This design comes from an exercise in tuning for small area on the open sky130 flow, not from production work.
Where RTL was checked, it was by simulation tests only, not by an equivalence proof against the original.
Not every run is shown, and edits may drop behaviour that the tests do not exercise.
Only the layout flow was run in runs 4 and 6; the RTL was not checked for function there.
Power figures rest on the tool's default switching activity, not on a simulated workload.

<file path="flow/design.v">
module pipeline_cpu(
	clk,
	rst_n,
	in_valid,
	instruction,
	dout,
	out_valid,
	ren,
	wen,
	addr,
	out_addr,
	din,
	out
);
input clk, rst_n, in_valid;
input [18:0] instruction;
input [15:0] dout;
output logic out_valid, ren, wen;
output logic [15:0] out, din;
output logic [3:0] out_addr, addr;
logic [18:0] in, in1, in2;
logic [15:0] out0, out1, out2, out3, out4, out5, out6, out7, out8, out9, out10, out11, out12, out13, out14, out15;
logic [19:0] rd, rs, rt, rl;
logic [19:0] rd1, rs1, rt1, rl1;
logic [19:0] rd2, rs2, rt2, rl2;
logic ok_in, ok_cal1, ok_cal2;
always @(posedge clk or negedge rst_n) begin
	if (!rst_n) begin
		rs <= 0;
		rt <= 0;
		ok_in <= 0;
		in <= 0;
	end else if (in_valid) begin
		ok_in <= 1;
		in <= instruction;
		case (instruction[15:12])
			4'd0: rs <= out0;
			4'd1: rs <= out1;
			4'd2: rs <= out2;
			4'd3: rs <= out3;
			4'd4: rs <= out4;
			4'd5: rs <= out5;
			4'd6: rs <= out6;
			4'd7: rs <= out7;
			4'd8: rs <= out8;
			4'd9: rs <= out9;
			4'd10: rs <= out10;
			4'd11: rs <= out11;
			4'd12: rs <= out12;
			4'd13: rs <= out13;
			4'd14: rs <= out14;
			4'd15: rs <= out15;		
		endcase
		case (instruction[11:8])
			4'd0: rt <= out0;
			4'd1: rt <= out1;
			4'd2: rt <= out2;
			4'd3: rt <= out3;
			4'd4: rt <= out4;
			4'd5: rt <= out5;
			4'd6: rt <= out6;
			4'd7: rt <= out7;
			4'd8: rt <= out8;
			4'd9: rt <= out9;
			4'd10: rt <= out10;
			4'd11: rt <= out11;
			4'd12: rt <= out12;
			4'd13: rt <= out13;
			4'd14: rt <= out14;
			4'd15: rt <= out15;
		endcase
	end else
		ok_in <= 0;
end
always @(posedge clk or negedge rst_n) begin
	if (!rst_n) begin
		rd1 <= 0;
		rs1 <= 0;
		rt1 <= 0;
		rl1 <= 0;
		ok_cal1 <= 0;
		din <= 0;
		ren <= 0;
		wen <= 0;
		in1 <= 0;
		addr <= 0;
		rd2 <= 0;
		rs2 <= 0;
		rt2 <= 0;
		rl2 <= 0;
		in2 <= 0;
		ok_cal2 <= 0;
	end else begin
		if (ok_in) begin
			in1 <= in;
			rd1 <= 0;
			rl1 <= 0;
			ok_cal1 <= 1;
			rs1 <= rs;
			rt1 <= rt;
			case (in[18:16])
				3'b000: begin
					case (in[3:0])
						4'b0000: rd1 <= rs & rt;
						4'b0001: rd1 <= rs | rt;
						4'b0010: rd1 <= rs + rt;
						4'b0011: begin
							if (rs>rt) rd1 <= rs-rt;
							else rd1 <= rt-rs;
						end
					endcase
				end
				3'b001: begin
					rd1 <= rs[15:0]*rt[15:12];
					rs1 <= rs[15:0]*rt[11:8];
					rt1 <= rs[15:0]*rt[7:4];
					rl1 <= rs[15:0]*rt[3:0];
				end
				3'b010: begin
					rt1 <= rs + in[7:0];
				end
				3'b011: begin
					if (rs>in[7:0])
						rt1 <= rs - in[7:0];
					else 
						rt1 <= in[7:0] - rs;
				end
				3'b100: begin
					wen <= 1;
					addr <= rs[3:0];
					din <= rt + in[7:0];
				end
				3'b101: begin
					ren <= 1;
					addr <= rs[3:0];
				end
			endcase
		end else begin
			ok_cal1 <= 0;
		end
		if (ok_cal1) begin
			ok_cal2 <= 1;
			in2 <= in1;
			rd2 <= rd1;
			rs2 <= rs1;
			rt2 <= rt1;
			rl2 <= rl1;
			case (in1[18:16])
				3'b001: begin
					{rd2[15:0],rl2[15:0]} <= (rd1<<12)+(rs1<<8)+(rt1<<4)+rl1;
				end
				3'b100: begin
					rl2 <= din;
					wen <= 0;
				end
				3'b101: begin
					ren <= 0;
					rt2 <= dout + in1[7:0];
				end
			endcase
		end else begin
			ok_cal2 <= 0;
		end
	end
end
always @(posedge clk or negedge rst_n) begin
	if (!rst_n) begin
		out <= 0;
		out_addr <= 0;
		out0 <= 0;
		out1 <= 0;
		out2 <= 0;
		out3 <= 0;
		out4 <= 0;
		out5 <= 0;
		out6 <= 0;
		out7 <= 0;
		out8 <= 0;
		out9 <= 0;
		out10 <= 0;
		out11 <= 0;
		out12 <= 0;
		out13 <= 0;
		out14 <= 0;
		out15 <= 0;
		out_valid <= 0;
	end else if (ok_cal2) begin
		out_valid <= 1;
		case (in2[18:16])
			3'b000: begin
				out <= rd2;
				out_addr <= in2[7:4];
				case (in2[7:4])
					4'd0: out0 <= rd2;
					4'd1: out1 <= rd2;
					4'd2: out2 <= rd2;
					4'd3: out3 <= rd2;
					4'd4: out4 <= rd2;
					4'd5: out5 <= rd2;
					4'd6: out6 <= rd2;
					4'd7: out7 <= rd2;
					4'd8: out8 <= rd2;
					4'd9: out9 <= rd2;
					4'd10: out10 <= rd2;
					4'd11: out11 <= rd2;
					4'd12: out12 <= rd2;
					4'd13: out13 <= rd2;
					4'd14: out14 <= rd2;
					4'd15: out15 <= rd2;
				endcase
			end
			3'b001: begin
				out <= rd2&rl2;
				out_addr <= in2[7:4]+in2[3:0];
				case (in2[7:4])
					4'd0: out0 <= rd2;
					4'd1: out1 <= rd2;
					4'd2: out2 <= rd2;
					4'd3: out3 <= rd2;
					4'd4: out4 <= rd2;
					4'd5: out5 <= rd2;
					4'd6: out6 <= rd2;
					4'd7: out7 <= rd2;
					4'd8: out8 <= rd2;
					4'd9: out9 <= rd2;
					4'd10: out10 <= rd2;
					4'd11: out11 <= rd2;
					4'd12: out12 <= rd2;
					4'd13: out13 <= rd2;
					4'd14: out14 <= rd2;
					4'd15: out15 <= rd2;
				endcase
				case (in2[3:0])
					4'd0: out0 <= rl2;
					4'd1: out1 <= rl2;
					4'd2: out2 <= rl2;
					4'd3: out3 <= rl2;
					4'd4: out4 <= rl2;
					4'd5: out5 <= rl2;
					4'd6: out6 <= rl2;
					4'd7: out7 <= rl2;
					4'd8: out8 <= rl2;
					4'd9: out9 <= rl2;
					4'd10: out10 <= rl2;
					4'd11: out11 <= rl2;
					4'd12: out12 <= rl2;
					4'd13: out13 <= rl2;
					4'd14: out14 <= rl2;
					4'd15: out15 <= rl2;
				endcase
			end
			3'b010: begin
				out_addr <= in2[11:8];
				out <= rt2;
				case (in2[11:8])
					4'd0: out0 <= rt2;
					4'd1: out1 <= rt2;
					4'd2: out2 <= rt2;
					4'd3: out3 <= rt2;
					4'd4: out4 <= rt2;
					4'd5: out5 <= rt2;
					4'd6: out6 <= rt2;
					4'd7: out7 <= rt2;
					4'd8: out8 <= rt2;
					4'd9: out9 <= rt2;
					4'd10: out10 <= rt2;
					4'd11: out11 <= rt2;
					4'd12: out12 <= rt2;
					4'd13: out13 <= rt2;
					4'd14: out14 <= rt2;
					4'd15: out15 <= rt2;
				endcase
			end
			3'b011: begin
				out_addr <= in2[11:8];
				out <= rt2;
				case (in2[11:8])
					4'd0: out0 <= rt2;
					4'd1: out1 <= rt2;
					4'd2: out2 <= rt2;
					4'd3: out3 <= rt2;
					4'd4: out4 <= rt2;
					4'd5: out5 <= rt2;
					4'd6: out6 <= rt2;
					4'd7: out7 <= rt2;
					4'd8: out8 <= rt2;
					4'd9: out9 <= rt2;
					4'd10: out10 <= rt2;
					4'd11: out11 <= rt2;
					4'd12: out12 <= rt2;
					4'd13: out13 <= rt2;
					4'd14: out14 <= rt2;
					4'd15: out15 <= rt2;
				endcase
			end
			3'b100: begin
				out <= rl2;
				case (in2[11:8])
					4'd0: out_addr <= out0[3:0];
					4'd1: out_addr <= out1[3:0];
					4'd2: out_addr <= out2[3:0];
					4'd3: out_addr <= out3[3:0];
					4'd4: out_addr <= out4[3:0];
					4'd5: out_addr <= out5[3:0];
					4'd6: out_addr <= out6[3:0];
					4'd7: out_addr <= out7[3:0];
					4'd8: out_addr <= out8[3:0];
					4'd9: out_addr <= out9[3:0];
					4'd10: out_addr <= out10[3:0];
					4'd11: out_addr <= out11[3:0];
					4'd12: out_addr <= out12[3:0];
					4'd13: out_addr <= out13[3:0];
					4'd14: out_addr <= out14[3:0];
					4'd15: out_addr <= out15[3:0];
				endcase
			end
			3'b101: begin
				out_addr <= in2[11:8];
				out <= rt2;
				case (in2[11:8])
					4'd0: out0 <= rt2;
					4'd1: out1 <= rt2;
					4'd2: out2 <= rt2;
					4'd3: out3 <= rt2;
					4'd4: out4 <= rt2;
					4'd5: out5 <= rt2;
					4'd6: out6 <= rt2;
					4'd7: out7 <= rt2;
					4'd8: out8 <= rt2;
					4'd9: out9 <= rt2;
					4'd10: out10 <= rt2;
					4'd11: out11 <= rt2;
					4'd12: out12 <= rt2;
					4'd13: out13 <= rt2;
					4'd14: out14 <= rt2;
					4'd15: out15 <= rt2;
				endcase
			end
		endcase
	end
end
endmodule
</file>
<file path="flow/run.sh">
#!/bin/bash
# synth_recipe.tcl (not shown) runs the flow's synth.tcl, then flattens the netlist and writes it again
# the make line also repeats each setting of config.mk as NAME=value (left out here)
make -C /OpenROAD-flow-scripts/flow DESIGN_CONFIG=/design/flow/config.mk WORK_HOME=/design/flow/orfs CLKGATE_MAP_FILE= SYNTH_SCRIPT=/design/flow/synth_recipe.tcl finish
</file>
<file path="flow/config.mk">
export PLATFORM = sky130hd
export DESIGN_NAME = pipeline_cpu
export DESIGN_NICKNAME = pipeline_cpu
export VERILOG_FILES = /design/flow/design.v
export SDC_FILE = /design/flow/constraint.sdc
export NUM_CORES = 4
export LEC_CHECK = 0
export CAP_MARGIN = 20
export CORE_MARGIN = 2
export CORE_UTILIZATION = 40
export SLEW_MARGIN = 20
</file>
<file path="flow/constraint.sdc">
create_clock -name core_clock -period 7.0 [get_ports {clk}]
set_input_delay 1.4000 -clock core_clock [delete_from_list [all_inputs] [get_ports {clk}]]
set_output_delay 1.4000 -clock core_clock [all_outputs]
set_load 0.01 [all_outputs]
</file>
Figure 1. Clock distribution (run 1).
Bar = 100 µm.
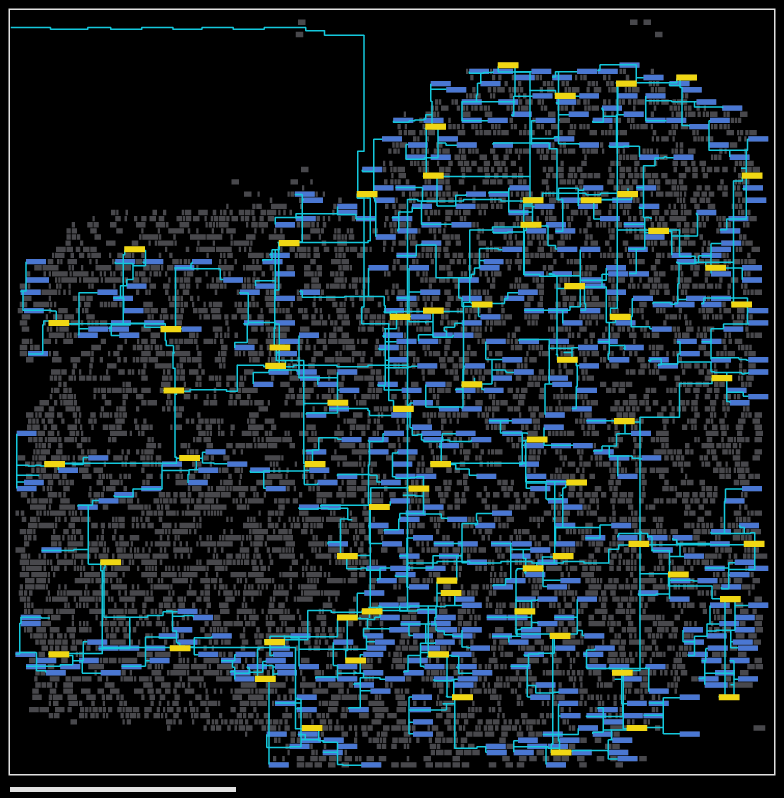
legend:
  clock wires:
    colour: cyan
    length: 8920 µm
  flip-flops:
    colour: blue
    count: 507
  cells driving clock nets:
    colour: yellow
    count: 67
routed clock nets: 68
clock power share: 0.171
Skew-Pair Late Insertion Delay: 0.69 ns
P_clk: 0.00360 W
Fin Clk Skew: 0.05698 ns

Figure 2. Gate-type map (run 1).
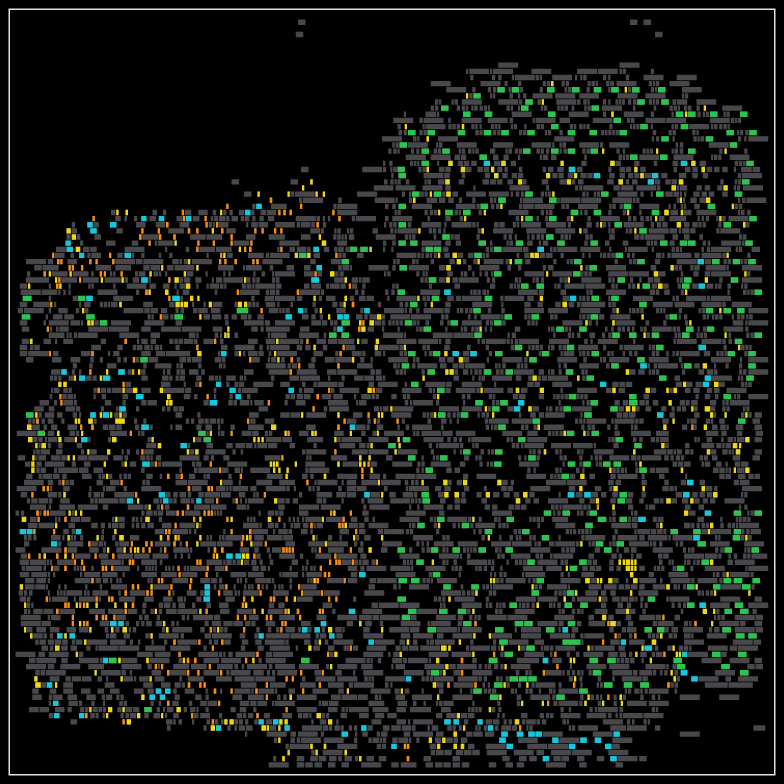
legend:
  NAND gates:
    colour: yellow
    cells: 541
    most_used: nand2_1
    where: spread over the die
  multiplexers:
    colour: green
    cells: 334
    most_used: mux2i_1
  AND-OR and OR-AND gates:
    colour: cyan
    cells: 140
    most_used: a21o_1
    where: spread over the die
  inverters:
    colour: orange
    cells: 357
    most_used: inv_1
commonest non-fill, non-tap cell in the layout: a21oi_1
multi-input combinational area share: 0.5919
final non-filler cell total: 7090

Figure 3. Routing congestion map (run 1).
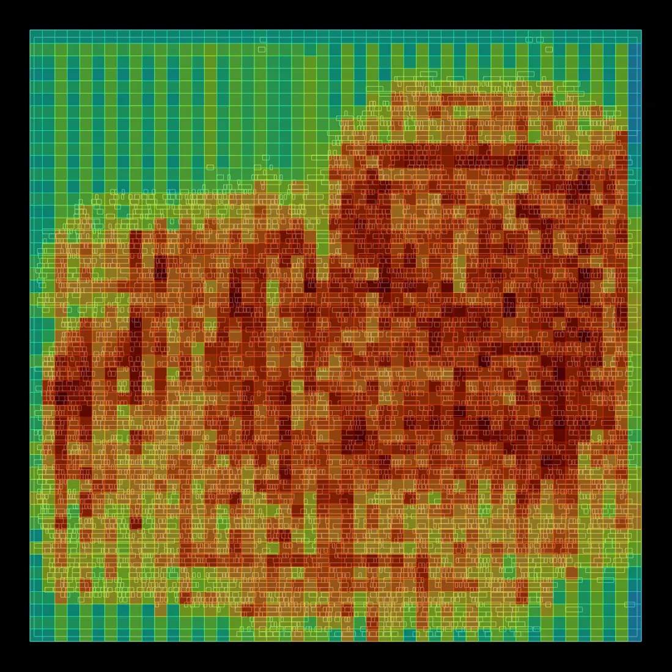
met2 Usage GRT: 0.5150
M3 GR Usage: 0.1173
most crowded layer after global routing: met2
fin util: 0.4464
met1 Use GR: 0.4489

-- run 1: cells in the final DEF, fill, tap and decap left out, types with 44 or more instances in the layout --
cell type,n
a221oi_1,45
buf_4,145
o21ai_0,316
ha_1,257
nor2_1,846
dfrtp_1,504
nor3_1,51
nand4_1,58
inv_1,349
nand3_1,79
a21o_1,46
mux2i_1,278
clkbuf_16,67
a22o_1,44
nand2_1,362
a22oi_1,196
o221ai_1,49
clkdlybuf4s50_1,78
mux2_2,54
fa_1,143
a21oi_1,949
xnor2_1,92
-- run 1: worst max-delay path, stage by stage (launching register included) --
cell and delay, ns:
dfrtp_1 0.57, inv_1 0.68, nor2_1 0.15, fa_1 0.52
inv_1 0.06, fa_1 0.53, inv_1 0.04, ha_1 0.19
a21oi_1 0.21, o21ai_0 0.16, a2111oi_0 0.73, o311ai_0 0.38
a21oi_1 0.29, o21bai_1 0.09, a21oi_1 0.18, xor2_1 0.16
o22ai_1 0.09
-- run 1: power by group --
part	internal (W)	leakage (nW)	switching (W)
Clock	0.00204	1.08	0.00156
Combinational	0.00440	14.2	0.00688
Sequential	0.00401	5.95	0.00213
Total	0.0105	21.2	0.0106
==> impl_results.md, run 1 <==
* Status: finished clean
* Initial DRT Pass Iterations at 13
* Crit path from: rs[4]
* Post-synth top cells: a21oi_1, nor2_1, dfrtp_1
* Vias per cell at 6.505
* Non-clk buf share at 0.04120
* # placed instances at 6963
* Die outline width at 338.6 µm
* Final wirelength at 212.4 mm
* FF-to-FF Start: rs[4]
* RR Endpoint: rl1[18]
* Async S/R FF share, synth at 1.000
* Worst VDD drop at 0.0002131 V
* Antenna cell count at 7
* Post-place instance area at 47190 µm²
* Slew margin rel. at 0.1376
* Well Taps at 1488
* Min-delay worst type: reg -> reg
* Synth Cell Area at 44790 µm²
* Post-synthesis mux area share at 0.07654
* Vias in the first global route at 42.16k
* Setup_tns at 0 ns
* Reg area at 12700 µm²
* Setup crit end kind: flop
* Cell taking the most area after synthesis: dfrtp_1
* Avg Cell Area, Syn at 7.863 µm²
* Total die area at 114700 µm²
* Critical Path AT at 5.74 ns
* CP Data Required Time at 7.51 ns
* Proportion of cell area occupied by registers at 0.2566
* Cells after Synth at 5696
* Layout cell share with drive strength beyond 1 at 0.07221
* Inverters at 357
* Top-Level Pins at 81
* Hold Crit Endpoint: out_valid
* Multi-input gates at 4380
* CTS tree: built
* 1st-iter DRT viols at 6867
* Period minus WS final at 5.230 ns
* Setup slack, reg-to-reg at 1.77 ns
* DP HPWL at 139.8 mm
* Top cells by area, synth: dfrtp_1, a21oi_1, nor2_1, ha_1, fa_1
* Reg2Reg Depth at 16
* Min-delay src: out_valid
* Drt drc at 0
* Post-cts hold buffer count at 0
* Post-synth cell types at 86
* Largest family of logic cells by synthesized area: compound AO/OA/AOI/OAI gates
* Hold_ws at 0.4691 ns
* Simple-Gate Fraction of Synth Area at 0.1521
* Clock buf count at 101
* Clk tree area frac at 0.04522
* Top Layer Used: met5
* DRT met1 WL at 79.32 mm
* Complex-gate fraction of the synthesized area at 0.2572
* Ys flop type: dfrtp_1
* Buffers, non-clock at 232
* EDFF count, synth at 0
* Fin. Hold Viols at 0
* Vias at 46.12k
* Final setup violation count at 0
* Top-count cell post-synth: a21oi_1
* Crit share post-route at 0.7472
* Met2 Routed Length at 86.10 mm
* First-pass GRT wire length at 301.4 mm
* Layout Cell Area excl Fill at 49470 µm²
* Worst Setup EP: rl1[18]
* Fin worst setup slack at 1.770 ns
* Area of the multi-input gates at 29280 µm²
* Fill cells at 11.15k
* Gr usage total at 0.3578
* CTS buffer count at 67
* Post-DRT Antenna Nets at 0
* Synth top area share at 0.2833
* F_max at 0.1912 GHz
* CTS resizes at 0
* FP Rows at 122
* Syn. warnings at 1
* H-tree Lvls at 3
* Placer's final routability congestion estimate at 1.032
* RSZ-0062 raised after global routing: false
* Slew Viols, Final at 0
* Wire per inst at 29.96 µm
* Worst Path Class, Setup: reg -> reg
* PortBufs at 80
* CTS root buffer: clkbuf_16
* Seq Cell Count at 507
* Area delta synth->final at 10.45%
* Pre-CTS setup slack at 1.999 ns
* Initial core utilization at 0.4042
* Top cell category: multi-input gates
* Die Y at 338.6 µm
* Pwr per Cell Area at 424.8 nW/µm²
* Sequential-to-total area share from yosys stat at 0.2833
* Hold Crit Depth at 1
* Max-Cap Viols at 0
* Overall power at 0.02101 W
* Largest buffer count on any clock path at 3
* Nets at 5983
* Xor and xnor area share after synthesis at 0.02523
* Overflow after GRT at 0
* Core ar. at 110800 µm²
* Critical Path Source Type: flop
* Largest net degree at the start of global routing at 163
* Crit Path Max Fanout at 16
* #FFs+latches synth at 507
* Wire length on met3 at 27.44 mm
* Measured slew at the worst slew-check pin at 1.287 ns
* LEAKAGE at 21.21 nW
* Adder-cell share of the synthesized area at 0.1357
* Setup Buffers After CTS at 0
* Initial antenna violation count at 13
* Reg clk slew, reported paths at 0.07 ns
* Clock Sinks at 507
==> run 2: a larger rewrite; changed files in full <==
==> flow/design.v <==
module pipeline_cpu(
	clk,
	rst_n,
	in_valid,
	instruction,
	dout,
	out_valid,
	ren,
	wen,
	addr,
	out_addr,
	din,
	out
);
input clk, rst_n, in_valid;
input [18:0] instruction;
input [15:0] dout;
output logic out_valid, ren, wen;
output logic [15:0] out, din;
output logic [3:0] out_addr, addr;
localparam K_NOP = 3'd0, K_ONE = 3'd1, K_ABS = 3'd2, K_MUL = 3'd3, K_LD = 3'd4, K_ST = 3'd5;
localparam C_NOP = 2'd0, C_ONE = 2'd1, C_MUL = 2'd2, C_ST = 2'd3;
logic [255:0] rf;    
logic [15:0] rv;     
function automatic [15:0] rd_rf(input [3:0] a, input [255:0] f, input [15:0] v);
	rd_rf = 16'd0;
	for (int i = 0; i < 16; i++)
		rd_rf = rd_rf | (f[16*i +: 16] & {16{v[i] && a == i}});
endfunction
logic        a_v;
logic [14:0] a_ins;      
logic [15:0] a_s, a_t;
logic        b_v;
logic [2:0]  b_k;
logic [7:0]  b_d;
logic [31:0] b_w;
logic        c_v;
logic [1:0]  c_k;
logic [7:0]  c_d;
logic [31:0] c_w;
wire i_mem = instruction[18:17] == 2'b10;
wire [3:0] i_sa = i_mem ? instruction[11:8] : instruction[15:12];
wire [3:0] i_ta = i_mem ? instruction[15:12] : instruction[11:8];
always_ff @(posedge clk) begin
	a_ins <= {instruction[18:16], instruction[11:0]};
	a_s   <= rd_rf(i_sa, rf, rv);
	a_t   <= rd_rf(i_ta, rf, rv);
end
wire [2:0] a_op = a_ins[14:12];
wire [3:0] a_frt = a_ins[11:8];
wire [7:0] a_imm = a_ins[7:0];
wire [3:0] a_fn = a_ins[3:0];
wire a_rr  = a_op == 3'b000;
wire a_sub = (a_rr && a_fn == 4'd3) || a_op == 3'b011;
wire [15:0] a_y = a_rr ? a_t : {8'd0, a_imm};
wire [16:0] a_sum = {1'b0, a_s} + {1'b0, a_y ^ {16{a_sub}}};
logic [2:0]  a_k;
logic [7:0]  a_d;
logic [16:0] a_r;
always_comb begin
	a_k = K_NOP;
	a_d = {4'd0, a_frt};
	a_r = a_sum;
	case (a_op)
		3'b000: begin
			a_k = a_fn == 4'd3 ? K_ABS : K_ONE;
			a_d = {4'd0, a_imm[7:4]};
			case (a_fn)
				4'd0: a_r = {1'b0, a_s & a_t};
				4'd1: a_r = {1'b0, a_s | a_t};
				4'd2, 4'd3: a_r = a_sum;
				default: a_r = 17'd0;
			endcase
		end
		3'b001: begin a_k = K_MUL; a_d = a_imm; end
		3'b010: a_k = K_ONE;
		3'b011: a_k = K_ABS;
		3'b100: a_k = K_ST;
		3'b101: begin a_k = K_LD; a_r = {9'd0, a_imm}; end
		default: ;
	endcase
end
wire [31:0] prod;
mul16 u_mul (.a(a_s), .b(a_t), .p(prod));
always_ff @(posedge clk) begin
	b_k <= a_k;
	b_d <= a_d;
	b_w <= (a_op == 3'b001) ? prod : {15'd0, a_r};
end
wire a_st = a_v && a_op == 3'b100;
wire a_ld = a_v && a_op == 3'b101;
wire b_st = b_v && b_k == K_ST;
wire b_ld = b_v && b_k == K_LD;
always_ff @(posedge clk or negedge rst_n) begin
	if (!rst_n) begin
		a_v <= 1'b0;
		b_v <= 1'b0;
		c_v <= 1'b0;
		wen <= 1'b0;
		ren <= 1'b0;
		addr <= 4'd0;
		din <= 16'd0;
	end else begin
		a_v <= in_valid;
		b_v <= a_v;
		c_v <= b_v;
		wen <= a_st && !b_st;
		ren <= a_ld && !b_ld;
		if (a_st || a_ld) addr <= a_t[3:0];
		if (a_st) din <= a_sum[15:0];
	end
end
always_ff @(posedge clk) begin
	c_d <= b_d;
	case (b_k)
		K_ONE: c_k <= C_ONE;
		K_ABS: c_k <= C_ONE;
		K_LD:  c_k <= C_ONE;
		K_MUL: c_k <= C_MUL;
		K_ST:  c_k <= C_ST;
		default: c_k <= C_NOP;
	endcase
	case (b_k)
		K_LD:  c_w <= {16'd0, dout + {8'd0, b_w[7:0]}};
		K_ABS: c_w <= {16'd0, b_w[16] ? b_w[15:0] + 16'd1 : ~b_w[15:0]};
		K_ST:  c_w <= {16'd0, din};
		default: c_w <= b_w;
	endcase
end
wire c_one = c_v && c_k == C_ONE;
wire c_mul = c_v && c_k == C_MUL;
wire c_st  = c_v && c_k == C_ST;
wire [15:0] lo = c_w[15:0];
wire [15:0] hi = c_w[31:16];
wire [15:0] rd_o = rd_rf(c_d[3:0], rf, rv);
logic [15:0] wl, wh;
always_comb
	for (int i = 0; i < 16; i++) begin
		wl[i] = (c_one || c_mul) && c_d[3:0] == i;
		wh[i] = c_mul && c_d[7:4] == i && c_d[3:0] != i;
	end
always_ff @(posedge clk or negedge rst_n) begin
	if (!rst_n) begin
		out_valid <= 1'b0;
		out <= 16'd0;
		out_addr <= 4'd0;
		rv <= 16'd0;
	end else begin
		if (c_v) out_valid <= 1'b1;
		if (c_one) begin
			out <= lo;
			out_addr <= c_d[3:0];
		end
		if (c_mul) begin
			out <= hi & lo;
			out_addr <= c_d[7:4] + c_d[3:0];
		end
		if (c_st) begin
			out <= lo;
			out_addr <= rd_o[3:0];
		end
		rv <= rv | wl | wh;
	end
end
always_ff @(posedge clk)
	for (int i = 0; i < 16; i++)
		rf[16*i +: 16] <= ({16{wl[i]}} & lo) | ({16{wh[i]}} & hi) | ({16{!(wl[i] || wh[i])}} & rf[16*i +: 16]);
endmodule
module mul16(input [15:0] a, input [15:0] b, output [31:0] p);
wire [255:0] pp;
genvar gi, gj;
generate for (gi = 0; gi < 16; gi = gi + 1) begin : g_i for (gj = 0; gj < 16; gj = gj + 1) begin : g_j assign pp[gi*16+gj] = a[gi] & b[gj]; end end endgenerate
wire t1;
wire t2;
wire t3;
wire t4;
wire t5;
wire t6;
wire t7;
wire t8;
wire t9;
wire t10;
wire t11;
wire t12;
wire t13;
wire t14;
wire t15;
wire t16;
wire t17;
wire t18;
wire t19;
wire t20;
wire t21;
wire t22;
wire t23;
wire t24;
wire t25;
wire t26;
wire t27;
wire t28;
wire t29;
wire t30;
wire t31;
wire t32;
wire t33;
wire t34;
wire t35;
wire t36;
wire t37;
wire t38;
wire t39;
wire t40;
wire t41;
wire t42;
wire t43;
wire t44;
wire t45;
wire t46;
wire t47;
wire t48;
wire t49;
wire t50;
wire t51;
wire t52;
wire t53;
wire t54;
wire t55;
wire t56;
wire t57;
wire t58;
wire t59;
wire t60;
wire t61;
wire t62;
wire t63;
wire t64;
wire t65;
wire t66;
wire t67;
wire t68;
wire t69;
wire t70;
wire t71;
wire t72;
wire t73;
wire t74;
wire t75;
wire t76;
wire t77;
wire t78;
wire t79;
wire t80;
wire t81;
wire t82;
wire t83;
wire t84;
wire t85;
wire t86;
wire t87;
wire t88;
wire t89;
wire t90;
wire t91;
wire t92;
wire t93;
wire t94;
wire t95;
wire t96;
wire t97;
wire t98;
wire t99;
wire t100;
wire t101;
wire t102;
wire t103;
wire t104;
wire t105;
wire t106;
wire t107;
wire t108;
wire t109;
wire t110;
wire t111;
wire t112;
wire t113;
wire t114;
wire t115;
wire t116;
wire t117;
wire t118;
wire t119;
wire t120;
wire t121;
wire t122;
wire t123;
wire t124;
wire t125;
wire t126;
wire t127;
wire t128;
wire t129;
wire t130;
wire t131;
wire t132;
wire t133;
wire t134;
wire t135;
wire t136;
wire t137;
wire t138;
wire t139;
wire t140;
wire t141;
wire t142;
wire t143;
wire t144;
wire t145;
wire t146;
wire t147;
wire t148;
wire t149;
wire t150;
wire t151;
wire t152;
wire t153;
wire t154;
wire t155;
wire t156;
wire t157;
wire t158;
wire t159;
wire t160;
wire t161;
wire t162;
wire t163;
wire t164;
wire t165;
wire t166;
wire t167;
wire t168;
wire t169;
wire t170;
wire t171;
wire t172;
wire t173;
wire t174;
wire t175;
wire t176;
wire t177;
wire t178;
wire t179;
wire t180;
wire t181;
wire t182;
wire t183;
wire t184;
wire t185;
wire t186;
wire t187;
wire t188;
wire t189;
wire t190;
wire t191;
wire t192;
wire t193;
wire t194;
wire t195;
wire t196;
wire t197;
wire t198;
wire t199;
wire t200;
wire t201;
wire t202;
wire t203;
wire t204;
wire t205;
wire t206;
wire t207;
wire t208;
wire t209;
wire t210;
wire t211;
wire t212;
wire t213;
wire t214;
wire t215;
wire t216;
wire t217;
wire t218;
wire t219;
wire t220;
wire t221;
wire t222;
wire t223;
wire t224;
wire t225;
wire t226;
wire t227;
wire t228;
wire t229;
wire t230;
wire t231;
wire t232;
wire t233;
wire t234;
wire t235;
wire t236;
wire t237;
wire t238;
wire t239;
wire t240;
wire t241;
wire t242;
wire t243;
wire t244;
wire t245;
wire t246;
wire t247;
wire t248;
wire t249;
wire t250;
wire t251;
wire t252;
wire t253;
wire t254;
wire t255;
wire t256;
wire t257;
wire t258;
wire t259;
wire t260;
wire t261;
wire t262;
wire t263;
wire t264;
wire t265;
wire t266;
wire t267;
wire t268;
wire t269;
wire t270;
wire t271;
wire t272;
wire t273;
wire t274;
wire t275;
wire t276;
wire t277;
wire t278;
wire t279;
wire t280;
wire t281;
wire t282;
wire t283;
wire t284;
wire t285;
wire t286;
wire t287;
wire t288;
wire t289;
wire t290;
wire t291;
wire t292;
wire t293;
wire t294;
wire t295;
wire t296;
wire t297;
wire t298;
wire t299;
wire t300;
wire t301;
wire t302;
wire t303;
wire t304;
wire t305;
wire t306;
wire t307;
wire t308;
wire t309;
wire t310;
wire t311;
wire t312;
wire t313;
wire t314;
wire t315;
wire t316;
wire t317;
wire t318;
wire t319;
wire t320;
wire t321;
wire t322;
wire t323;
wire t324;
wire t325;
wire t326;
wire t327;
wire t328;
wire t329;
wire t330;
wire t331;
wire t332;
wire t333;
wire t334;
wire t335;
wire t336;
wire t337;
wire t338;
wire t339;
wire t340;
wire t341;
wire t342;
wire t343;
wire t344;
wire t345;
wire t346;
wire t347;
wire t348;
wire t349;
wire t350;
wire t351;
wire t352;
wire t353;
wire t354;
wire t355;
wire t356;
wire t357;
wire t358;
wire t359;
wire t360;
wire t361;
wire t362;
wire t363;
wire t364;
wire t365;
wire t366;
wire t367;
wire t368;
wire t369;
wire t370;
wire t371;
wire t372;
wire t373;
wire t374;
wire t375;
wire t376;
wire t377;
wire t378;
wire t379;
wire t380;
wire t381;
wire t382;
wire t383;
wire t384;
wire t385;
wire t386;
wire t387;
wire t388;
wire t389;
wire t390;
wire t391;
wire t392;
wire t393;
wire t394;
wire t395;
wire t396;
wire t397;
wire t398;
wire t399;
wire t400;
wire t401;
wire t402;
wire t403;
wire t404;
wire t405;
wire t406;
wire t407;
wire t408;
wire t409;
wire t410;
wire t411;
wire t412;
wire t413;
wire t414;
wire t415;
wire t416;
wire t417;
wire t418;
wire t419;
wire t420;
wire t421;
wire t422;
wire t423;
wire t424;
wire t425;
wire t426;
wire t427;
wire t428;
wire t429;
wire t430;
wire t431;
wire t432;
wire t433;
wire t434;
wire t435;
wire t436;
wire t437;
wire t438;
wire t439;
wire t440;
wire t441;
wire t442;
ha ut1 (.a(pp[13]), .b(pp[28]), .s(t1), .co(t2));
fa ut3 (.a(pp[14]), .b(pp[29]), .c(pp[44]), .s(t3), .co(t4));
ha ut5 (.a(pp[59]), .b(pp[74]), .s(t5), .co(t6));
fa ut7 (.a(pp[15]), .b(pp[30]), .c(pp[45]), .s(t7), .co(t8));
fa ut9 (.a(pp[60]), .b(pp[75]), .c(pp[90]), .s(t9), .co(t10));
ha ut11 (.a(pp[105]), .b(pp[120]), .s(t11), .co(t12));
fa ut13 (.a(pp[31]), .b(pp[46]), .c(pp[61]), .s(t13), .co(t14));
fa ut15 (.a(pp[76]), .b(pp[91]), .c(pp[106]), .s(t15), .co(t16));
ha ut17 (.a(pp[121]), .b(pp[136]), .s(t17), .co(t18));
fa ut19 (.a(pp[47]), .b(pp[62]), .c(pp[77]), .s(t19), .co(t20));
fa ut21 (.a(pp[92]), .b(pp[107]), .c(pp[122]), .s(t21), .co(t22));
fa ut23 (.a(pp[63]), .b(pp[78]), .c(pp[93]), .s(t23), .co(t24));
ha ut25 (.a(pp[9]), .b(pp[24]), .s(t25), .co(t26));
fa ut27 (.a(pp[10]), .b(pp[25]), .c(pp[40]), .s(t27), .co(t28));
ha ut29 (.a(pp[55]), .b(pp[70]), .s(t29), .co(t30));
fa ut31 (.a(pp[11]), .b(pp[26]), .c(pp[41]), .s(t31), .co(t32));
fa ut33 (.a(pp[56]), .b(pp[71]), .c(pp[86]), .s(t33), .co(t34));
ha ut35 (.a(pp[101]), .b(pp[116]), .s(t35), .co(t36));
fa ut37 (.a(pp[12]), .b(pp[27]), .c(pp[42]), .s(t37), .co(t38));
fa ut39 (.a(pp[57]), .b(pp[72]), .c(pp[87]), .s(t39), .co(t40));
fa ut41 (.a(pp[102]), .b(pp[117]), .c(pp[132]), .s(t41), .co(t42));
ha ut43 (.a(pp[147]), .b(pp[162]), .s(t43), .co(t44));
fa ut45 (.a(pp[43]), .b(pp[58]), .c(pp[73]), .s(t45), .co(t46));
fa ut47 (.a(pp[88]), .b(pp[103]), .c(pp[118]), .s(t47), .co(t48));
fa ut49 (.a(pp[133]), .b(pp[148]), .c(pp[163]), .s(t49), .co(t50));
fa ut51 (.a(pp[178]), .b(pp[193]), .c(pp[208]), .s(t51), .co(t52));
fa ut53 (.a(pp[89]), .b(pp[104]), .c(pp[119]), .s(t53), .co(t54));
fa ut55 (.a(pp[134]), .b(pp[149]), .c(pp[164]), .s(t55), .co(t56));
fa ut57 (.a(pp[179]), .b(pp[194]), .c(pp[209]), .s(t57), .co(t58));
fa ut59 (.a(pp[224]), .b(t3), .c(t5), .s(t59), .co(t60));
fa ut61 (.a(pp[135]), .b(pp[150]), .c(pp[165]), .s(t61), .co(t62));
fa ut63 (.a(pp[180]), .b(pp[195]), .c(pp[210]), .s(t63), .co(t64));
fa ut65 (.a(pp[225]), .b(pp[240]), .c(t7), .s(t65), .co(t66));
fa ut67 (.a(t9), .b(t11), .c(t4), .s(t67), .co(t68));
fa ut69 (.a(pp[151]), .b(pp[166]), .c(pp[181]), .s(t69), .co(t70));
fa ut71 (.a(pp[196]), .b(pp[211]), .c(pp[226]), .s(t71), .co(t72));
fa ut73 (.a(pp[241]), .b(t13), .c(t15), .s(t73), .co(t74));
fa ut75 (.a(t17), .b(t8), .c(t10), .s(t75), .co(t76));
fa ut77 (.a(pp[137]), .b(pp[152]), .c(pp[167]), .s(t77), .co(t78));
fa ut79 (.a(pp[182]), .b(pp[197]), .c(pp[212]), .s(t79), .co(t80));
fa ut81 (.a(pp[227]), .b(pp[242]), .c(t19), .s(t81), .co(t82));
fa ut83 (.a(t21), .b(t14), .c(t16), .s(t83), .co(t84));
fa ut85 (.a(pp[108]), .b(pp[123]), .c(pp[138]), .s(t85), .co(t86));
fa ut87 (.a(pp[153]), .b(pp[168]), .c(pp[183]), .s(t87), .co(t88));
fa ut89 (.a(pp[198]), .b(pp[213]), .c(pp[228]), .s(t89), .co(t90));
fa ut91 (.a(pp[243]), .b(t23), .c(t20), .s(t91), .co(t92));
fa ut93 (.a(pp[79]), .b(pp[94]), .c(pp[109]), .s(t93), .co(t94));
fa ut95 (.a(pp[124]), .b(pp[139]), .c(pp[154]), .s(t95), .co(t96));
fa ut97 (.a(pp[169]), .b(pp[184]), .c(pp[199]), .s(t97), .co(t98));
fa ut99 (.a(pp[214]), .b(pp[229]), .c(pp[244]), .s(t99), .co(t100));
fa ut101 (.a(pp[95]), .b(pp[110]), .c(pp[125]), .s(t101), .co(t102));
fa ut103 (.a(pp[140]), .b(pp[155]), .c(pp[170]), .s(t103), .co(t104));
fa ut105 (.a(pp[185]), .b(pp[200]), .c(pp[215]), .s(t105), .co(t106));
fa ut107 (.a(pp[111]), .b(pp[126]), .c(pp[141]), .s(t107), .co(t108));
fa ut109 (.a(pp[156]), .b(pp[171]), .c(pp[186]), .s(t109), .co(t110));
fa ut111 (.a(pp[127]), .b(pp[142]), .c(pp[157]), .s(t111), .co(t112));
ha ut113 (.a(pp[6]), .b(pp[21]), .s(t113), .co(t114));
fa ut115 (.a(pp[7]), .b(pp[22]), .c(pp[37]), .s(t115), .co(t116));
ha ut117 (.a(pp[52]), .b(pp[67]), .s(t117), .co(t118));
fa ut119 (.a(pp[8]), .b(pp[23]), .c(pp[38]), .s(t119), .co(t120));
fa ut121 (.a(pp[53]), .b(pp[68]), .c(pp[83]), .s(t121), .co(t122));
ha ut123 (.a(pp[98]), .b(pp[113]), .s(t123), .co(t124));
fa ut125 (.a(pp[39]), .b(pp[54]), .c(pp[69]), .s(t125), .co(t126));
fa ut127 (.a(pp[84]), .b(pp[99]), .c(pp[114]), .s(t127), .co(t128));
fa ut129 (.a(pp[129]), .b(pp[144]), .c(t25), .s(t129), .co(t130));
fa ut131 (.a(pp[85]), .b(pp[100]), .c(pp[115]), .s(t131), .co(t132));
fa ut133 (.a(pp[130]), .b(pp[145]), .c(pp[160]), .s(t133), .co(t134));
fa ut135 (.a(t27), .b(t29), .c(t26), .s(t135), .co(t136));
fa ut137 (.a(pp[131]), .b(pp[146]), .c(pp[161]), .s(t137), .co(t138));
fa ut139 (.a(pp[176]), .b(t31), .c(t33), .s(t139), .co(t140));
fa ut141 (.a(t35), .b(t28), .c(t30), .s(t141), .co(t142));
fa ut143 (.a(pp[177]), .b(pp[192]), .c(t37), .s(t143), .co(t144));
fa ut145 (.a(t39), .b(t41), .c(t43), .s(t145), .co(t146));
fa ut147 (.a(t32), .b(t34), .c(t36), .s(t147), .co(t148));
fa ut149 (.a(t1), .b(t45), .c(t47), .s(t149), .co(t150));
fa ut151 (.a(t49), .b(t51), .c(t38), .s(t151), .co(t152));
fa ut153 (.a(t40), .b(t42), .c(t44), .s(t153), .co(t154));
fa ut155 (.a(t2), .b(t53), .c(t55), .s(t155), .co(t156));
fa ut157 (.a(t57), .b(t59), .c(t46), .s(t157), .co(t158));
fa ut159 (.a(t48), .b(t50), .c(t52), .s(t159), .co(t160));
fa ut161 (.a(t6), .b(t61), .c(t63), .s(t161), .co(t162));
fa ut163 (.a(t65), .b(t67), .c(t54), .s(t163), .co(t164));
fa ut165 (.a(t56), .b(t58), .c(t60), .s(t165), .co(t166));
fa ut167 (.a(t12), .b(t69), .c(t71), .s(t167), .co(t168));
fa ut169 (.a(t73), .b(t75), .c(t62), .s(t169), .co(t170));
fa ut171 (.a(t64), .b(t66), .c(t68), .s(t171), .co(t172));
fa ut173 (.a(t18), .b(t77), .c(t79), .s(t173), .co(t174));
fa ut175 (.a(t81), .b(t83), .c(t70), .s(t175), .co(t176));
fa ut177 (.a(t72), .b(t74), .c(t76), .s(t177), .co(t178));
fa ut179 (.a(t22), .b(t85), .c(t87), .s(t179), .co(t180));
fa ut181 (.a(t89), .b(t91), .c(t78), .s(t181), .co(t182));
fa ut183 (.a(t80), .b(t82), .c(t84), .s(t183), .co(t184));
fa ut185 (.a(t24), .b(t93), .c(t95), .s(t185), .co(t186));
fa ut187 (.a(t97), .b(t99), .c(t86), .s(t187), .co(t188));
fa ut189 (.a(t88), .b(t90), .c(t92), .s(t189), .co(t190));
fa ut191 (.a(pp[230]), .b(pp[245]), .c(t101), .s(t191), .co(t192));
fa ut193 (.a(t103), .b(t105), .c(t94), .s(t193), .co(t194));
fa ut195 (.a(t96), .b(t98), .c(t100), .s(t195), .co(t196));
fa ut197 (.a(pp[201]), .b(pp[216]), .c(pp[231]), .s(t197), .co(t198));
fa ut199 (.a(pp[246]), .b(t107), .c(t109), .s(t199), .co(t200));
fa ut201 (.a(t102), .b(t104), .c(t106), .s(t201), .co(t202));
fa ut203 (.a(pp[172]), .b(pp[187]), .c(pp[202]), .s(t203), .co(t204));
fa ut205 (.a(pp[217]), .b(pp[232]), .c(pp[247]), .s(t205), .co(t206));
fa ut207 (.a(t111), .b(t108), .c(t110), .s(t207), .co(t208));
fa ut209 (.a(pp[143]), .b(pp[158]), .c(pp[173]), .s(t209), .co(t210));
fa ut211 (.a(pp[188]), .b(pp[203]), .c(pp[218]), .s(t211), .co(t212));
fa ut213 (.a(pp[233]), .b(pp[248]), .c(t112), .s(t213), .co(t214));
fa ut215 (.a(pp[159]), .b(pp[174]), .c(pp[189]), .s(t215), .co(t216));
fa ut217 (.a(pp[204]), .b(pp[219]), .c(pp[234]), .s(t217), .co(t218));
fa ut219 (.a(pp[175]), .b(pp[190]), .c(pp[205]), .s(t219), .co(t220));
ha ut221 (.a(pp[4]), .b(pp[19]), .s(t221), .co(t222));
fa ut223 (.a(pp[5]), .b(pp[20]), .c(pp[35]), .s(t223), .co(t224));
ha ut225 (.a(pp[50]), .b(pp[65]), .s(t225), .co(t226));
fa ut227 (.a(pp[36]), .b(pp[51]), .c(pp[66]), .s(t227), .co(t228));
fa ut229 (.a(pp[81]), .b(pp[96]), .c(t113), .s(t229), .co(t230));
fa ut231 (.a(pp[82]), .b(pp[97]), .c(pp[112]), .s(t231), .co(t232));
fa ut233 (.a(t115), .b(t117), .c(t114), .s(t233), .co(t234));
fa ut235 (.a(pp[128]), .b(t119), .c(t121), .s(t235), .co(t236));
fa ut237 (.a(t123), .b(t116), .c(t118), .s(t237), .co(t238));
fa ut239 (.a(t125), .b(t127), .c(t129), .s(t239), .co(t240));
fa ut241 (.a(t120), .b(t122), .c(t124), .s(t241), .co(t242));
fa ut243 (.a(t131), .b(t133), .c(t135), .s(t243), .co(t244));
fa ut245 (.a(t126), .b(t128), .c(t130), .s(t245), .co(t246));
fa ut247 (.a(t137), .b(t139), .c(t141), .s(t247), .co(t248));
fa ut249 (.a(t132), .b(t134), .c(t136), .s(t249), .co(t250));
fa ut251 (.a(t143), .b(t145), .c(t147), .s(t251), .co(t252));
fa ut253 (.a(t138), .b(t140), .c(t142), .s(t253), .co(t254));
fa ut255 (.a(t149), .b(t151), .c(t153), .s(t255), .co(t256));
fa ut257 (.a(t144), .b(t146), .c(t148), .s(t257), .co(t258));
fa ut259 (.a(t155), .b(t157), .c(t159), .s(t259), .co(t260));
fa ut261 (.a(t150), .b(t152), .c(t154), .s(t261), .co(t262));
fa ut263 (.a(t161), .b(t163), .c(t165), .s(t263), .co(t264));
fa ut265 (.a(t156), .b(t158), .c(t160), .s(t265), .co(t266));
fa ut267 (.a(t167), .b(t169), .c(t171), .s(t267), .co(t268));
fa ut269 (.a(t162), .b(t164), .c(t166), .s(t269), .co(t270));
fa ut271 (.a(t173), .b(t175), .c(t177), .s(t271), .co(t272));
fa ut273 (.a(t168), .b(t170), .c(t172), .s(t273), .co(t274));
fa ut275 (.a(t179), .b(t181), .c(t183), .s(t275), .co(t276));
fa ut277 (.a(t174), .b(t176), .c(t178), .s(t277), .co(t278));
fa ut279 (.a(t185), .b(t187), .c(t189), .s(t279), .co(t280));
fa ut281 (.a(t180), .b(t182), .c(t184), .s(t281), .co(t282));
fa ut283 (.a(t191), .b(t193), .c(t195), .s(t283), .co(t284));
fa ut285 (.a(t186), .b(t188), .c(t190), .s(t285), .co(t286));
fa ut287 (.a(t197), .b(t199), .c(t201), .s(t287), .co(t288));
fa ut289 (.a(t192), .b(t194), .c(t196), .s(t289), .co(t290));
fa ut291 (.a(t203), .b(t205), .c(t207), .s(t291), .co(t292));
fa ut293 (.a(t198), .b(t200), .c(t202), .s(t293), .co(t294));
fa ut295 (.a(t209), .b(t211), .c(t213), .s(t295), .co(t296));
fa ut297 (.a(t204), .b(t206), .c(t208), .s(t297), .co(t298));
fa ut299 (.a(pp[249]), .b(t215), .c(t217), .s(t299), .co(t300));
fa ut301 (.a(t210), .b(t212), .c(t214), .s(t301), .co(t302));
fa ut303 (.a(pp[220]), .b(pp[235]), .c(pp[250]), .s(t303), .co(t304));
fa ut305 (.a(t219), .b(t216), .c(t218), .s(t305), .co(t306));
fa ut307 (.a(pp[191]), .b(pp[206]), .c(pp[221]), .s(t307), .co(t308));
fa ut309 (.a(pp[236]), .b(pp[251]), .c(t220), .s(t309), .co(t310));
fa ut311 (.a(pp[207]), .b(pp[222]), .c(pp[237]), .s(t311), .co(t312));
ha ut313 (.a(pp[3]), .b(pp[18]), .s(t313), .co(t314));
fa ut315 (.a(pp[34]), .b(pp[49]), .c(pp[64]), .s(t315), .co(t316));
fa ut317 (.a(pp[80]), .b(t223), .c(t225), .s(t317), .co(t318));
fa ut319 (.a(t227), .b(t229), .c(t224), .s(t319), .co(t320));
fa ut321 (.a(t231), .b(t233), .c(t228), .s(t321), .co(t322));
fa ut323 (.a(t235), .b(t237), .c(t232), .s(t323), .co(t324));
fa ut325 (.a(t239), .b(t241), .c(t236), .s(t325), .co(t326));
fa ut327 (.a(t243), .b(t245), .c(t240), .s(t327), .co(t328));
fa ut329 (.a(t247), .b(t249), .c(t244), .s(t329), .co(t330));
fa ut331 (.a(t251), .b(t253), .c(t248), .s(t331), .co(t332));
fa ut333 (.a(t255), .b(t257), .c(t252), .s(t333), .co(t334));
fa ut335 (.a(t259), .b(t261), .c(t256), .s(t335), .co(t336));
fa ut337 (.a(t263), .b(t265), .c(t260), .s(t337), .co(t338));
fa ut339 (.a(t267), .b(t269), .c(t264), .s(t339), .co(t340));
fa ut341 (.a(t271), .b(t273), .c(t268), .s(t341), .co(t342));
fa ut343 (.a(t275), .b(t277), .c(t272), .s(t343), .co(t344));
fa ut345 (.a(t279), .b(t281), .c(t276), .s(t345), .co(t346));
fa ut347 (.a(t283), .b(t285), .c(t280), .s(t347), .co(t348));
fa ut349 (.a(t287), .b(t289), .c(t284), .s(t349), .co(t350));
fa ut351 (.a(t291), .b(t293), .c(t288), .s(t351), .co(t352));
fa ut353 (.a(t295), .b(t297), .c(t292), .s(t353), .co(t354));
fa ut355 (.a(t299), .b(t301), .c(t296), .s(t355), .co(t356));
fa ut357 (.a(t303), .b(t305), .c(t300), .s(t357), .co(t358));
fa ut359 (.a(t307), .b(t309), .c(t304), .s(t359), .co(t360));
fa ut361 (.a(pp[252]), .b(t311), .c(t308), .s(t361), .co(t362));
fa ut363 (.a(pp[223]), .b(pp[238]), .c(pp[253]), .s(t363), .co(t364));
ha ut365 (.a(pp[2]), .b(pp[17]), .s(t365), .co(t366));
fa ut367 (.a(pp[33]), .b(pp[48]), .c(t313), .s(t367), .co(t368));
fa ut369 (.a(t221), .b(t315), .c(t314), .s(t369), .co(t370));
fa ut371 (.a(t222), .b(t317), .c(t316), .s(t371), .co(t372));
fa ut373 (.a(t226), .b(t319), .c(t318), .s(t373), .co(t374));
fa ut375 (.a(t230), .b(t321), .c(t320), .s(t375), .co(t376));
fa ut377 (.a(t234), .b(t323), .c(t322), .s(t377), .co(t378));
fa ut379 (.a(t238), .b(t325), .c(t324), .s(t379), .co(t380));
fa ut381 (.a(t242), .b(t327), .c(t326), .s(t381), .co(t382));
fa ut383 (.a(t246), .b(t329), .c(t328), .s(t383), .co(t384));
fa ut385 (.a(t250), .b(t331), .c(t330), .s(t385), .co(t386));
fa ut387 (.a(t254), .b(t333), .c(t332), .s(t387), .co(t388));
fa ut389 (.a(t258), .b(t335), .c(t334), .s(t389), .co(t390));
fa ut391 (.a(t262), .b(t337), .c(t336), .s(t391), .co(t392));
fa ut393 (.a(t266), .b(t339), .c(t338), .s(t393), .co(t394));
fa ut395 (.a(t270), .b(t341), .c(t340), .s(t395), .co(t396));
fa ut397 (.a(t274), .b(t343), .c(t342), .s(t397), .co(t398));
fa ut399 (.a(t278), .b(t345), .c(t344), .s(t399), .co(t400));
fa ut401 (.a(t282), .b(t347), .c(t346), .s(t401), .co(t402));
fa ut403 (.a(t286), .b(t349), .c(t348), .s(t403), .co(t404));
fa ut405 (.a(t290), .b(t351), .c(t350), .s(t405), .co(t406));
fa ut407 (.a(t294), .b(t353), .c(t352), .s(t407), .co(t408));
fa ut409 (.a(t298), .b(t355), .c(t354), .s(t409), .co(t410));
fa ut411 (.a(t302), .b(t357), .c(t356), .s(t411), .co(t412));
fa ut413 (.a(t306), .b(t359), .c(t358), .s(t413), .co(t414));
fa ut415 (.a(t310), .b(t361), .c(t360), .s(t415), .co(t416));
fa ut417 (.a(t312), .b(t363), .c(t362), .s(t417), .co(t418));
fa ut419 (.a(pp[239]), .b(pp[254]), .c(t364), .s(t419), .co(t420));
fa ut421 (.a(pp[1]), .b(pp[16]), .c(1'b0), .s(t421), .co(t422));
fa ut423 (.a(pp[32]), .b(t365), .c(t422), .s(t423), .co(t424));
fa ut425 (.a(t367), .b(t366), .c(t424), .s(t425), .co(t426));
fa ut427 (.a(t369), .b(t368), .c(t426), .s(t427), .co(t428));
fa ut429 (.a(t371), .b(t370), .c(t428), .s(t429), .co(t430));
fa ut431 (.a(t373), .b(t372), .c(t430), .s(t431), .co(t432));
fa ut433 (.a(t375), .b(t374), .c(t432), .s(t433), .co(t434));
fa ut435 (.a(t377), .b(t376), .c(t434), .s(t435), .co(t436));
fa ut437 (.a(t379), .b(t378), .c(t436), .s(t437), .co(t438));
fa ut439 (.a(t381), .b(t380), .c(t438), .s(t439), .co(t440));
fa ut441 (.a(t383), .b(t382), .c(t440), .s(t441), .co(t442));
wire [19:0] rr;
assign rr = {1'b0, pp[255], t419, t417, t415, t413, t411, t409, t407, t405, t403, t401, t399, t397, t395, t393, t391, t389, t387, t385} + {1'b0, t420, t418, t416, t414, t412, t410, t408, t406, t404, t402, t400, t398, t396, t394, t392, t390, t388, t386, t384} + t442;
assign p = {rr[19], rr[18], rr[17], rr[16], rr[15], rr[14], rr[13], rr[12], rr[11], rr[10], rr[9], rr[8], rr[7], rr[6], rr[5], rr[4], rr[3], rr[2], rr[1], rr[0], t441, t439, t437, t435, t433, t431, t429, t427, t425, t423, t421, pp[0]};
endmodule
module fa(input a, b, c, output s, co);
assign s = a ^ b ^ c;
assign co = (a & b) | (a & c) | (b & c);
endmodule
module ha(input a, b, output s, co);
assign s = a ^ b;
assign co = a & b;
endmodule
module hai(input a, b, output s, co);
assign s = ~(a ^ b);
assign co = a | b;
endmodule
==> flow/config.mk <==
export PLATFORM = sky130hd
export DESIGN_NAME = pipeline_cpu
export DESIGN_NICKNAME = pipeline_cpu
export VERILOG_FILES = /design/flow/design.v
export SDC_FILE = /design/flow/constraint.sdc
export NUM_CORES = 4
export LEC_CHECK = 0
export CAP_MARGIN = 20
export CORE_MARGIN = 2
export CORE_UTILIZATION = 60
export CTS_BUF_LIST = sky130_fd_sc_hd__clkbuf_4
export CTS_CLUSTER_SIZE = 30
export SLEW_MARGIN = 20
export SYNTH_HIERARCHICAL = 1
Figure 4. Placement density heat map (run 2).
Bar = 50 µm. 23 x 23 tiles, from dark purple (low) to yellow (high), 0 to 100% covered.
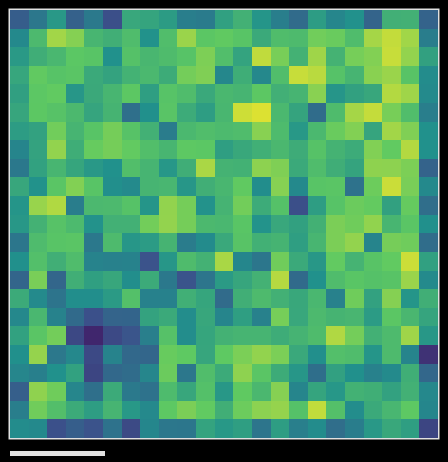
tiles over 75% full: 21%
mean over tiles: 61%
fullest tile: 95%
emptiest ninth of the die: south-west

Figure 5. Gate-type map (run 2).
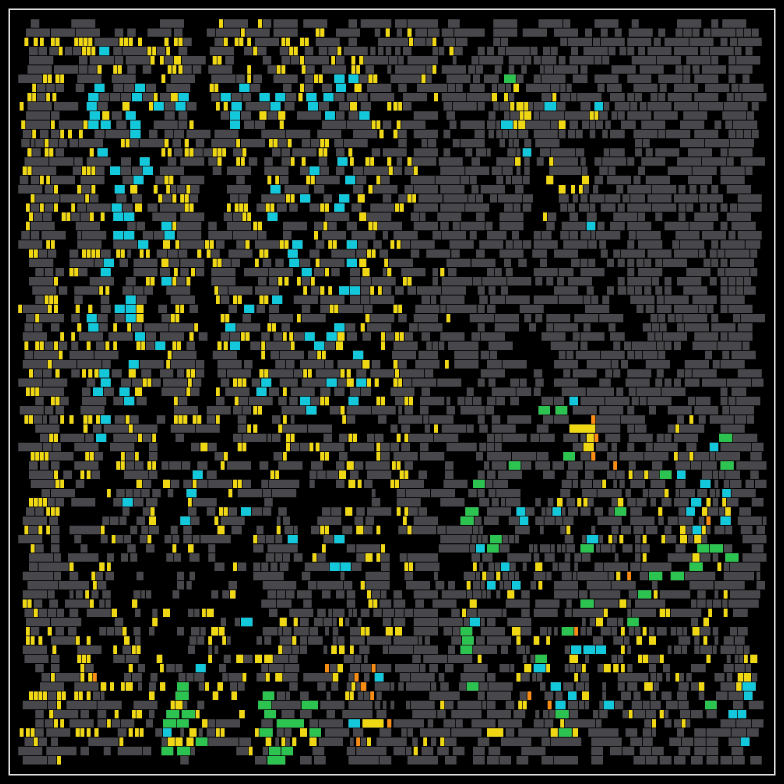
legend:
  NAND gates:
    colour: yellow
    cells: 781
    most_used: nand2_1
    where: spread over the die
  inverters:
    colour: orange
    cells: 17
    most_used: inv_1
  AND-OR and OR-AND gates:
    colour: cyan
    cells: 146
    most_used: a22o_1
    where: spread over the die
  multiplexers:
    colour: green
    cells: 52
    most_used: mux2i_1

Figure 6. Close-up of the layout (run 2).
Window x 103 to 123, y 58 to 78 µm. Cells in grey, sequential cells in the stronger grey; small squares are vias.
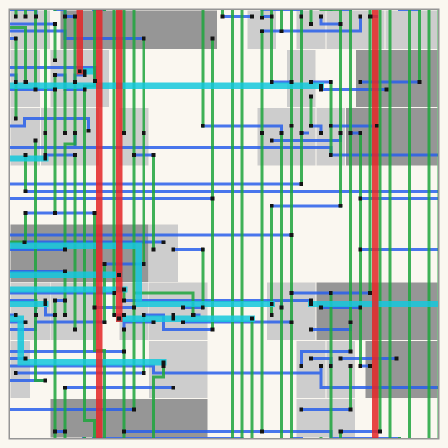
legend:
  met1:
    colour: blue
  met4:
    colour: red
  met3:
    colour: cyan
  met2:
    colour: green
cells with their middle in the window: 29
sequential cells in the window: 6
netlist names of flops here include: `rf` (4)
most frequent: a22oi_1 (9), nand2_1 (9), dfxtp_1 (5)

==> run 2 against run 1 <==
Compared with the run above:
- still clean
- synthesized cell count is 42% lower
- routed wire length shrank 41%
- first-iteration DRC count shrank 26%
- non-clock buffer count fell by 66
- sequential power shrank 24%
- critical endpoint is now b_w[24]
- largest cell class unchanged
==> impl_results.md, run 2 <==
* Hold_ws at 0.3203 ns (was 0.4691 ns)
* Layout Cell Area excl Fill at 32060 µm² (was 49470 µm²)
* P_clk at 0.00226 W (was 0.00360 W)
* Pwr per Cell Area at 314.0 nW/µm² (was 424.8 nW/µm²)
* Clk tree area frac at 0.04422 (was 0.04522)
* Met2 Routed Length at 52.67 mm (was 86.10 mm)
* Multi-input combinational area share at 0.5913 (was 0.5919)
* Post-place instance area at 30570 µm² (was 47190 µm²)
* Reg area at 9320 µm² (was 12700 µm²)
* Fill cells at 4057 (was 11.15k)
* First-pass GRT wire length at 181.2 mm (was 301.4 mm)
* Synth Cell Area at 29480 µm² (was 44790 µm²)
* CP Data Required Time at 7.75 ns (was 7.51 ns)
* Area of the multi-input gates at 18960 µm² (was 29280 µm²)
* Placer's final routability congestion estimate at 1.064 (was 1.032)
* Critical Path Source Type: flop (unchanged)
* Multi-input gates at 2559 (was 4380)
* Overall power at 0.01007 W (was 0.02101 W)
* Avg Cell Area, Syn at 8.919 µm² (was 7.863 µm²)
* FP Rows at 81 (was 122)
* Drt drc at 0 (unchanged)
* Reg clk slew, reported paths at 0.07 ns (about the same)
* Period minus WS final at 6.816 ns (was 5.230 ns)
* Setup crit end kind: flop (unchanged)
* Status: finished clean (unchanged)
* Final non-filler cell total at 4059 (was 7090)
* LEAKAGE at 14.61 nW (was 21.21 nW)
* Max-Cap Viols at 0 (unchanged)
* CP most frequent cell: fa_1
* Met2 Usage GRT at 0.7189 (was 0.5150)
* Vias at 29.08k (was 46.12k)
* RSZ-0062 raised after global routing: false (unchanged)
* Die outline width at 225.6 µm (was 338.6 µm)
* Int Pwr at 0.005738 W (was 0.01045 W)
* Crit path cell chain: and2_1 > fa_1 > fa_1 > fa_1 > fa_1 > fa_1 > fa_1 > fa_1 > fa_1 > fa_2 > fa_1 > fa_1 > fa_2 > inv_1 > fa_1 > nand2b_2 > a21oi_2 > o2111ai_4 > a31oi_1 > xor2_1 > and3_1 (was inv_1 > nor2_1 > fa_1 > inv_1 > fa_1 > inv_1 > ha_1 > a21oi_1 > o21ai_0 > a2111oi_0 > o311ai_0 > a21oi_1 > o21bai_1 > a21oi_1 > xor2_1 > o22ai_1)
* Setup_tns at 0 ns (unchanged)
* Largest buffer count on any clock path at 3 (unchanged)
* DP HPWL at 81.70 mm (was 139.8 mm)
* DRT met1 WL at 43.82 mm (was 79.32 mm)
* Synth top area share at 0.2635 (was 0.2833)
* Buffers, non-clock at 166 (was 232)
* CTS tree: built (unchanged)
* Gr usage total at 0.4862 (was 0.3578)
* Non-clk buf share at 0.04527 (was 0.04120)
* Largest net degree at the start of global routing at 63 (was 163)
* Top-count cell post-synth: nand2_1 (was a21oi_1)
* Max stage delay on crit path at 0.44 ns (was 0.73 ns)
* Clock buf count at 168 (was 101)
* Measured slew at the worst slew-check pin at 1.401 ns (was 1.287 ns)
* F_max at 0.1467 GHz (was 0.1912 GHz)
* Worst VDD drop at 0.0002286 V (was 0.0002131 V)
* Top Layer Used: met5 (unchanged)
* Combinational cell power at 0.00313 W (was 0.0113 W)
* Clock Sinks at 450 (was 507)
* Seq Cell Count at 450 (was 507)
* Worst Path Class, Setup: reg -> reg (unchanged)
* Share of total power in combinational logic at 0.311 (was 0.537)
* 1st-iter DRT viols at 5115 (was 6867)
* Met1 Use GR at 0.5888 (was 0.4489)
* Pwr top: registers (was combinational logic)
* Slowest-stage cell, CP: fa_1 (was a2111oi_0)
* Commonest non-fill, non-tap cell in the layout: nand2_1 (was a21oi_1)
* Proportion of cell area occupied by registers at 0.2907 (was 0.2566)
* Syn. warnings at 7 (was 1)
* EDFF count, synth at 0 (unchanged)
* Initial core utilization at 0.6047 (was 0.4042)
* Wire length on met3 at 17.17 mm (was 27.44 mm)
* Slew margin rel. at 0.06621 (was 0.1376)
* Setup Buffers After CTS at 0 (unchanged)
* #FFs+latches synth at 450 (was 507)
* Crit Path Max Fanout at 8 (was 16)
* Clock power share at 0.225 (was 0.171)
* H-tree Lvls at 3 (unchanged)
* Wire per inst at 30.68 µm (was 29.96 µm)
* P_seq at 0.00468 W (was 0.00613 W)
* Post-synth cell types at 80 (was 86)
* Worst path top cell family by delay: adder cells (was compound AO/OA/AOI/OAI gates)
* Antenna cell count at 7 (unchanged)
* Skew-Pair Late Insertion Delay at 0.98 ns (was 0.69 ns)
* Top cells by area, synth: dfxtp_1, fa_1, nand2_1, a22oi_1, and2_1 (was dfrtp_1, a21oi_1, nor2_1, ha_1, fa_1)
run 2: cell count changes after synthesis, moves of 250 or more:
cell / change
inv_1: -333
nor2_1: -742
and2_1: +256
nand2_1: +292
dfxtp_1: +388
a21oi_1: -875
mux2i_1: -250
dfrtp_1: -445
run 2: kinds of logic (layout without fill, tap and decap cells):
group                    count (synthesis)  in the layout  share of synthesized area
adder cells (fa/ha/maj)                286            286                     0.1741
buffers and inverters                  296            379                    0.04347
multiplexers                            52             52                    0.01927
AO/OA/AOI/OAI                          827            827                     0.2084
flip-flops                             450            450                     0.3162
AND/OR/NAND/NOR                       1325           1325                     0.2183
other                                    1              8                  0.0001272
XOR/XNOR                                68             68                    0.02021
run 2: worst paths after layout:
path	from	end	depth (start not counted)
setup reg to reg	a_t[1]	b_w[24]	21
min in group asynchronous	rst_n	rv[1]	1
max in group asynchronous	rst_n	out[5]	1
setup / recovery	a_t[1]	b_w[24]	21
hold reg to reg	b_d[2]	c_d[2]	0
hold / removal	b_d[2]	c_d[2]	0
run 2: repair_timing:
item | in CTS | in global routing
pin swaps | 0 | 1
gates resized for setup | 1 | 5
setup endpoints to repair | 2 | 7
hold buffers | 0 | 0
==> run 2 -> run 3 <==
--- a/flow/config.mk
+++ b/flow/config.mk
@@ -7,8 +7,6 @@
 export LEC_CHECK = 0
 export CAP_MARGIN = 20
 export CORE_MARGIN = 2
-export CORE_UTILIZATION = 60
-export CTS_BUF_LIST = sky130_fd_sc_hd__clkbuf_4
-export CTS_CLUSTER_SIZE = 30
+export CORE_UTILIZATION = 40
 export SLEW_MARGIN = 20
 export SYNTH_HIERARCHICAL = 1
Figure 7. Gate-type map (run 3).
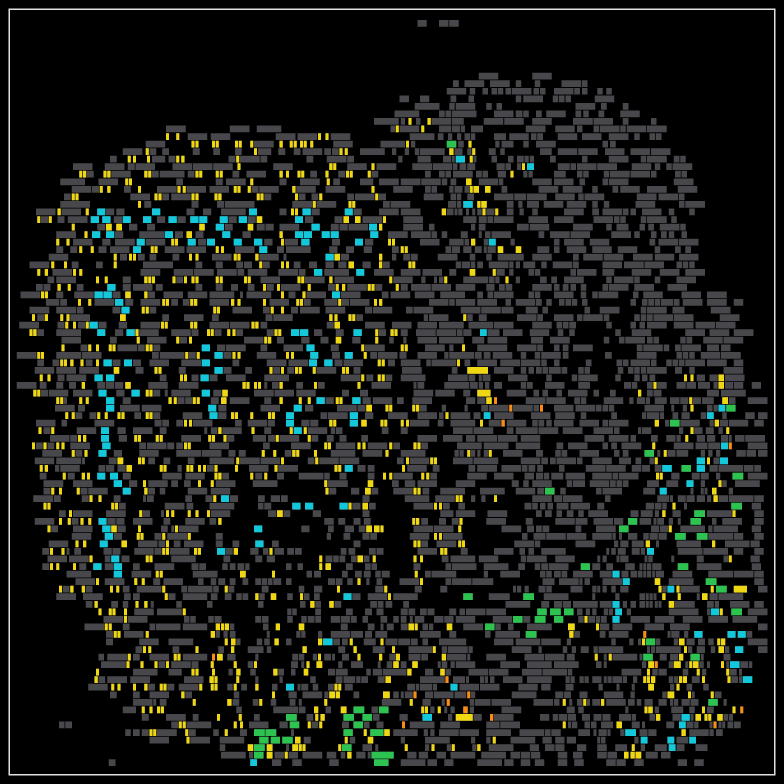
legend:
  inverters:
    colour: orange
    cells: 17
    most_used: inv_1
  AND-OR and OR-AND gates:
    colour: cyan
    cells: 146
    most_used: a22o_1
  NAND gates:
    colour: yellow
    cells: 781
    most_used: nand2_1
    where: spread over the die
  multiplexers:
    colour: green
    cells: 52
    most_used: mux2i_1
multi-input combinational area share: 0.5755
final non-filler cell total: 4273
commonest non-fill, non-tap cell in the layout: nand2_1

Figure 8. Clock distribution (run 3).
Bar = 100 µm.
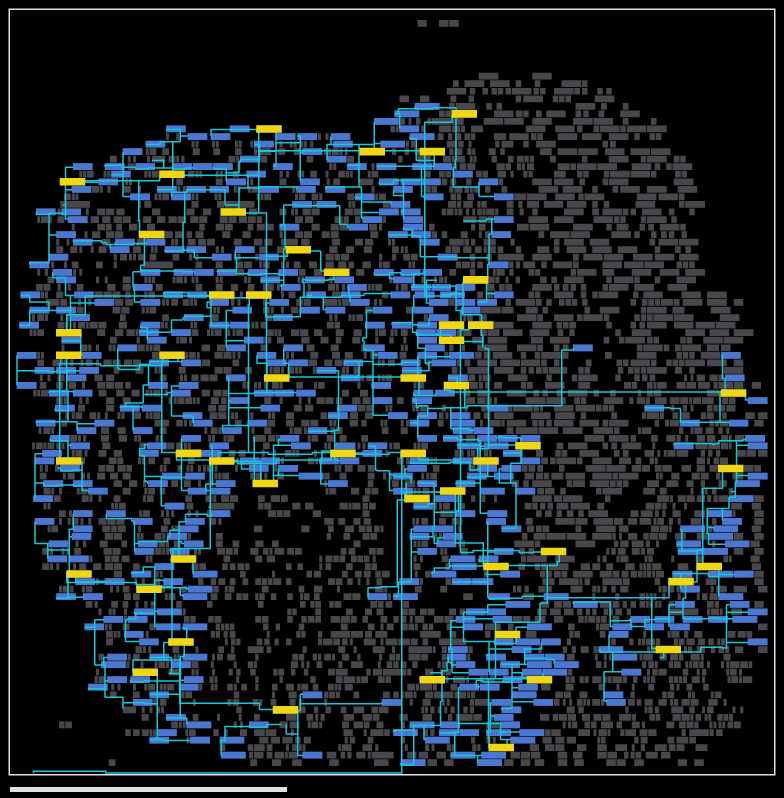
legend:
  clock wires:
    colour: cyan
    length: 6280 µm
  cells driving clock nets:
    colour: yellow
    count: 49
  flip-flops:
    colour: blue
    count: 450
flops lie: spread over the die
Skew-Pair Late Insertion Delay: 0.62 ns
clock power share: 0.263
Fin Clk Skew: 0.03803 ns
P_clk: 0.00279 W

Figure 9. Placement density heat map (run 3).
Bar = 100 µm. 28 x 28 tiles, from dark purple (low) to yellow (high), 0 to 100% covered.
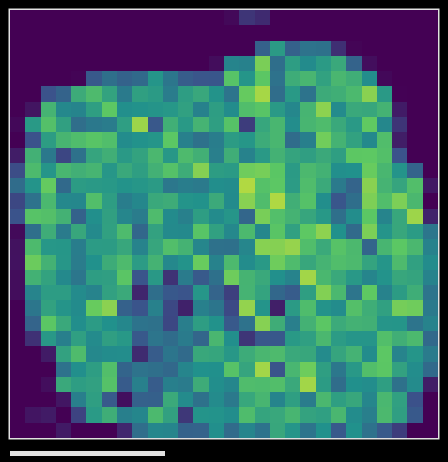
emptiest ninth of the die: north-west
mean over tiles: 42%
tiles over 75% full: 5.2%

==> run 3 against run 2 <==
Compared with the run above:
- critical endpoint unchanged
- hold slack better by 0.0043 ns
- utilization down 21 points
- largest power group unchanged
- highest routed layer unchanged
- register-to-register slack better by 0.11 ns
- largest cell class unchanged
==> impl_results.md, run 3 <==
* Crit path buf inv count at 1 (unchanged)
* H-tree Lvls at 2 (was 3)
* Fin worst setup slack at 0.2914 ns (was 0.1842 ns)
* Met2 Usage GRT at 0.4995 (was 0.7189)
* Slew Viols, Final at 0 (unchanged)
* Worst path top cell family by delay: adder cells (unchanged)
* Measured slew at the worst slew-check pin at 1.211 ns (was 1.401 ns)
* Wire per inst at 30.20 µm (was 30.68 µm)
* Crit Path Max Fanout at 6 (was 8)
* Min-delay worst type: reg -> reg (unchanged)
* Top-count cell post-synth: nand2_1 (unchanged)
* Period minus WS final at 6.709 ns (was 6.816 ns)
* Slew margin rel. at 0.1923 (was 0.06621)
* Complex-gate fraction of the synthesized area at 0.2084 (unchanged)
* Final setup violation count at 0 (unchanged)
* Largest family of logic cells by synthesized area: simple AND/OR/NAND/NOR gates (unchanged)
* Total die area at 75880 µm² (was 50920 µm²)
* CP most frequent cell: fa_1 (unchanged)
* Nets at 3585 (was 3621)
* Die outline width at 275.5 µm (was 225.6 µm)
* Placer's final routability congestion estimate at 0.9800 (was 1.064)
* DP HPWL at 86.32 mm (was 81.70 mm)
* Met2 Routed Length at 54.26 mm (was 52.67 mm)
* Pwr top: registers (unchanged)
* Top cells by area, synth: dfxtp_1, fa_1, nand2_1, a22oi_1, and2_1 (unchanged)
* Xor and xnor area share after synthesis at 0.02021 (unchanged)
* Met1 Use GR at 0.4525 (was 0.5888)
* CTS resizes at 0 (was 1)
* Pre-CTS setup slack at 0.05121 ns (was 0.05128 ns)
* Critical Path Source Type: flop (unchanged)
* Clock Sinks at 450 (unchanged)
* Overflow after GRT at 0 (unchanged)
* Reg clk slew, reported paths at 0.07 ns (about the same)
* Setup_tns at 0 ns (unchanged)
* Final wirelength at 129.0 mm (was 124.5 mm)
* Most crowded layer after global routing: met2 (unchanged)
* Gr usage total at 0.3356 (was 0.4862)
* PortBufs at 80 (unchanged)
* Setup crit end kind: flop (unchanged)
* Pwr per Cell Area at 322.7 nW/µm² (was 314.0 nW/µm²)
* Overall power at 0.01063 W (was 0.01007 W)
* Post-synthesis mux area share at 0.01927 (unchanged)
* Max-Cap Viols at 0 (unchanged)
* Critical Path AT at 7.19 ns (was 7.57 ns)
* Status: finished clean (unchanged)
* Sequential power share at 0.445 (was 0.464)
* Max stage delay on crit path at 0.43 ns (was 0.44 ns)
* Ys flop type: dfxtp_1 (unchanged)
* Die Y at 275.5 µm (was 225.6 µm)
* Worst VDD drop at 0.0002230 V (was 0.0002286 V)
* EDFF count, synth at 0 (unchanged)
* CTS tree: built (unchanged)
* Drt drc at 0 (unchanged)
* Synth Cell Area at 29480 µm² (unchanged)
* Setup Buffers After CTS at 0 (unchanged)
* FP Rows at 99 (was 81)
* Layout Cell Area excl Fill at 32920 µm² (was 32060 µm²)
* Simple-Gate Fraction of Synth Area at 0.2183 (unchanged)
* Vias at 27.82k (was 29.08k)
* Crit path cell chain: and2_1 > fa_1 > fa_1 > fa_1 > fa_1 > fa_1 > fa_1 > fa_1 > fa_1 > fa_1 > fa_1 > fa_1 > fa_2 > inv_1 > fa_1 > nand2b_4 > a21oi_2 > o2111ai_4 > a31oi_1 > xor2_1 > and3_1 (was and2_1 > fa_1 > fa_1 > fa_1 > fa_1 > fa_1 > fa_1 > fa_1 > fa_1 > fa_2 > fa_1 > fa_1 > fa_2 > inv_1 > fa_1 > nand2b_2 > a21oi_2 > o2111ai_4 > a31oi_1 > xor2_1 > and3_1)
* Post-cts hold buffer count at 0 (unchanged)
* Initial core utilization at 0.4040 (was 0.6047)
* Setup slack, reg-to-reg at 0.29 ns (was 0.18 ns)
* Reg area at 9321 µm² (was 9320 µm²)
* CTS root buffer: clkbuf_16 (was clkbuf_4)
* First-pass GRT wire length at 186.6 mm (was 181.2 mm)
* Top Layer Used: met5 (unchanged)
* Avg Cell Area, Syn at 8.919 µm² (unchanged)
* Hold_ws at 0.3246 ns (was 0.3203 ns)
* Worst Path Class, Setup: reg -> reg (unchanged)
* CTS buffer count at 49 (was 115)
* Area of the multi-input gates at 18950 µm² (was 18960 µm²)
* Vias in the first global route at 26.74k (was 28.39k)
* Switching share of power at 0.4120 (was 0.4299)
* P_seq at 0.00473 W (was 0.00468 W)
* Wire length on met3 at 16.21 mm (was 17.17 mm)
* Initial antenna violation count at 5 (was 19)
* Async S/R FF share, synth at 0.1378 (unchanged)
* M3 GR Usage at 0.08734 (was 0.1788)
* Fill cells at 7157 (was 4057)
* Crit share post-route at 0.9584 (was 0.9737)
* Initial DRT Pass Iterations at 9 (was 13)
* LEAKAGE at 14.76 nW (was 14.61 nW)
* Top-Level Pins at 81 (unchanged)
* Largest net degree at the start of global routing at 63 (unchanged)
* RSZ-0062 raised after global routing: false (unchanged)
* Post-DRT Antenna Nets at 0 (unchanged)
* Slowest-stage cell, CP: fa_1 (unchanged)
* Switch Pwr at 0.004377 W (was 0.004328 W)
* CP Data Required Time at 7.48 ns (was 7.75 ns)
==> run 3: cell count changes in the layout (fill, tap and decap cells not counted), moves of 6 or more <==
| cell | change |
|---|---|
| and3_1 | +6 |
| and3_2 | -6 |
| buf_4 | +31 |
| clkbuf_1 | +9 |
| clkbuf_16 | +50 |
| clkbuf_4 | -168 |
| clkbuf_8 | +13 |
| clkinv_1 | -18 |
| diode_2 | -6 |
| nor2_2 | +7 |
==> run 3: worst paths after layout <==
check | from | end | cells past startpoint
setup reg to reg | a_t[1] | b_w[24] | 21
hold reg to reg | b_d[3] | c_d[3] | 0
setup / recovery | a_t[1] | b_w[24] | 21
min in group asynchronous | rst_n | rv[5] | 1
max in group asynchronous | rst_n | out[8] | 1
hold / removal | b_d[3] | c_d[3] | 0
==> run 3: cell type report <==
| cell class | instances | share of cell area |
|---|---|---|
| sequential | 450 | 0.2831 |
| clock buffer | 72 | 0.04446 |
| timing repair buffer | 196 | 0.05070 |
| clock inverter | 19 | 0.007677 |
| tap | 959 | 0.03644 |
| inverter | 17 | 0.001976 |
| multi-input combinational | 2559 | 0.5755 |
| antenna | 1 | 0.00007601 |
==> run 3 -> run 4 <==
--- a/flow/design.v
+++ b/flow/design.v
@@ -22,11 +22,6 @@
 localparam C_NOP = 2'd0, C_ONE = 2'd1, C_MUL = 2'd2, C_ST = 2'd3;
 logic [255:0] rf;    
 logic [15:0] rv;     
-function automatic [15:0] rd_rf(input [3:0] a, input [255:0] f, input [15:0] v);
-	rd_rf = 16'd0;
-	for (int i = 0; i < 16; i++)
-		rd_rf = rd_rf | (f[16*i +: 16] & {16{v[i] && a == i}});
-endfunction
 logic        a_v;
 logic [14:0] a_ins;      
 logic [15:0] a_s, a_t;
@@ -41,10 +36,13 @@
 wire i_mem = instruction[18:17] == 2'b10;
 wire [3:0] i_sa = i_mem ? instruction[11:8] : instruction[15:12];
 wire [3:0] i_ta = i_mem ? instruction[15:12] : instruction[11:8];
+wire [15:0] rd_s, rd_t;
+rf_rd u_rs (.a(i_sa), .v(rv), .f(rf), .y(rd_s));
+rf_rd u_rt (.a(i_ta), .v(rv), .f(rf), .y(rd_t));
 always_ff @(posedge clk) begin
 	a_ins <= {instruction[18:16], instruction[11:0]};
-	a_s   <= rd_rf(i_sa, rf, rv);
-	a_t   <= rd_rf(i_ta, rf, rv);
+	a_s   <= rd_s;
+	a_t   <= rd_t;
 end
 wire [2:0] a_op = a_ins[14:12];
 wire [3:0] a_frt = a_ins[11:8];
@@ -85,7 +83,8 @@
 always_ff @(posedge clk) begin
 	b_k <= a_k;
 	b_d <= a_d;
-	b_w <= (a_op == 3'b001) ? prod : {15'd0, a_r};
+	b_w[31:17] <= prod[31:17];    
+	b_w[16:0] <= (a_op == 3'b001) ? prod[16:0] : a_r;
 end
 wire a_st = a_v && a_op == 3'b100;
 wire a_ld = a_v && a_op == 3'b101;
@@ -110,6 +109,10 @@
 		if (a_st) din <= a_sum[15:0];
 	end
 end
+wire b_ldk = b_k == K_LD;
+wire [15:0] b_p = b_ldk ? dout : b_w[15:0] ^ {16{!b_w[16]}};
+wire [7:0]  b_q = b_w[7:0] & {8{b_ldk}};
+wire [15:0] b_sum = b_p + {8'd0, b_q} + {15'd0, !b_ldk && b_w[16]};
 always_ff @(posedge clk) begin
 	c_d <= b_d;
 	case (b_k)
@@ -120,11 +123,11 @@
 		K_ST:  c_k <= C_ST;
 		default: c_k <= C_NOP;
 	endcase
+	c_w[31:16] <= b_w[31:16];     
 	case (b_k)
-		K_LD:  c_w <= {16'd0, dout + {8'd0, b_w[7:0]}};
-		K_ABS: c_w <= {16'd0, b_w[16] ? b_w[15:0] + 16'd1 : ~b_w[15:0]};
-		K_ST:  c_w <= {16'd0, din};
-		default: c_w <= b_w;
+		K_LD, K_ABS: c_w[15:0] <= b_sum;
+		K_ST:  c_w[15:0] <= din;
+		default: c_w[15:0] <= b_w[15:0];
 	endcase
 end
 wire c_one = c_v && c_k == C_ONE;
@@ -132,7 +135,8 @@
 wire c_st  = c_v && c_k == C_ST;
 wire [15:0] lo = c_w[15:0];
 wire [15:0] hi = c_w[31:16];
-wire [15:0] rd_o = rd_rf(c_d[3:0], rf, rv);
+wire [3:0] rd_o;
+rf_rd4 u_ro (.a(c_d[3:0]), .v(rv), .f(rf), .y(rd_o));
 logic [15:0] wl, wh;
 always_comb
 	for (int i = 0; i < 16; i++) begin
@@ -162,14 +166,71 @@
 		rv <= rv | wl | wh;
 	end
 end
-always_ff @(posedge clk)
-	for (int i = 0; i < 16; i++)
-		rf[16*i +: 16] <= ({16{wl[i]}} & lo) | ({16{wh[i]}} & hi) | ({16{!(wl[i] || wh[i])}} & rf[16*i +: 16]);
+wire [255:0] rf_nx;
+genvar gi, gb;
+generate for (gi = 0; gi < 16; gi = gi + 1) begin : g_wr
+	wire hold = !(wl[gi] || wh[gi]);
+	for (gb = 0; gb < 16; gb = gb + 1) begin : g_b
+		rf_bit u_b (.wl(wl[gi]), .wh(wh[gi]), .hold(hold), .lo(lo[gb]), .hi(hi[gb]), .r(rf[16*gi+gb]), .d(rf_nx[16*gi+gb]));
+	end
+end endgenerate
+always_ff @(posedge clk) rf <= rf_nx;
+endmodule
+module rf_bit(input wl, wh, hold, lo, hi, r, output d);
+assign d = (wl & lo) | (wh & hi) | (hold & r);
+endmodule
+module rf_rd(input [3:0] a, input [15:0] v, input [255:0] f, output [15:0] y);
+wire [15:0] s;
+genvar i, b;
+generate for (i = 0; i < 16; i = i + 1) begin : g_s
+	assign s[i] = v[i] && a == i;
+end
+for (b = 0; b < 16; b = b + 1) begin : g_b
+	wire [5:0] n;
+	wire m0, m1;
+	for (i = 0; i < 5; i = i + 1) begin : g_d
+		aoi222 u_a (.a(s[3*i]), .b(f[16*(3*i)+b]), .c(s[3*i+1]), .d(f[16*(3*i+1)+b]), .e(s[3*i+2]), .f(f[16*(3*i+2)+b]), .y(n[i]));
+	end
+	nand2 u_l (.a(s[15]), .b(f[16*15+b]), .y(n[5]));
+	nand3 u_n0 (.a(n[0]), .b(n[1]), .c(n[2]), .y(m0));
+	nand3 u_n1 (.a(n[3]), .b(n[4]), .c(n[5]), .y(m1));
+	or2 u_o (.a(m0), .b(m1), .y(y[b]));
+end endgenerate
+endmodule
+module rf_rd4(input [3:0] a, input [15:0] v, input [255:0] f, output [3:0] y);
+wire [15:0] s;
+genvar i, b;
+generate for (i = 0; i < 16; i = i + 1) begin : g_s
+	assign s[i] = v[i] && a == i;
+end
+for (b = 0; b < 4; b = b + 1) begin : g_b
+	wire [5:0] n;
+	wire m0, m1;
+	for (i = 0; i < 5; i = i + 1) begin : g_d
+		aoi222 u_a (.a(s[3*i]), .b(f[16*(3*i)+b]), .c(s[3*i+1]), .d(f[16*(3*i+1)+b]), .e(s[3*i+2]), .f(f[16*(3*i+2)+b]), .y(n[i]));
+	end
+	nand2 u_l (.a(s[15]), .b(f[16*15+b]), .y(n[5]));
+	nand3 u_n0 (.a(n[0]), .b(n[1]), .c(n[2]), .y(m0));
+	nand3 u_n1 (.a(n[3]), .b(n[4]), .c(n[5]), .y(m1));
+	or2 u_o (.a(m0), .b(m1), .y(y[b]));
+end endgenerate
+endmodule
+module aoi222(input a, b, c, d, e, f, output y);
+assign y = ~((a & b) | (c & d) | (e & f));
+endmodule
+module nand3(input a, b, c, output y);
+assign y = ~(a & b & c);
+endmodule
+module nand2(input a, b, output y);
+assign y = ~(a & b);
+endmodule
+module or2(input a, b, output y);
+assign y = a | b;
 endmodule
 module mul16(input [15:0] a, input [15:0] b, output [31:0] p);
 wire [255:0] pp;
 genvar gi, gj;
-generate for (gi = 0; gi < 16; gi = gi + 1) begin : g_i for (gj = 0; gj < 16; gj = gj + 1) begin : g_j assign pp[gi*16+gj] = a[gi] & b[gj]; end end endgenerate
+generate for (gi = 0; gi < 16; gi = gi + 1) begin : g_i for (gj = 0; gj < 16; gj = gj + 1) begin : g_j assign pp[gi*16+gj] = ~(a[gi] & b[gj]); end end endgenerate
 wire t1;
 wire t2;
 wire t3;
@@ -606,34 +667,28 @@
 wire t434;
 wire t435;
 wire t436;
-wire t437;
-wire t438;
-wire t439;
-wire t440;
-wire t441;
-wire t442;
-ha ut1 (.a(pp[13]), .b(pp[28]), .s(t1), .co(t2));
+fa ut1 (.a(pp[13]), .b(pp[28]), .c(1'b1), .s(t1), .co(t2));
 fa ut3 (.a(pp[14]), .b(pp[29]), .c(pp[44]), .s(t3), .co(t4));
-ha ut5 (.a(pp[59]), .b(pp[74]), .s(t5), .co(t6));
+fa ut5 (.a(pp[59]), .b(pp[74]), .c(1'b1), .s(t5), .co(t6));
 fa ut7 (.a(pp[15]), .b(pp[30]), .c(pp[45]), .s(t7), .co(t8));
 fa ut9 (.a(pp[60]), .b(pp[75]), .c(pp[90]), .s(t9), .co(t10));
-ha ut11 (.a(pp[105]), .b(pp[120]), .s(t11), .co(t12));
+fa ut11 (.a(pp[105]), .b(pp[120]), .c(1'b1), .s(t11), .co(t12));
 fa ut13 (.a(pp[31]), .b(pp[46]), .c(pp[61]), .s(t13), .co(t14));
 fa ut15 (.a(pp[76]), .b(pp[91]), .c(pp[106]), .s(t15), .co(t16));
-ha ut17 (.a(pp[121]), .b(pp[136]), .s(t17), .co(t18));
+fa ut17 (.a(pp[121]), .b(pp[136]), .c(1'b1), .s(t17), .co(t18));
 fa ut19 (.a(pp[47]), .b(pp[62]), .c(pp[77]), .s(t19), .co(t20));
 fa ut21 (.a(pp[92]), .b(pp[107]), .c(pp[122]), .s(t21), .co(t22));
 fa ut23 (.a(pp[63]), .b(pp[78]), .c(pp[93]), .s(t23), .co(t24));
-ha ut25 (.a(pp[9]), .b(pp[24]), .s(t25), .co(t26));
+fa ut25 (.a(pp[9]), .b(pp[24]), .c(1'b1), .s(t25), .co(t26));
 fa ut27 (.a(pp[10]), .b(pp[25]), .c(pp[40]), .s(t27), .co(t28));
-ha ut29 (.a(pp[55]), .b(pp[70]), .s(t29), .co(t30));
+fa ut29 (.a(pp[55]), .b(pp[70]), .c(1'b1), .s(t29), .co(t30));
 fa ut31 (.a(pp[11]), .b(pp[26]), .c(pp[41]), .s(t31), .co(t32));
 fa ut33 (.a(pp[56]), .b(pp[71]), .c(pp[86]), .s(t33), .co(t34));
-ha ut35 (.a(pp[101]), .b(pp[116]), .s(t35), .co(t36));
+fa ut35 (.a(pp[101]), .b(pp[116]), .c(1'b1), .s(t35), .co(t36));
 fa ut37 (.a(pp[12]), .b(pp[27]), .c(pp[42]), .s(t37), .co(t38));
 fa ut39 (.a(pp[57]), .b(pp[72]), .c(pp[87]), .s(t39), .co(t40));
 fa ut41 (.a(pp[102]), .b(pp[117]), .c(pp[132]), .s(t41), .co(t42));
-ha ut43 (.a(pp[147]), .b(pp[162]), .s(t43), .co(t44));
+fa ut43 (.a(pp[147]), .b(pp[162]), .c(1'b1), .s(t43), .co(t44));
 fa ut45 (.a(pp[43]), .b(pp[58]), .c(pp[73]), .s(t45), .co(t46));
 fa ut47 (.a(pp[88]), .b(pp[103]), .c(pp[118]), .s(t47), .co(t48));
 fa ut49 (.a(pp[133]), .b(pp[148]), .c(pp[163]), .s(t49), .co(t50));
@@ -668,12 +723,12 @@
 fa ut107 (.a(pp[111]), .b(pp[126]), .c(pp[141]), .s(t107), .co(t108));
 fa ut109 (.a(pp[156]), .b(pp[171]), .c(pp[186]), .s(t109), .co(t110));
 fa ut111 (.a(pp[127]), .b(pp[142]), .c(pp[157]), .s(t111), .co(t112));
-ha ut113 (.a(pp[6]), .b(pp[21]), .s(t113), .co(t114));
+fa ut113 (.a(pp[6]), .b(pp[21]), .c(1'b1), .s(t113), .co(t114));
 fa ut115 (.a(pp[7]), .b(pp[22]), .c(pp[37]), .s(t115), .co(t116));
-ha ut117 (.a(pp[52]), .b(pp[67]), .s(t117), .co(t118));
+fa ut117 (.a(pp[52]), .b(pp[67]), .c(1'b1), .s(t117), .co(t118));
 fa ut119 (.a(pp[8]), .b(pp[23]), .c(pp[38]), .s(t119), .co(t120));
 fa ut121 (.a(pp[53]), .b(pp[68]), .c(pp[83]), .s(t121), .co(t122));
-ha ut123 (.a(pp[98]), .b(pp[113]), .s(t123), .co(t124));
+fa ut123 (.a(pp[98]), .b(pp[113]), .c(1'b1), .s(t123), .co(t124));
 fa ut125 (.a(pp[39]), .b(pp[54]), .c(pp[69]), .s(t125), .co(t126));
 fa ut127 (.a(pp[84]), .b(pp[99]), .c(pp[114]), .s(t127), .co(t128));
 fa ut129 (.a(pp[129]), .b(pp[144]), .c(t25), .s(t129), .co(t130));
@@ -722,9 +777,9 @@
 fa ut215 (.a(pp[159]), .b(pp[174]), .c(pp[189]), .s(t215), .co(t216));
 fa ut217 (.a(pp[204]), .b(pp[219]), .c(pp[234]), .s(t217), .co(t218));
 fa ut219 (.a(pp[175]), .b(pp[190]), .c(pp[205]), .s(t219), .co(t220));
-ha ut221 (.a(pp[4]), .b(pp[19]), .s(t221), .co(t222));
+fa ut221 (.a(pp[4]), .b(pp[19]), .c(1'b1), .s(t221), .co(t222));
 fa ut223 (.a(pp[5]), .b(pp[20]), .c(pp[35]), .s(t223), .co(t224));
-ha ut225 (.a(pp[50]), .b(pp[65]), .s(t225), .co(t226));
+fa ut225 (.a(pp[50]), .b(pp[65]), .c(1'b1), .s(t225), .co(t226));
 fa ut227 (.a(pp[36]), .b(pp[51]), .c(pp[66]), .s(t227), .co(t228));
 fa ut229 (.a(pp[81]), .b(pp[96]), .c(t113), .s(t229), .co(t230));
 fa ut231 (.a(pp[82]), .b(pp[97]), .c(pp[112]), .s(t231), .co(t232));
@@ -768,7 +823,7 @@
 fa ut307 (.a(pp[191]), .b(pp[206]), .c(pp[221]), .s(t307), .co(t308));
 fa ut309 (.a(pp[236]), .b(pp[251]), .c(t220), .s(t309), .co(t310));
 fa ut311 (.a(pp[207]), .b(pp[222]), .c(pp[237]), .s(t311), .co(t312));
-ha ut313 (.a(pp[3]), .b(pp[18]), .s(t313), .co(t314));
+fa ut313 (.a(pp[3]), .b(pp[18]), .c(1'b1), .s(t313), .co(t314));
 fa ut315 (.a(pp[34]), .b(pp[49]), .c(pp[64]), .s(t315), .co(t316));
 fa ut317 (.a(pp[80]), .b(t223), .c(t225), .s(t317), .co(t318));
 fa ut319 (.a(t227), .b(t229), .c(t224), .s(t319), .co(t320));
@@ -794,7 +849,7 @@
 fa ut359 (.a(t307), .b(t309), .c(t304), .s(t359), .co(t360));
 fa ut361 (.a(pp[252]), .b(t311), .c(t308), .s(t361), .co(t362));
 fa ut363 (.a(pp[223]), .b(pp[238]), .c(pp[253]), .s(t363), .co(t364));
-ha ut365 (.a(pp[2]), .b(pp[17]), .s(t365), .co(t366));
+fa ut365 (.a(pp[2]), .b(pp[17]), .c(1'b1), .s(t365), .co(t366));
 fa ut367 (.a(pp[33]), .b(pp[48]), .c(t313), .s(t367), .co(t368));
 fa ut369 (.a(t221), .b(t315), .c(t314), .s(t369), .co(t370));
 fa ut371 (.a(t222), .b(t317), .c(t316), .s(t371), .co(t372));
@@ -822,7 +877,7 @@
 fa ut415 (.a(t310), .b(t361), .c(t360), .s(t415), .co(t416));
 fa ut417 (.a(t312), .b(t363), .c(t362), .s(t417), .co(t418));
 fa ut419 (.a(pp[239]), .b(pp[254]), .c(t364), .s(t419), .co(t420));
-fa ut421 (.a(pp[1]), .b(pp[16]), .c(1'b0), .s(t421), .co(t422));
+fa ut421 (.a(pp[1]), .b(pp[16]), .c(1'b1), .s(t421), .co(t422));
 fa ut423 (.a(pp[32]), .b(t365), .c(t422), .s(t423), .co(t424));
 fa ut425 (.a(t367), .b(t366), .c(t424), .s(t425), .co(t426));
 fa ut427 (.a(t369), .b(t368), .c(t426), .s(t427), .co(t428));
@@ -830,12 +885,12 @@
 fa ut431 (.a(t373), .b(t372), .c(t430), .s(t431), .co(t432));
 fa ut433 (.a(t375), .b(t374), .c(t432), .s(t433), .co(t434));
 fa ut435 (.a(t377), .b(t376), .c(t434), .s(t435), .co(t436));
-fa ut437 (.a(t379), .b(t378), .c(t436), .s(t437), .co(t438));
-fa ut439 (.a(t381), .b(t380), .c(t438), .s(t439), .co(t440));
-fa ut441 (.a(t383), .b(t382), .c(t440), .s(t441), .co(t442));
-wire [19:0] rr;
-assign rr = {1'b0, pp[255], t419, t417, t415, t413, t411, t409, t407, t405, t403, t401, t399, t397, t395, t393, t391, t389, t387, t385} + {1'b0, t420, t418, t416, t414, t412, t410, t408, t406, t404, t402, t400, t398, t396, t394, t392, t390, t388, t386, t384} + t442;
-assign p = {rr[19], rr[18], rr[17], rr[16], rr[15], rr[14], rr[13], rr[12], rr[11], rr[10], rr[9], rr[8], rr[7], rr[6], rr[5], rr[4], rr[3], rr[2], rr[1], rr[0], t441, t439, t437, t435, t433, t431, t429, t427, t425, t423, t421, pp[0]};
+wire [22:0] rr;
+wire [22:0] rx = ~{1'b1, pp[255], t419, t417, t415, t413, t411, t409, t407, t405, t403, t401, t399, t397, t395, t393, t391, t389, t387, t385, t383, t381, t379};
+wire [22:0] ry = ~{1'b1, t420, t418, t416, t414, t412, t410, t408, t406, t404, t402, t400, t398, t396, t394, t392, t390, t388, t386, t384, t382, t380, t378};
+wire rc = ~t436;
+assign rr = ~(rx + ry + rc);
+assign p = ~{rr[22], rr[21], rr[20], rr[19], rr[18], rr[17], rr[16], rr[15], rr[14], rr[13], rr[12], rr[11], rr[10], rr[9], rr[8], rr[7], rr[6], rr[5], rr[4], rr[3], rr[2], rr[1], rr[0], t435, t433, t431, t429, t427, t425, t423, t421, pp[0]};
 endmodule
 module fa(input a, b, c, output s, co);
 assign s = a ^ b ^ c;
@@ -845,7 +900,3 @@
 assign s = a ^ b;
 assign co = a & b;
 endmodule
-module hai(input a, b, output s, co);
-assign s = ~(a ^ b);
-assign co = a | b;
-endmodule
==> flow/flow/run.sh (new file) <==
#!/bin/bash
# Own layout flow: the standard ORFS flow (standard.sh, with its standard synthesis),
# with these changes:
#  - ports buffered with buf_1 (the smallest buffer) instead of ORFS's default choice
#  - clock tree without dummy loads, from small clock buffers
#  - power recovery (downsizing gates off the critical paths) after global routing
# Each make step's full output is in orfs/logs/; make's own output is in standard.log here.
set -euo pipefail
bash standard.sh finish \
	"BUFFER_PORTS_ARGS=-buffer_cell sky130_fd_sc_hd__buf_1" \
	"CTS_ARGS=-sink_clustering_enable -repair_clock_nets -dont_use_dummy_load -buf_list {sky130_fd_sc_hd__clkbuf_4 sky130_fd_sc_hd__clkbuf_8}" \
	RECOVER_POWER=100 > standard.log 2>&1
==> flow/standard.sh (new file) <==
#!/bin/bash
# synth_recipe.tcl (not shown) runs the flow's synth.tcl, then flattens the netlist and writes it again
# the make line also repeats each setting of config.mk as NAME=value (left out here)
make -C /OpenROAD-flow-scripts/flow DESIGN_CONFIG=/design/flow/config.mk WORK_HOME=/design/flow/orfs CLKGATE_MAP_FILE= SYNTH_SCRIPT=/design/flow/synth_recipe.tcl "${@:-finish}"
removed: flow/run.sh
Figure 10. Close-up of the layout (run 4).
Window x 122 to 142, y 69 to 89 µm. Cells in grey, sequential cells in the stronger grey; small squares are vias.
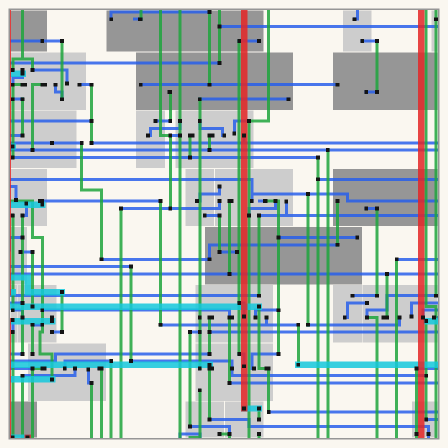
legend:
  met3:
    colour: cyan
  met1:
    colour: blue
  met2:
    colour: green
  met4:
    colour: red
most frequent: a222oi_1 (7), dfxtp_1 (5), inv_1 (4)
sequential cells in the window: 5
netlist names of flops here include: `rf` (5)
cells with their middle in the window: 20

Figure 11. Placement density heat map (run 4).
Bar = 100 µm. 26 x 26 tiles, from dark purple (low) to yellow (high), 0 to 100% covered.
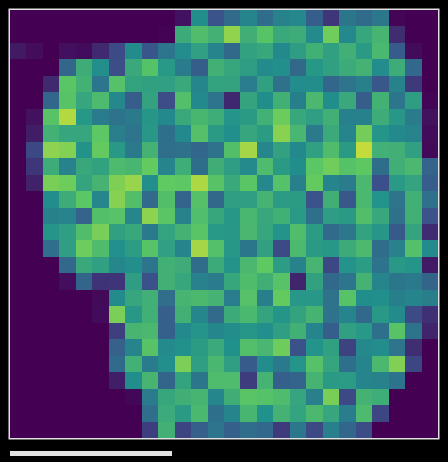
fullest tile: 91%
mean over tiles: 41%
emptiest ninth of the die: south-west
densest ninth of the die: centre
nearly empty tiles: 19%
tiles over 75% full: 4.7%

Figure 12. Routing congestion map (run 4).
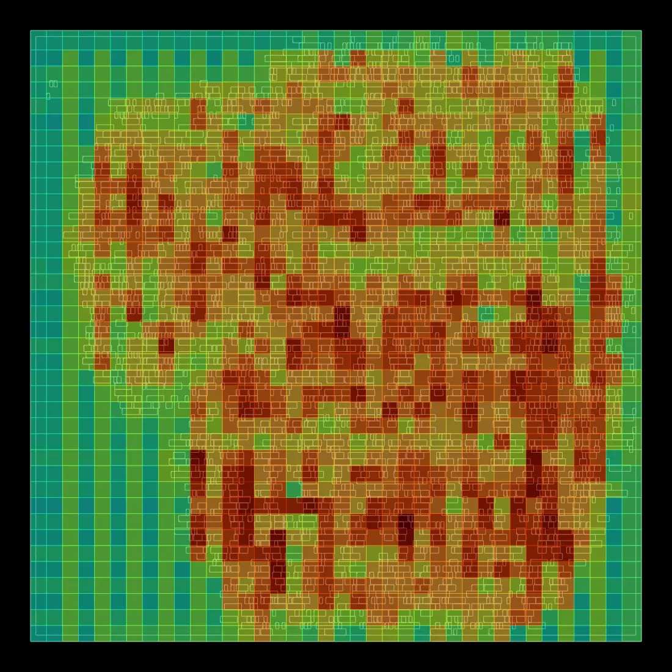
M3 GR Usage: 0.04418
gr usage total: 0.2782
fin util: 0.4424

==> run 4 against run 3 <==
Compared with the run above:
- now fails the layout checks on max-capacitance violations, max-slew violations
- synthesized cell count down 16%
- largest cell class unchanged
- cell count fell by 11%
- clock skew is 0.038 ns higher
- sequential cell count unchanged
- die area shrank 8.4%
- synthesized area shrank 8.5%
- non-clock buffer count shrank 29
- global-route usage is 5.7 points lower
- via count fell by 11%
- critical endpoint is now b_w[29]
- critical path depth down 3
- total power decreased by 1.4%
- sequential share of layout area increased by 3.2 points
==> impl_results.md, run 4 <==
* Area of the multi-input gates at 16070 µm² (was 18950 µm²)
* FP Rows at 95 (was 99)
* Area delta synth->final at 9.769% (was 11.70%)
* Die outline width at 263.7 µm (was 275.5 µm)
* RSZ-0062 raised after global routing: false (unchanged)
* CTS root buffer: clkbuf_8 (was clkbuf_16)
* Hold Crit Depth at 0 (unchanged)
* Critical Path Source Type: flop (unchanged)
* Fin. Hold Viols at 0 (unchanged)
* Placer's final routability congestion estimate at 0.9572 (was 0.9800)
* Multi-input gates at 1922 (was 2559)
* Xor and xnor area share after synthesis at 0.02695 (was 0.02021)
* Period minus WS final at 6.390 ns (was 6.709 ns)
* Measured slew at the worst slew-check pin at 4.080 ns (was 1.211 ns)
* Post-synth top cells: a222oi_1, nand2_1, dfxtp_1 (was nand2_1, dfxtp_1, a22oi_1)
* Top cell category: multi-input gates (unchanged)
* Sequential-to-total area share from yosys stat at 0.3455 (was 0.3162)
* Clock Sinks at 450 (unchanged)
* Status: finished with violations (was finished clean)
* Final wirelength at 98.50 mm (was 129.0 mm)
* Top cells by area, synth: dfxtp_1, fa_1, a222oi_1, dfrtp_1, nand2_1 (was dfxtp_1, fa_1, nand2_1, a22oi_1, and2_1)
* Commonest cells after routing, fill and taps aside: a222oi_1, nand2_1, dfxtp_1 (was nand2_1, dfxtp_1, a22oi_1)
* Pwr top: registers (unchanged)
* Final non-filler cell total at 3812 (was 4273)
* Ys flop type: dfxtp_1 (unchanged)
* Vias per cell at 6.519 (was 6.510)
* Post-DRT Antenna Nets at 0 (unchanged)
* H-tree Lvls at 3 (was 2)
* Initial core utilization at 0.4031 (was 0.4040)
* Cells after Synth at 2782 (was 3305)
* Crit Path Max Fanout at 10 (was 6)
* Setup Buffers After CTS at 0 (unchanged)
* Min-delay worst type: reg -> reg (unchanged)
* LEAKAGE at 11.87 nW (was 14.76 nW)
* Seq Cell Count at 450 (unchanged)
* CTS tree: built (unchanged)
* Non-clk buf share at 0.02827 (was 0.05070)
* Crit share post-route at 0.9129 (was 0.9584)
* Setup_tns at 0 ns (unchanged)
* Top-Level Pins at 81 (unchanged)
* First-pass GRT wire length at 150.7 mm (was 186.6 mm)
* Setup slack, reg-to-reg at 0.61 ns (was 0.29 ns)
* CTS resizes at 0 (unchanged)
* Int Pwr at 0.006064 W (was 0.006248 W)
* Post-synthesis mux area share at 0.01248 (was 0.01927)
* Pre-CTS setup slack at 0.5505 ns (was 0.05121 ns)
* Syn. warnings at 7 (unchanged)
* Cell taking the most area after synthesis: dfxtp_1 (unchanged)
* Final setup violation count at 0 (unchanged)
* Worst Path Class, Setup: reg -> reg (unchanged)
* Most flops, register: rf (unchanged)
* Worst Setup EP: b_w[29] (was b_w[24])
* Synth top area share at 0.2880 (was 0.2635)
* Sequential power share at 0.458 (was 0.445)
* Inverters at 320 (was 17)
* Overflow after GRT at 0 (unchanged)
* Largest buffer count on any clock path at 3 (unchanged)
* Slew margin rel. at -1.720 (was 0.1923)
* CTS buffer count at 79 (was 49)
* Core ar. at 66920 µm² (was 72960 µm²)
* Crit path from: a_s[1] (was a_t[1])
* Nets at 3250 (was 3585)
* PortBufs at 80 (unchanged)
* Largest regs: rf: 256 flops, b_w: 32 flops, c_w: 32 flops (unchanged)
* Well Taps at 873 (was 959)
* Worst VDD drop at 0.0001757 V (was 0.0002230 V)
* Skew-Pair Late Insertion Delay at 0.70 ns (was 0.62 ns)
* Initial antenna violation count at 3 (was 5)
* Vias in the first global route at 24.83k (was 26.74k)
* Die Y at 263.7 µm (was 275.5 µm)
* Largest net degree at the start of global routing at 63 (unchanged)
* Avg Cell Area, Syn at 9.696 µm² (was 8.919 µm²)
* FF-to-FF Start: a_s[1] (was a_t[1])
* # placed instances at 3732 (was 4181)
* Async S/R FF share, synth at 0.1378 (unchanged)
* Switch Pwr at 0.004412 W (was 0.004377 W)
* Pwr per Cell Area at 353.8 nW/µm² (was 322.7 nW/µm²)
* Reg area at 9319 µm² (was 9321 µm²)
* Share of total power in combinational logic at 0.350 (was 0.293)
* Largest family of logic cells by synthesized area: compound AO/OA/AOI/OAI gates (was simple AND/OR/NAND/NOR gates)
* Multi-input combinational area share at 0.5427 (was 0.5755)
* P_seq at 0.00479 W (was 0.00473 W)
* Simple-Gate Fraction of Synth Area at 0.1364 (was 0.2183)
* #FFs+latches synth at 450 (unchanged)
* Top-count cell post-synth: a222oi_1 (was nand2_1)
* Commonest non-fill, non-tap cell in the layout: a222oi_1 (was nand2_1)
* Vias at 24.85k (was 27.82k)
* Clock power share at 0.192 (was 0.263)
* Clock buf count at 79 (was 72)
* Post-synth cell types at 64 (was 80)
* Setup crit end kind: flop (unchanged)
* Max-Cap Viols at 2 (was 0)
* Buffers, non-clock at 167 (was 196)
* Layout Cell Area excl Fill at 29610 µm² (was 32920 µm²)
* Hold_ws at 0.3038 ns (was 0.3246 ns)
* Reg clk slew, reported paths at 0.06 ns (was 0.07 ns)
* Antenna cell count at 1 (unchanged)
* Post-place instance area at 28770 µm² (was 31180 µm²)
* Met2 Usage GRT at 0.4367 (was 0.4995)
* Largest register FFs at 256 (unchanged)
* 1st-iter DRT viols at 4985 (was 4205)
* Fin worst setup slack at 0.6095 ns (was 0.2914 ns)
* Clk tree area frac at 0.03672 (was 0.05214)
* CP Data Required Time at 7.55 ns (was 7.48 ns)
* Critical Path AT at 6.94 ns (was 7.19 ns)
* Synth Cell Area at 26970 µm² (was 29480 µm²)
* Post-cts hold buffer count at 0 (unchanged)
* EDFF count, synth at 0 (unchanged)
* RR Endpoint: b_w[29] (was b_w[24])
* Fill cells at 6579 (was 7157)
* P_clk at 0.00201 W (was 0.00279 W)
* Total die area at 69530 µm² (was 75880 µm²)
* Proportion of cell area occupied by registers at 0.3147 (was 0.2831)
* Overall power at 0.01048 W (was 0.01063 W)
* F_max at 0.1565 GHz (was 0.1491 GHz)
* Hold Crit Endpoint: c_d[4] (was c_d[3])
* Initial DRT Pass Iterations at 15 (was 9)
* DP HPWL at 71.54 mm (was 86.32 mm)
* Adder-cell share of the synthesized area at 0.1933 (was 0.1741)
* Layout check failures: max-capacitance violations, max-slew violations
* Most crowded layer after global routing: met2 (unchanged)
* Layout cell share with drive strength beyond 1 at 0.05650 (was 0.08572)
* Reg2Reg Depth at 18 (was 21)
* Min-delay src: b_d[4] (was b_d[3])
* Complex-gate fraction of the synthesized area at 0.2256 (was 0.2084)
* Switching share of power at 0.4211 (was 0.4120)
* Combinational cell power at 0.00367 W (was 0.00311 W)
* Drt drc at 0 (unchanged)
* Met1 Use GR at 0.3717 (was 0.4525)
* Wire per inst at 25.84 µm (was 30.20 µm)
* Slew Viols, Final at 63 (was 0)
* Fin Clk Skew at 0.07569 ns (was 0.03803 ns)
[run 4: worst max-delay path: stages (launching register included)]
cell,delay [ns]
dfxtp_1,0.57
nand2_1,0.15
fa_1,0.54
fa_1,0.45
fa_1,0.44
fa_1,0.39
fa_1,0.39
fa_1,0.39
fa_1,0.39
fa_1,0.39
fa_1,0.48
inv_1,0.11
fa_1,0.21
a21o_1,0.19
a221o_1,0.22
a31oi_1,0.22
o41a_1,0.42
o21a_1,0.22
xnor2_1,0.13
[run 4: per-module statistics from Yosys, one instance, submodules excluded]
| module | cells | flip-flops and latches | cell area (µm²) |
|---|---|---|---|
| pipeline_cpu | 1151 | 450 | 13690 |
| mul16 | 505 | 0 | 2395 |
| rf_rd | 24 | 0 | 160.2 |
| rf_rd4 | 24 | 0 | 160.2 |
| fa | 1 | 0 | 20.02 |
| rf_bit | 2 | 0 | 13.76 |
| aoi222 | 1 | 0 | 10.01 |
| or2 | 1 | 0 | 6.256 |
| nand3 | 1 | 0 | 5.005 |
| nand2 | 1 | 0 | 3.754 |
[run 4: per-layer routing]
metal  wire length [µm]  up-vias
met1              38800    12250
li1                   -    10700
met2              44520     1605
met5                  0        -
met4               5257        0
met3               9914      295
==> run 4 -> run 5 <==
--- a/flow/design.v
+++ b/flow/design.v
@@ -36,9 +36,15 @@
 wire i_mem = instruction[18:17] == 2'b10;
 wire [3:0] i_sa = i_mem ? instruction[11:8] : instruction[15:12];
 wire [3:0] i_ta = i_mem ? instruction[15:12] : instruction[11:8];
+logic [15:0] s_s, s_t;
+always_comb
+	for (int i = 0; i < 16; i++) begin
+		s_s[i] = rv[i] && i_sa == i;
+		s_t[i] = rv[i] && i_ta == i;
+	end
 wire [15:0] rd_s, rd_t;
-rf_rd u_rs (.a(i_sa), .v(rv), .f(rf), .y(rd_s));
-rf_rd u_rt (.a(i_ta), .v(rv), .f(rf), .y(rd_t));
+rf_rd u_rs (.s(s_s), .f(rf), .y(rd_s));
+rf_rd u_rt (.s(s_t), .f(rf), .y(rd_t));
 always_ff @(posedge clk) begin
 	a_ins <= {instruction[18:16], instruction[11:0]};
 	a_s   <= rd_s;
@@ -51,7 +57,15 @@
 wire a_rr  = a_op == 3'b000;
 wire a_sub = (a_rr && a_fn == 4'd3) || a_op == 3'b011;
 wire [15:0] a_y = a_rr ? a_t : {8'd0, a_imm};
-wire [16:0] a_sum = {1'b0, a_s} + {1'b0, a_y ^ {16{a_sub}}};
+wire [15:0] a_yx = a_y ^ {16{a_sub}};
+wire [16:0] a_sum;
+wire [8:0] a_c;       
+assign a_c[0] = 1'b0;
+genvar ga;
+generate for (ga = 0; ga < 8; ga = ga + 1) begin : g_as
+	fa u_f (.a(a_s[ga]), .b(a_yx[ga]), .c(a_c[ga]), .s(a_sum[ga]), .co(a_c[ga+1]));
+end endgenerate
+assign a_sum[16:8] = {1'b0, a_s[15:8]} + {1'b0, a_yx[15:8]} + {8'd0, a_c[8]};
 logic [2:0]  a_k;
 logic [7:0]  a_d;
 logic [16:0] a_r;
@@ -112,7 +126,17 @@
 wire b_ldk = b_k == K_LD;
 wire [15:0] b_p = b_ldk ? dout : b_w[15:0] ^ {16{!b_w[16]}};
 wire [7:0]  b_q = b_w[7:0] & {8{b_ldk}};
-wire [15:0] b_sum = b_p + {8'd0, b_q} + {15'd0, !b_ldk && b_w[16]};
+wire [15:0] b_sum;
+wire [8:0]  b_c;       
+wire [8:0]  b_t;       
+assign b_c[0] = !b_ldk && b_w[16];
+assign b_t[0] = 1'b1;
+genvar gk;
+generate for (gk = 0; gk < 8; gk = gk + 1) begin : g_bs
+	fa u_f (.a(b_p[gk]), .b(b_q[gk]), .c(b_c[gk]), .s(b_sum[gk]), .co(b_c[gk+1]));
+	assign b_t[gk+1] = b_t[gk] && b_p[8+gk];
+	assign b_sum[8+gk] = b_p[8+gk] ^ (b_c[8] && b_t[gk]);
+end endgenerate
 always_ff @(posedge clk) begin
 	c_d <= b_d;
 	case (b_k)
@@ -126,8 +150,7 @@
 	c_w[31:16] <= b_w[31:16];     
 	case (b_k)
 		K_LD, K_ABS: c_w[15:0] <= b_sum;
-		K_ST:  c_w[15:0] <= din;
-		default: c_w[15:0] <= b_w[15:0];
+		default: c_w[15:0] <= b_w[15:0];    
 	endcase
 end
 wire c_one = c_v && c_k == C_ONE;
@@ -135,14 +158,16 @@
 wire c_st  = c_v && c_k == C_ST;
 wire [15:0] lo = c_w[15:0];
 wire [15:0] hi = c_w[31:16];
-wire [3:0] rd_o;
-rf_rd4 u_ro (.a(c_d[3:0]), .v(rv), .f(rf), .y(rd_o));
-logic [15:0] wl, wh;
+logic [15:0] dl, s_o, wl, wh;
 always_comb
 	for (int i = 0; i < 16; i++) begin
-		wl[i] = (c_one || c_mul) && c_d[3:0] == i;
-		wh[i] = c_mul && c_d[7:4] == i && c_d[3:0] != i;
+		dl[i] = c_d[3:0] == i;
+		s_o[i] = rv[i] && dl[i];
+		wl[i] = (c_one || c_mul) && dl[i];
+		wh[i] = c_mul && c_d[7:4] == i && !dl[i];
 	end
+wire [3:0] rd_o;
+rf_rd4 u_ro (.s(s_o), .f(rf), .y(rd_o));
 always_ff @(posedge clk or negedge rst_n) begin
 	if (!rst_n) begin
 		out_valid <= 1'b0;
@@ -179,13 +204,9 @@
 module rf_bit(input wl, wh, hold, lo, hi, r, output d);
 assign d = (wl & lo) | (wh & hi) | (hold & r);
 endmodule
-module rf_rd(input [3:0] a, input [15:0] v, input [255:0] f, output [15:0] y);
-wire [15:0] s;
+module rf_rd(input [15:0] s, input [255:0] f, output [15:0] y);
 genvar i, b;
-generate for (i = 0; i < 16; i = i + 1) begin : g_s
-	assign s[i] = v[i] && a == i;
-end
-for (b = 0; b < 16; b = b + 1) begin : g_b
+generate for (b = 0; b < 16; b = b + 1) begin : g_b
 	wire [5:0] n;
 	wire m0, m1;
 	for (i = 0; i < 5; i = i + 1) begin : g_d
@@ -197,13 +218,9 @@
 	or2 u_o (.a(m0), .b(m1), .y(y[b]));
 end endgenerate
 endmodule
-module rf_rd4(input [3:0] a, input [15:0] v, input [255:0] f, output [3:0] y);
-wire [15:0] s;
+module rf_rd4(input [15:0] s, input [255:0] f, output [3:0] y);
 genvar i, b;
-generate for (i = 0; i < 16; i = i + 1) begin : g_s
-	assign s[i] = v[i] && a == i;
-end
-for (b = 0; b < 4; b = b + 1) begin : g_b
+generate for (b = 0; b < 4; b = b + 1) begin : g_b
 	wire [5:0] n;
 	wire m0, m1;
 	for (i = 0; i < 5; i = i + 1) begin : g_d
==> flow/flow/run.sh (replaced) <==
#!/bin/bash
# Own layout flow: the standard ORFS flow (standard.sh, with its standard synthesis),
# with these changes:
#  - ports buffered with buf_1 (the smallest buffer) instead of ORFS's default choice
#  - clock tree without dummy loads, from small clock buffers in clusters of up to 14 flip-flops
#  - before global routing, downsizing of gates off the critical paths (flow/pre_grt.tcl),
#    followed by the standard repairs
# Each make step's full output is in orfs/logs/; make's own output is in standard.log here.
set -euo pipefail
bash standard.sh finish \
	"BUFFER_PORTS_ARGS=-buffer_cell sky130_fd_sc_hd__buf_1" \
	"CTS_ARGS=-sink_clustering_enable -repair_clock_nets -dont_use_dummy_load -buf_list {sky130_fd_sc_hd__clkbuf_4 sky130_fd_sc_hd__clkbuf_8} -sink_clustering_buffer sky130_fd_sc_hd__clkbuf_8 -sink_clustering_size 14 -sink_clustering_max_diameter 70" \
	"PRE_GLOBAL_ROUTE_TCL=$PWD/flow/pre_grt.tcl" > standard.log 2>&1
==> flow/flow/pre_grt.tcl (new file) <==
# Before global routing: downsize gates off the critical paths (placement parasitics),
# then repair slew, capacitance and fanout again, since downsizing ignores them.
estimate_parasitics -placement
repair_timing -recover_power 100 -match_cell_footprint -verbose
repair_design -match_cell_footprint -cap_margin 20 -slew_margin 20 -verbose
detailed_placement
Figure 13. Clock distribution (run 5).
Bar = 100 µm.
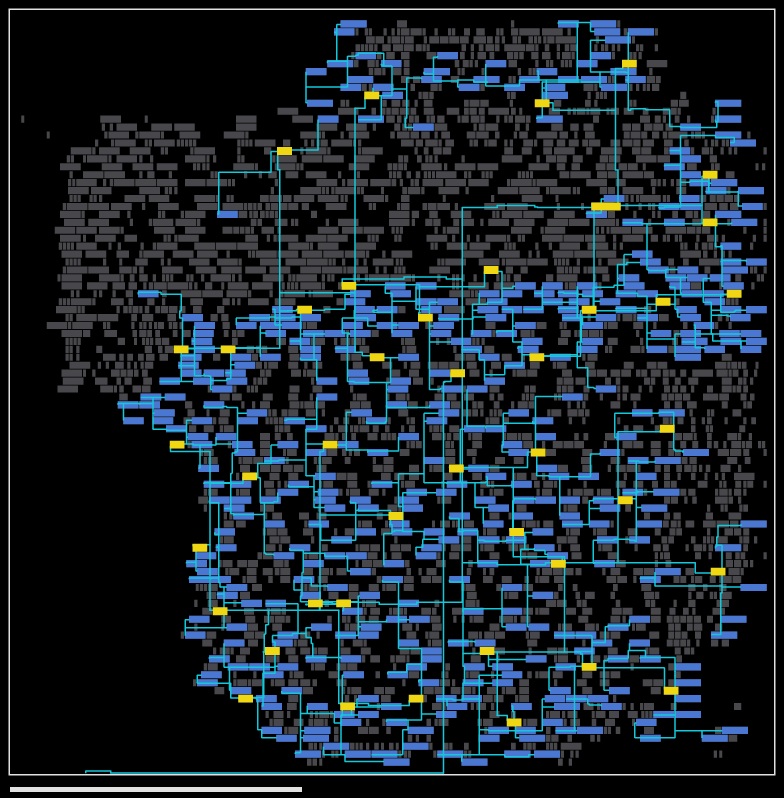
legend:
  flip-flops:
    colour: blue
    count: 450
  clock wires:
    colour: cyan
    length: 5800 µm
  cells driving clock nets:
    colour: yellow
    count: 43
routed clock nets: 44
Skew-Pair Late Insertion Delay: 0.67 ns
clock power share: 0.153
P_clk: 0.00143 W
Fin Clk Skew: 0.09490 ns

Figure 14. Routing congestion map (run 5).
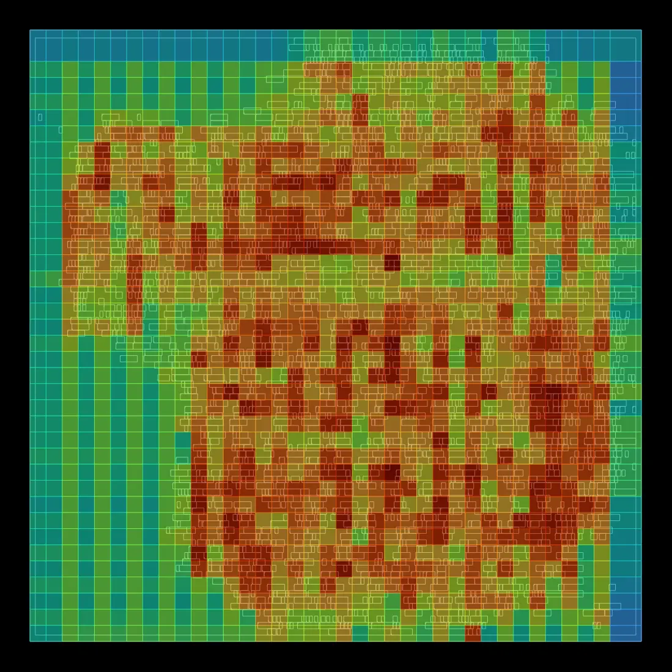
fin util: 0.4386
met2 Usage GRT: 0.4431
gr usage total: 0.2724
wire per inst: 25.47 µm
met1 Use GR: 0.3612

Figure 15. Close-up of the layout (run 5).
Window x 121 to 141, y 69 to 89 µm. Cells in grey, sequential cells in the stronger grey; small squares are vias.
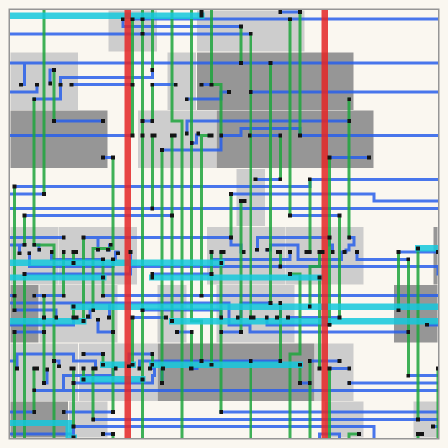
legend:
  met4:
    colour: red
  met2:
    colour: green
  met1:
    colour: blue
  met3:
    colour: cyan
most frequent: a222oi_1 (10), inv_1 (4), dfxtp_1 (4)
netlist names of flops here include: `rf` (4)
cells with their middle in the window: 23
sequential cells in the window: 4

==> run 5 against run 4 <==
Compared with the run above:
- now clean on timing, DRC and antenna
- critical path depth is the same
- clock skew grew 0.019 ns
- synthesized cell count shrank 2.5%
- hold slack lost 0.0052 ns
- first-iteration DRC count shrank 4.3%
- non-clock buffer count grew 1
- die area shrank 1.4%
- setup slack lost 0.22 ns
- clock-buffer cell count shrank 36
- largest power group unchanged
==> impl_results.md, run 5 <==
* Status: finished clean (was finished with violations)
* Vias in the first global route at 24.20k (was 24.83k)
* Post-DRT Antenna Nets at 0 (unchanged)
* Max-Cap Viols at 0 (was 2)
* Area delta synth->final at 8.447% (was 9.769%)
* EDFF count, synth at 0 (unchanged)
* Drt drc at 0 (unchanged)
* Vias at 24.24k (was 24.85k)
* Synth Cell Area at 26590 µm² (was 26970 µm²)
* Wire length on met3 at 9.188 mm (was 9.914 mm)
* Initial antenna violation count at 1 (was 3)
* M3 GR Usage at 0.03829 (was 0.04418)
* Share of total power in combinational logic at 0.353 (was 0.350)
* RSZ-0062 raised after global routing: false (unchanged)
* Post-place instance area at 28390 µm² (was 28770 µm²)
* Top-count cell post-synth: a222oi_1 (unchanged)
* Top-Level Pins at 81 (unchanged)
* FF-to-FF Start: a_s[0] (was a_s[1])
* Initial core utilization at 0.4044 (was 0.4031)
* Largest regs: rf: 256 flops, b_w: 32 flops, c_w: 32 flops (unchanged)
* Fin. Hold Viols at 0 (unchanged)
* Setup crit end kind: flop (unchanged)
* Fin worst setup slack at 0.3920 ns (was 0.6095 ns)
* Critical Path AT at 7.16 ns (was 6.94 ns)
* Crit path from: a_s[0] (was a_s[1])
* # placed instances at 3656 (was 3732)
* 1st-iter DRT viols at 4771 (was 4985)
* Overall power at 0.009391 W (was 0.01048 W)
* Post-cts hold buffer count at 0 (unchanged)
* CTS tree: built (unchanged)
* Final wirelength at 94.32 mm (was 98.50 mm)
* Async S/R FF share, synth at 0.1378 (unchanged)
* Period minus WS final at 6.608 ns (was 6.390 ns)
* Synth top area share at 0.2921 (was 0.2880)
* Pwr per Cell Area at 325.7 nW/µm² (was 353.8 nW/µm²)
* Max stage delay on crit path at 0.59 ns (was 0.57 ns)
* Cells after Synth at 2712 (was 2782)
* Met2 Routed Length at 43.66 mm (was 44.52 mm)
* H-tree Lvls at 2 (was 3)
* Switching share of power at 0.4244 (was 0.4211)
* Top cells by area, synth: dfxtp_1, fa_1, a222oi_1, nand2_1, dfrtp_1 (was dfxtp_1, fa_1, a222oi_1, dfrtp_1, nand2_1)
* Worst VDD drop at 0.0001511 V (was 0.0001757 V)
* P_seq at 0.00465 W (was 0.00479 W)
* Slew Viols, Final at 0 (was 63)
* Placer's final routability congestion estimate at 0.9337 (was 0.9572)
* F_max at 0.1513 GHz (was 0.1565 GHz)
* Switch Pwr at 0.003985 W (was 0.004412 W)
* CP most frequent cell: fa_1 (unchanged)
* Measured slew at the worst slew-check pin at 1.141 ns (was 4.080 ns)
* Syn. warnings at 7 (unchanged)
* DP HPWL at 68.81 mm (was 71.54 mm)
* Hold_ws at 0.2986 ns (was 0.3038 ns)
* Worst path depth at 18 (unchanged)
* Overflow after GRT at 0 (unchanged)
* Initial DRT Pass Iterations at 13 (was 15)
* Min-delay src: b_w[26] (was b_d[4])
* Int Pwr at 0.005406 W (was 0.006064 W)
* Reg2Reg Depth at 18 (unchanged)
* Final setup violation count at 0 (unchanged)
* Vias per cell at 6.547 (was 6.519)
* PortBufs at 80 (unchanged)
* CP Data Required Time at 7.55 ns (about the same)
* Worst path top cell family by delay: adder cells (unchanged)
* Largest register FFs at 256 (unchanged)
* Largest buffer count on any clock path at 3 (unchanged)
* Combinational cell power at 0.00331 W (was 0.00367 W)
* Crit Path Max Fanout at 12 (was 10)
* Commonest cells after routing, fill and taps aside: a222oi_1, nand2_1, dfxtp_1 (unchanged)
* Setup_tns at 0 ns (unchanged)
* Die Y at 261.8 µm (was 263.7 µm)
* Crit path cell chain: buf_1 > nand2_1 > fa_1 > fa_1 > fa_1 > fa_1 > fa_1 > fa_1 > fa_1 > fa_1 > inv_1 > fa_1 > a21o_1 > a221o_1 > a31oi_1 > o41a_1 > o21a_1 > xnor2_1 (was nand2_1 > fa_1 > fa_1 > fa_1 > fa_1 > fa_1 > fa_1 > fa_1 > fa_1 > fa_1 > inv_1 > fa_1 > a21o_1 > a221o_1 > a31oi_1 > o41a_1 > o21a_1 > xnor2_1)
* Die outline width at 261.8 µm (was 263.7 µm)
* Pre-CTS setup slack at 0.4949 ns (was 0.5505 ns)
* Sequential-to-total area share from yosys stat at 0.3505 (was 0.3455)
* Worst Path Class, Setup: reg -> reg (unchanged)
* Min-delay worst type: reg -> reg (unchanged)
* RR Endpoint: b_w[29] (unchanged)
* Final non-filler cell total at 3703 (was 3812)
* Ys flop type: dfxtp_1 (unchanged)
==> run 5: cell count changes after synthesis, moves of 8 or more <==
cell,change
nor2_1,-16
fa_1,+15
nand2_1,+25
nor2b_1,-8
xnor2_1,-12
xor2_1,-9
o21ai_0,-33
a22o_1,+8
and2_1,-9
nor3_1,+12
a22oi_1,-22
ha_1,-16
==> run 5: logic make-up (layout without fill, tap and decap cells) <==
family / after synthesis / in the layout / share of synthesized area
AO/OA/AOI/OAI: 653 / 653 / 0.2163
XOR/XNOR: 62 / 62 / 0.02042
adder cells (fa/ha/maj): 280 / 280 / 0.1984
buffers and inverters: 423 / 534 / 0.06136
flip-flops: 450 / 450 / 0.3505
multiplexers: 35 / 35 / 0.01365
other: 2 / 18 / 0.0002825
AND/OR/NAND/NOR: 807 / 807 / 0.1391
==> run 5: final cells by class <==
| type | instances | area (µm²) |
|---|---|---|
| diodes | 1 | 2.502 |
| inverters | 323 | 1212 |
| repair buffers | 168 | 884.6 |
| flip-flops and latches | 450 | 9319 |
| clock buffers | 43 | 591.8 |
| well taps | 864 | 1081 |
| fillers | 6341 | 36910 |
| multi-input cells | 1854 | 15740 |
==> run 5 -> run 6 <==
--- a/flow/design.v
+++ b/flow/design.v
@@ -45,8 +45,11 @@
 wire [15:0] rd_s, rd_t;
 rf_rd u_rs (.s(s_s), .f(rf), .y(rd_s));
 rf_rd u_rt (.s(s_t), .f(rf), .y(rd_t));
+logic a_rr, a_sub;
 always_ff @(posedge clk) begin
 	a_ins <= {instruction[18:16], instruction[11:0]};
+	a_rr  <= instruction[18:16] == 3'b000;
+	a_sub <= (instruction[18:16] == 3'b000 && instruction[3:0] == 4'd3) || instruction[18:16] == 3'b011;
 	a_s   <= rd_s;
 	a_t   <= rd_t;
 end
@@ -54,8 +57,6 @@
 wire [3:0] a_frt = a_ins[11:8];
 wire [7:0] a_imm = a_ins[7:0];
 wire [3:0] a_fn = a_ins[3:0];
-wire a_rr  = a_op == 3'b000;
-wire a_sub = (a_rr && a_fn == 4'd3) || a_op == 3'b011;
 wire [15:0] a_y = a_rr ? a_t : {8'd0, a_imm};
 wire [15:0] a_yx = a_y ^ {16{a_sub}};
 wire [16:0] a_sum;
==> flow/flow/run.sh (replaced) <==
#!/bin/bash
# Own layout flow: the standard ORFS flow (standard.sh, with its standard synthesis
# script synth_recipe.tcl), with these changes:
#  - ABC maps the logic with flow/abc.script, an area-oriented mapping script, in place of
#    ORFS's delay-oriented abc_speed.script. ORFS's scripts folder is copied to orfs_scripts/
#    and only that one file is replaced in the copy.
#  - ports buffered with buf_1 (the smallest buffer) instead of ORFS's default choice
#  - clock tree without dummy loads, from small clock buffers in clusters of up to 14 flip-flops
#  - before global routing, downsizing of gates off the critical paths (flow/pre_grt.tcl),
#    followed by the standard repairs
# Each make step's full output is in orfs/logs/; make's own output is in standard.log here.
set -euo pipefail
rm -rf orfs_scripts
cp -r "$FLOW_HOME/scripts" orfs_scripts
cp flow/abc.script orfs_scripts/abc_speed.script
bash standard.sh finish \
	"SCRIPTS_DIR=$PWD/orfs_scripts" \
	"BUFFER_PORTS_ARGS=-buffer_cell sky130_fd_sc_hd__buf_1" \
	"CTS_ARGS=-sink_clustering_enable -repair_clock_nets -dont_use_dummy_load -buf_list {sky130_fd_sc_hd__clkbuf_4 sky130_fd_sc_hd__clkbuf_8} -sink_clustering_buffer sky130_fd_sc_hd__clkbuf_8 -sink_clustering_size 14 -sink_clustering_max_diameter 70" \
	"PRE_GLOBAL_ROUTE_TCL=$PWD/flow/pre_grt.tcl" > standard.log 2>&1
==> flow/flow/abc.script (new file) <==
&get -n
&st
&dch
&nf
&st
&syn2
&dch
&nf
&put
Figure 16. Placement density heat map (run 6).
Bar = 100 µm. 26 x 26 tiles, from dark purple (low) to yellow (high), 0 to 100% covered.
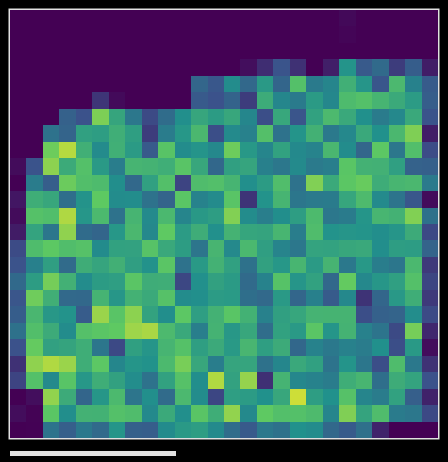
tiles over 75% full: 4.7%
emptiest ninth of the die: north-west
mean over tiles: 41%
fullest tile: 92%
nearly empty tiles: 19%
initial core utilization: 0.4031
Core ar.: 64230 µm²
fin util: 0.4447

Figure 17. Gate-type map (run 6).
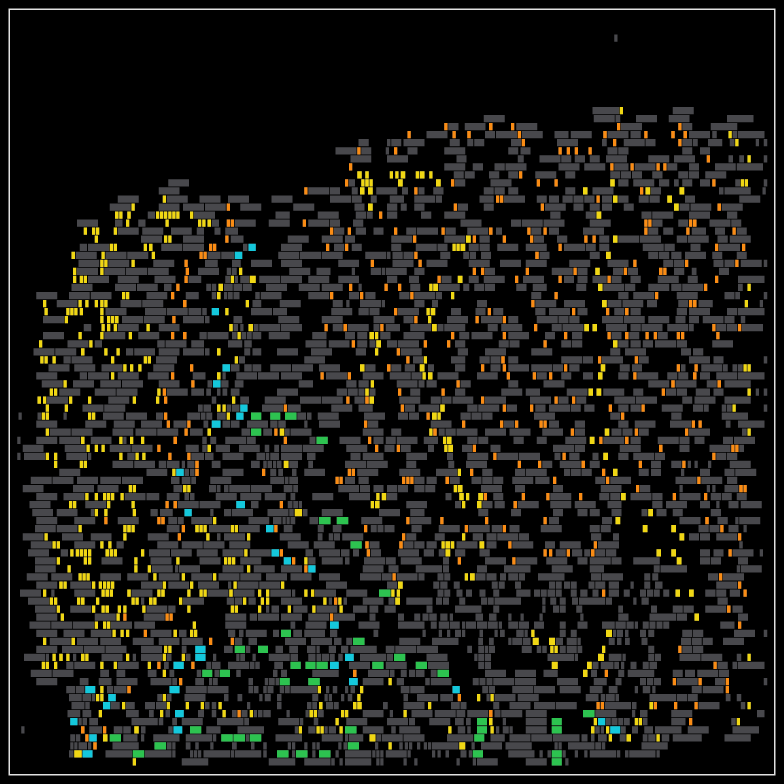
legend:
  inverters:
    colour: orange
    cells: 328
    most_used: clkinv_1
  multiplexers:
    colour: green
    cells: 45
    most_used: mux2_1
  NAND gates:
    colour: yellow
    cells: 472
    most_used: nand2_1
    where: spread over the die
  AND-OR and OR-AND gates:
    colour: cyan
    cells: 34
    most_used: a21o_1

Figure 18. Clock distribution (run 6).
Bar = 100 µm.
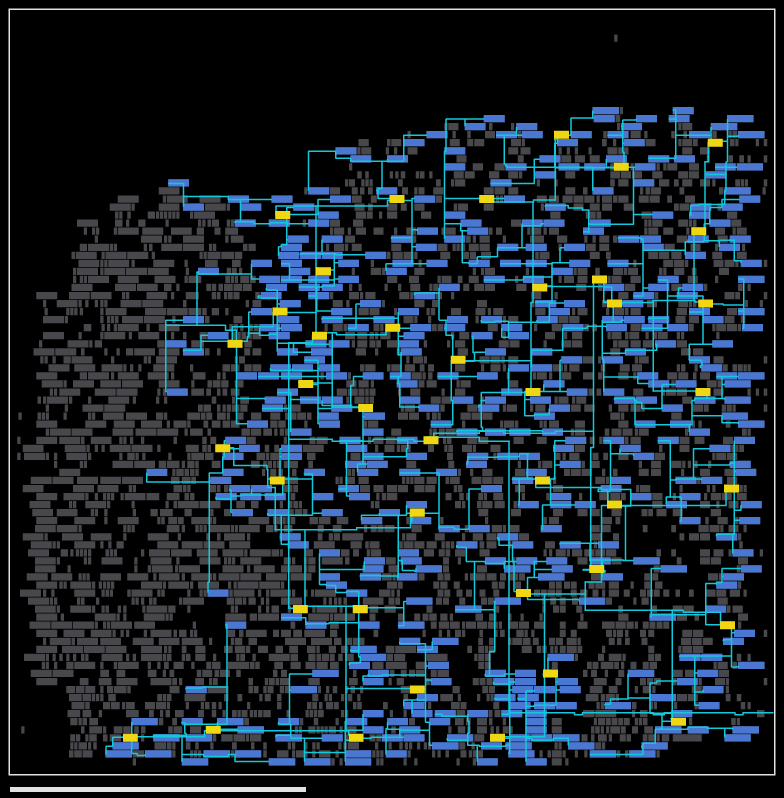
legend:
  cells driving clock nets:
    colour: yellow
    count: 40
  clock wires:
    colour: cyan
    length: 5770 µm
  flip-flops:
    colour: blue
    count: 452
routed clock nets: 41

==> run 6 against run 5 <==
Compared with the run above:
- synthesized cell count shrank 5.3%
- sequential cell count grew 2
- clock-buffer cell count shrank 3
- hold slack gained 0.018 ns
- still clean
- maximum frequency shrank 0.36%
- cell area shrank 0.94%
==> impl_results.md, run 6 <==
* Min-delay src: b_d[6] (was b_w[26])
* Fin. Hold Viols at 0 (unchanged)
* Drt drc at 0 (unchanged)
* Worst Setup EP: b_w[14] (was b_w[29])
* FP Rows at 93 (was 94)
* Slew Viols, Final at 0 (unchanged)
* # placed instances at 3604 (was 3656)
* Sequential-to-total area share from yosys stat at 0.3615 (was 0.3505)
* CP most frequent cell: fa_1 (unchanged)
* Placer's final routability congestion estimate at 0.9491 (was 0.9337)
* Final non-filler cell total at 3646 (was 3703)
* Pwr per Cell Area at 355.6 nW/µm² (was 325.7 nW/µm²)
* Layout cell share with drive strength beyond 1 at 0.04550 (was 0.05426)
* CP Data Required Time at 7.52 ns (was 7.55 ns)
* Setup_tns at 0 ns (unchanged)
* Measured slew at the worst slew-check pin at 1.172 ns (was 1.141 ns)
* Critical Path AT at 7.15 ns (was 7.16 ns)
* Crit path from: a_rr (was a_s[0])
* Cell taking the most area after synthesis: dfxtp_1 (unchanged)
* Syn. warnings at 7 (unchanged)
* Max-Cap Viols at 0 (unchanged)
* FF-to-FF Start: a_rr (was a_s[0])
* Wire per inst at 25.89 µm (was 25.47 µm)
* P_clk at 0.00140 W (was 0.00143 W)
* Gr usage total at 0.2780 (was 0.2724)
* Synth Cell Area at 25890 µm² (was 26590 µm²)
* Top-Level Pins at 81 (unchanged)
* Status: finished clean (unchanged)
* Post-DRT Antenna Nets at 0 (unchanged)
* DP HPWL at 69.89 mm (was 68.81 mm)
* Setup Buffers After CTS at 0 (unchanged)
* Final wirelength at 94.39 mm (was 94.32 mm)
* Die Y at 258.4 µm (was 261.8 µm)
* Period minus WS final at 6.632 ns (was 6.608 ns)
* Area of the multi-input gates at 15480 µm² (was 15740 µm²)
* Largest regs: rf: 256 flops, b_w: 32 flops, c_w: 32 flops (unchanged)
* Post-synth top cells: a222oi_1, dfxtp_1, nand2_1 (was a222oi_1, nand2_1, dfxtp_1)
run 6: cell count changes in the layout (fill, tap and decap cells not counted), sizes merged, moves of 7 or more:
cell    delta
and3      -15
nand2     -51
clkinv   +328
inv      -323
nand2b    -16
a22o       -8
o22a       +7
a21oi     +19
nor3      +16
maj3       -7
a222oi     -8
and2      +20
mux2      +16
run 6: routing by layer:
layer	global-route usage	vias up	routed length, µm
met3	0.04167	243	8810
li1	-	10160	-
met1	0.3720	11870	38380
met5	0	-	13
met4	0.1114	2	3789
met2	0.4524	1478	43400
run 6: layout make-up:
cell class                      count  area share
Multi-Input combinational cell   1803      0.5418
Clock buffer                       40     0.01927
Tap cell                          855     0.03745
Sequential cell                   452      0.3277
Timing Repair Buffer              168     0.03071
Inverter                          328     0.04310
run 6: cell families after synthesis:
group,Yosys count,share of synthesized area
AOI/OAI and AO/OA,652,0.2177
and+or+nand+nor,752,0.1316
other,2,0.0002901
muxes,45,0.01865
buffers and inverters,328,0.04755
xor gates and xnor gates,64,0.02165
adders and majority gates,273,0.2010
DFF,452,0.3615

-- separate check: timing with driven ports --
The results above use ideal ports. As a check the final layouts listed here were re-extracted and re-timed, cells and wires unchanged.
Step 1 assumes that a clkbuf_16 drives the clock port and a buf_2 every other input.
Step 2, shift: input delay + t, output delay - t, t = (earliest + latest rising clock arrival at the registers) / 2. This alone moves slack from input paths to output paths.
Slacks: ideal / step 1 / step 2; pairs: ideal / step 1.
| run | t (ns) | setup slack, ns | hold WS [ns] |
|---|---|---|---|
| run 1 | 0.738 | 1.770 / 1.770 / 1.770 | 0.469 / 0.469 / 0.469 |
| run 2 | 0.964 | 0.184 / 0.184 / 0.184 | 0.320 / 0.320 / 0.320 |
| run 3 | 0.660 | 0.291 / 0.291 / 0.291 | 0.325 / 0.325 / 0.325 |
| run 4 | 0.710 | 0.610 / 0.610 / 0.610 | 0.304 / 0.304 / 0.304 |
| run 5 | 0.676 | 0.392 / 0.392 / 0.392 | 0.299 / 0.299 / 0.299 |
| run 6 | 0.677 | 0.368 / 0.368 / 0.368 | 0.317 / 0.317 / 0.317 |
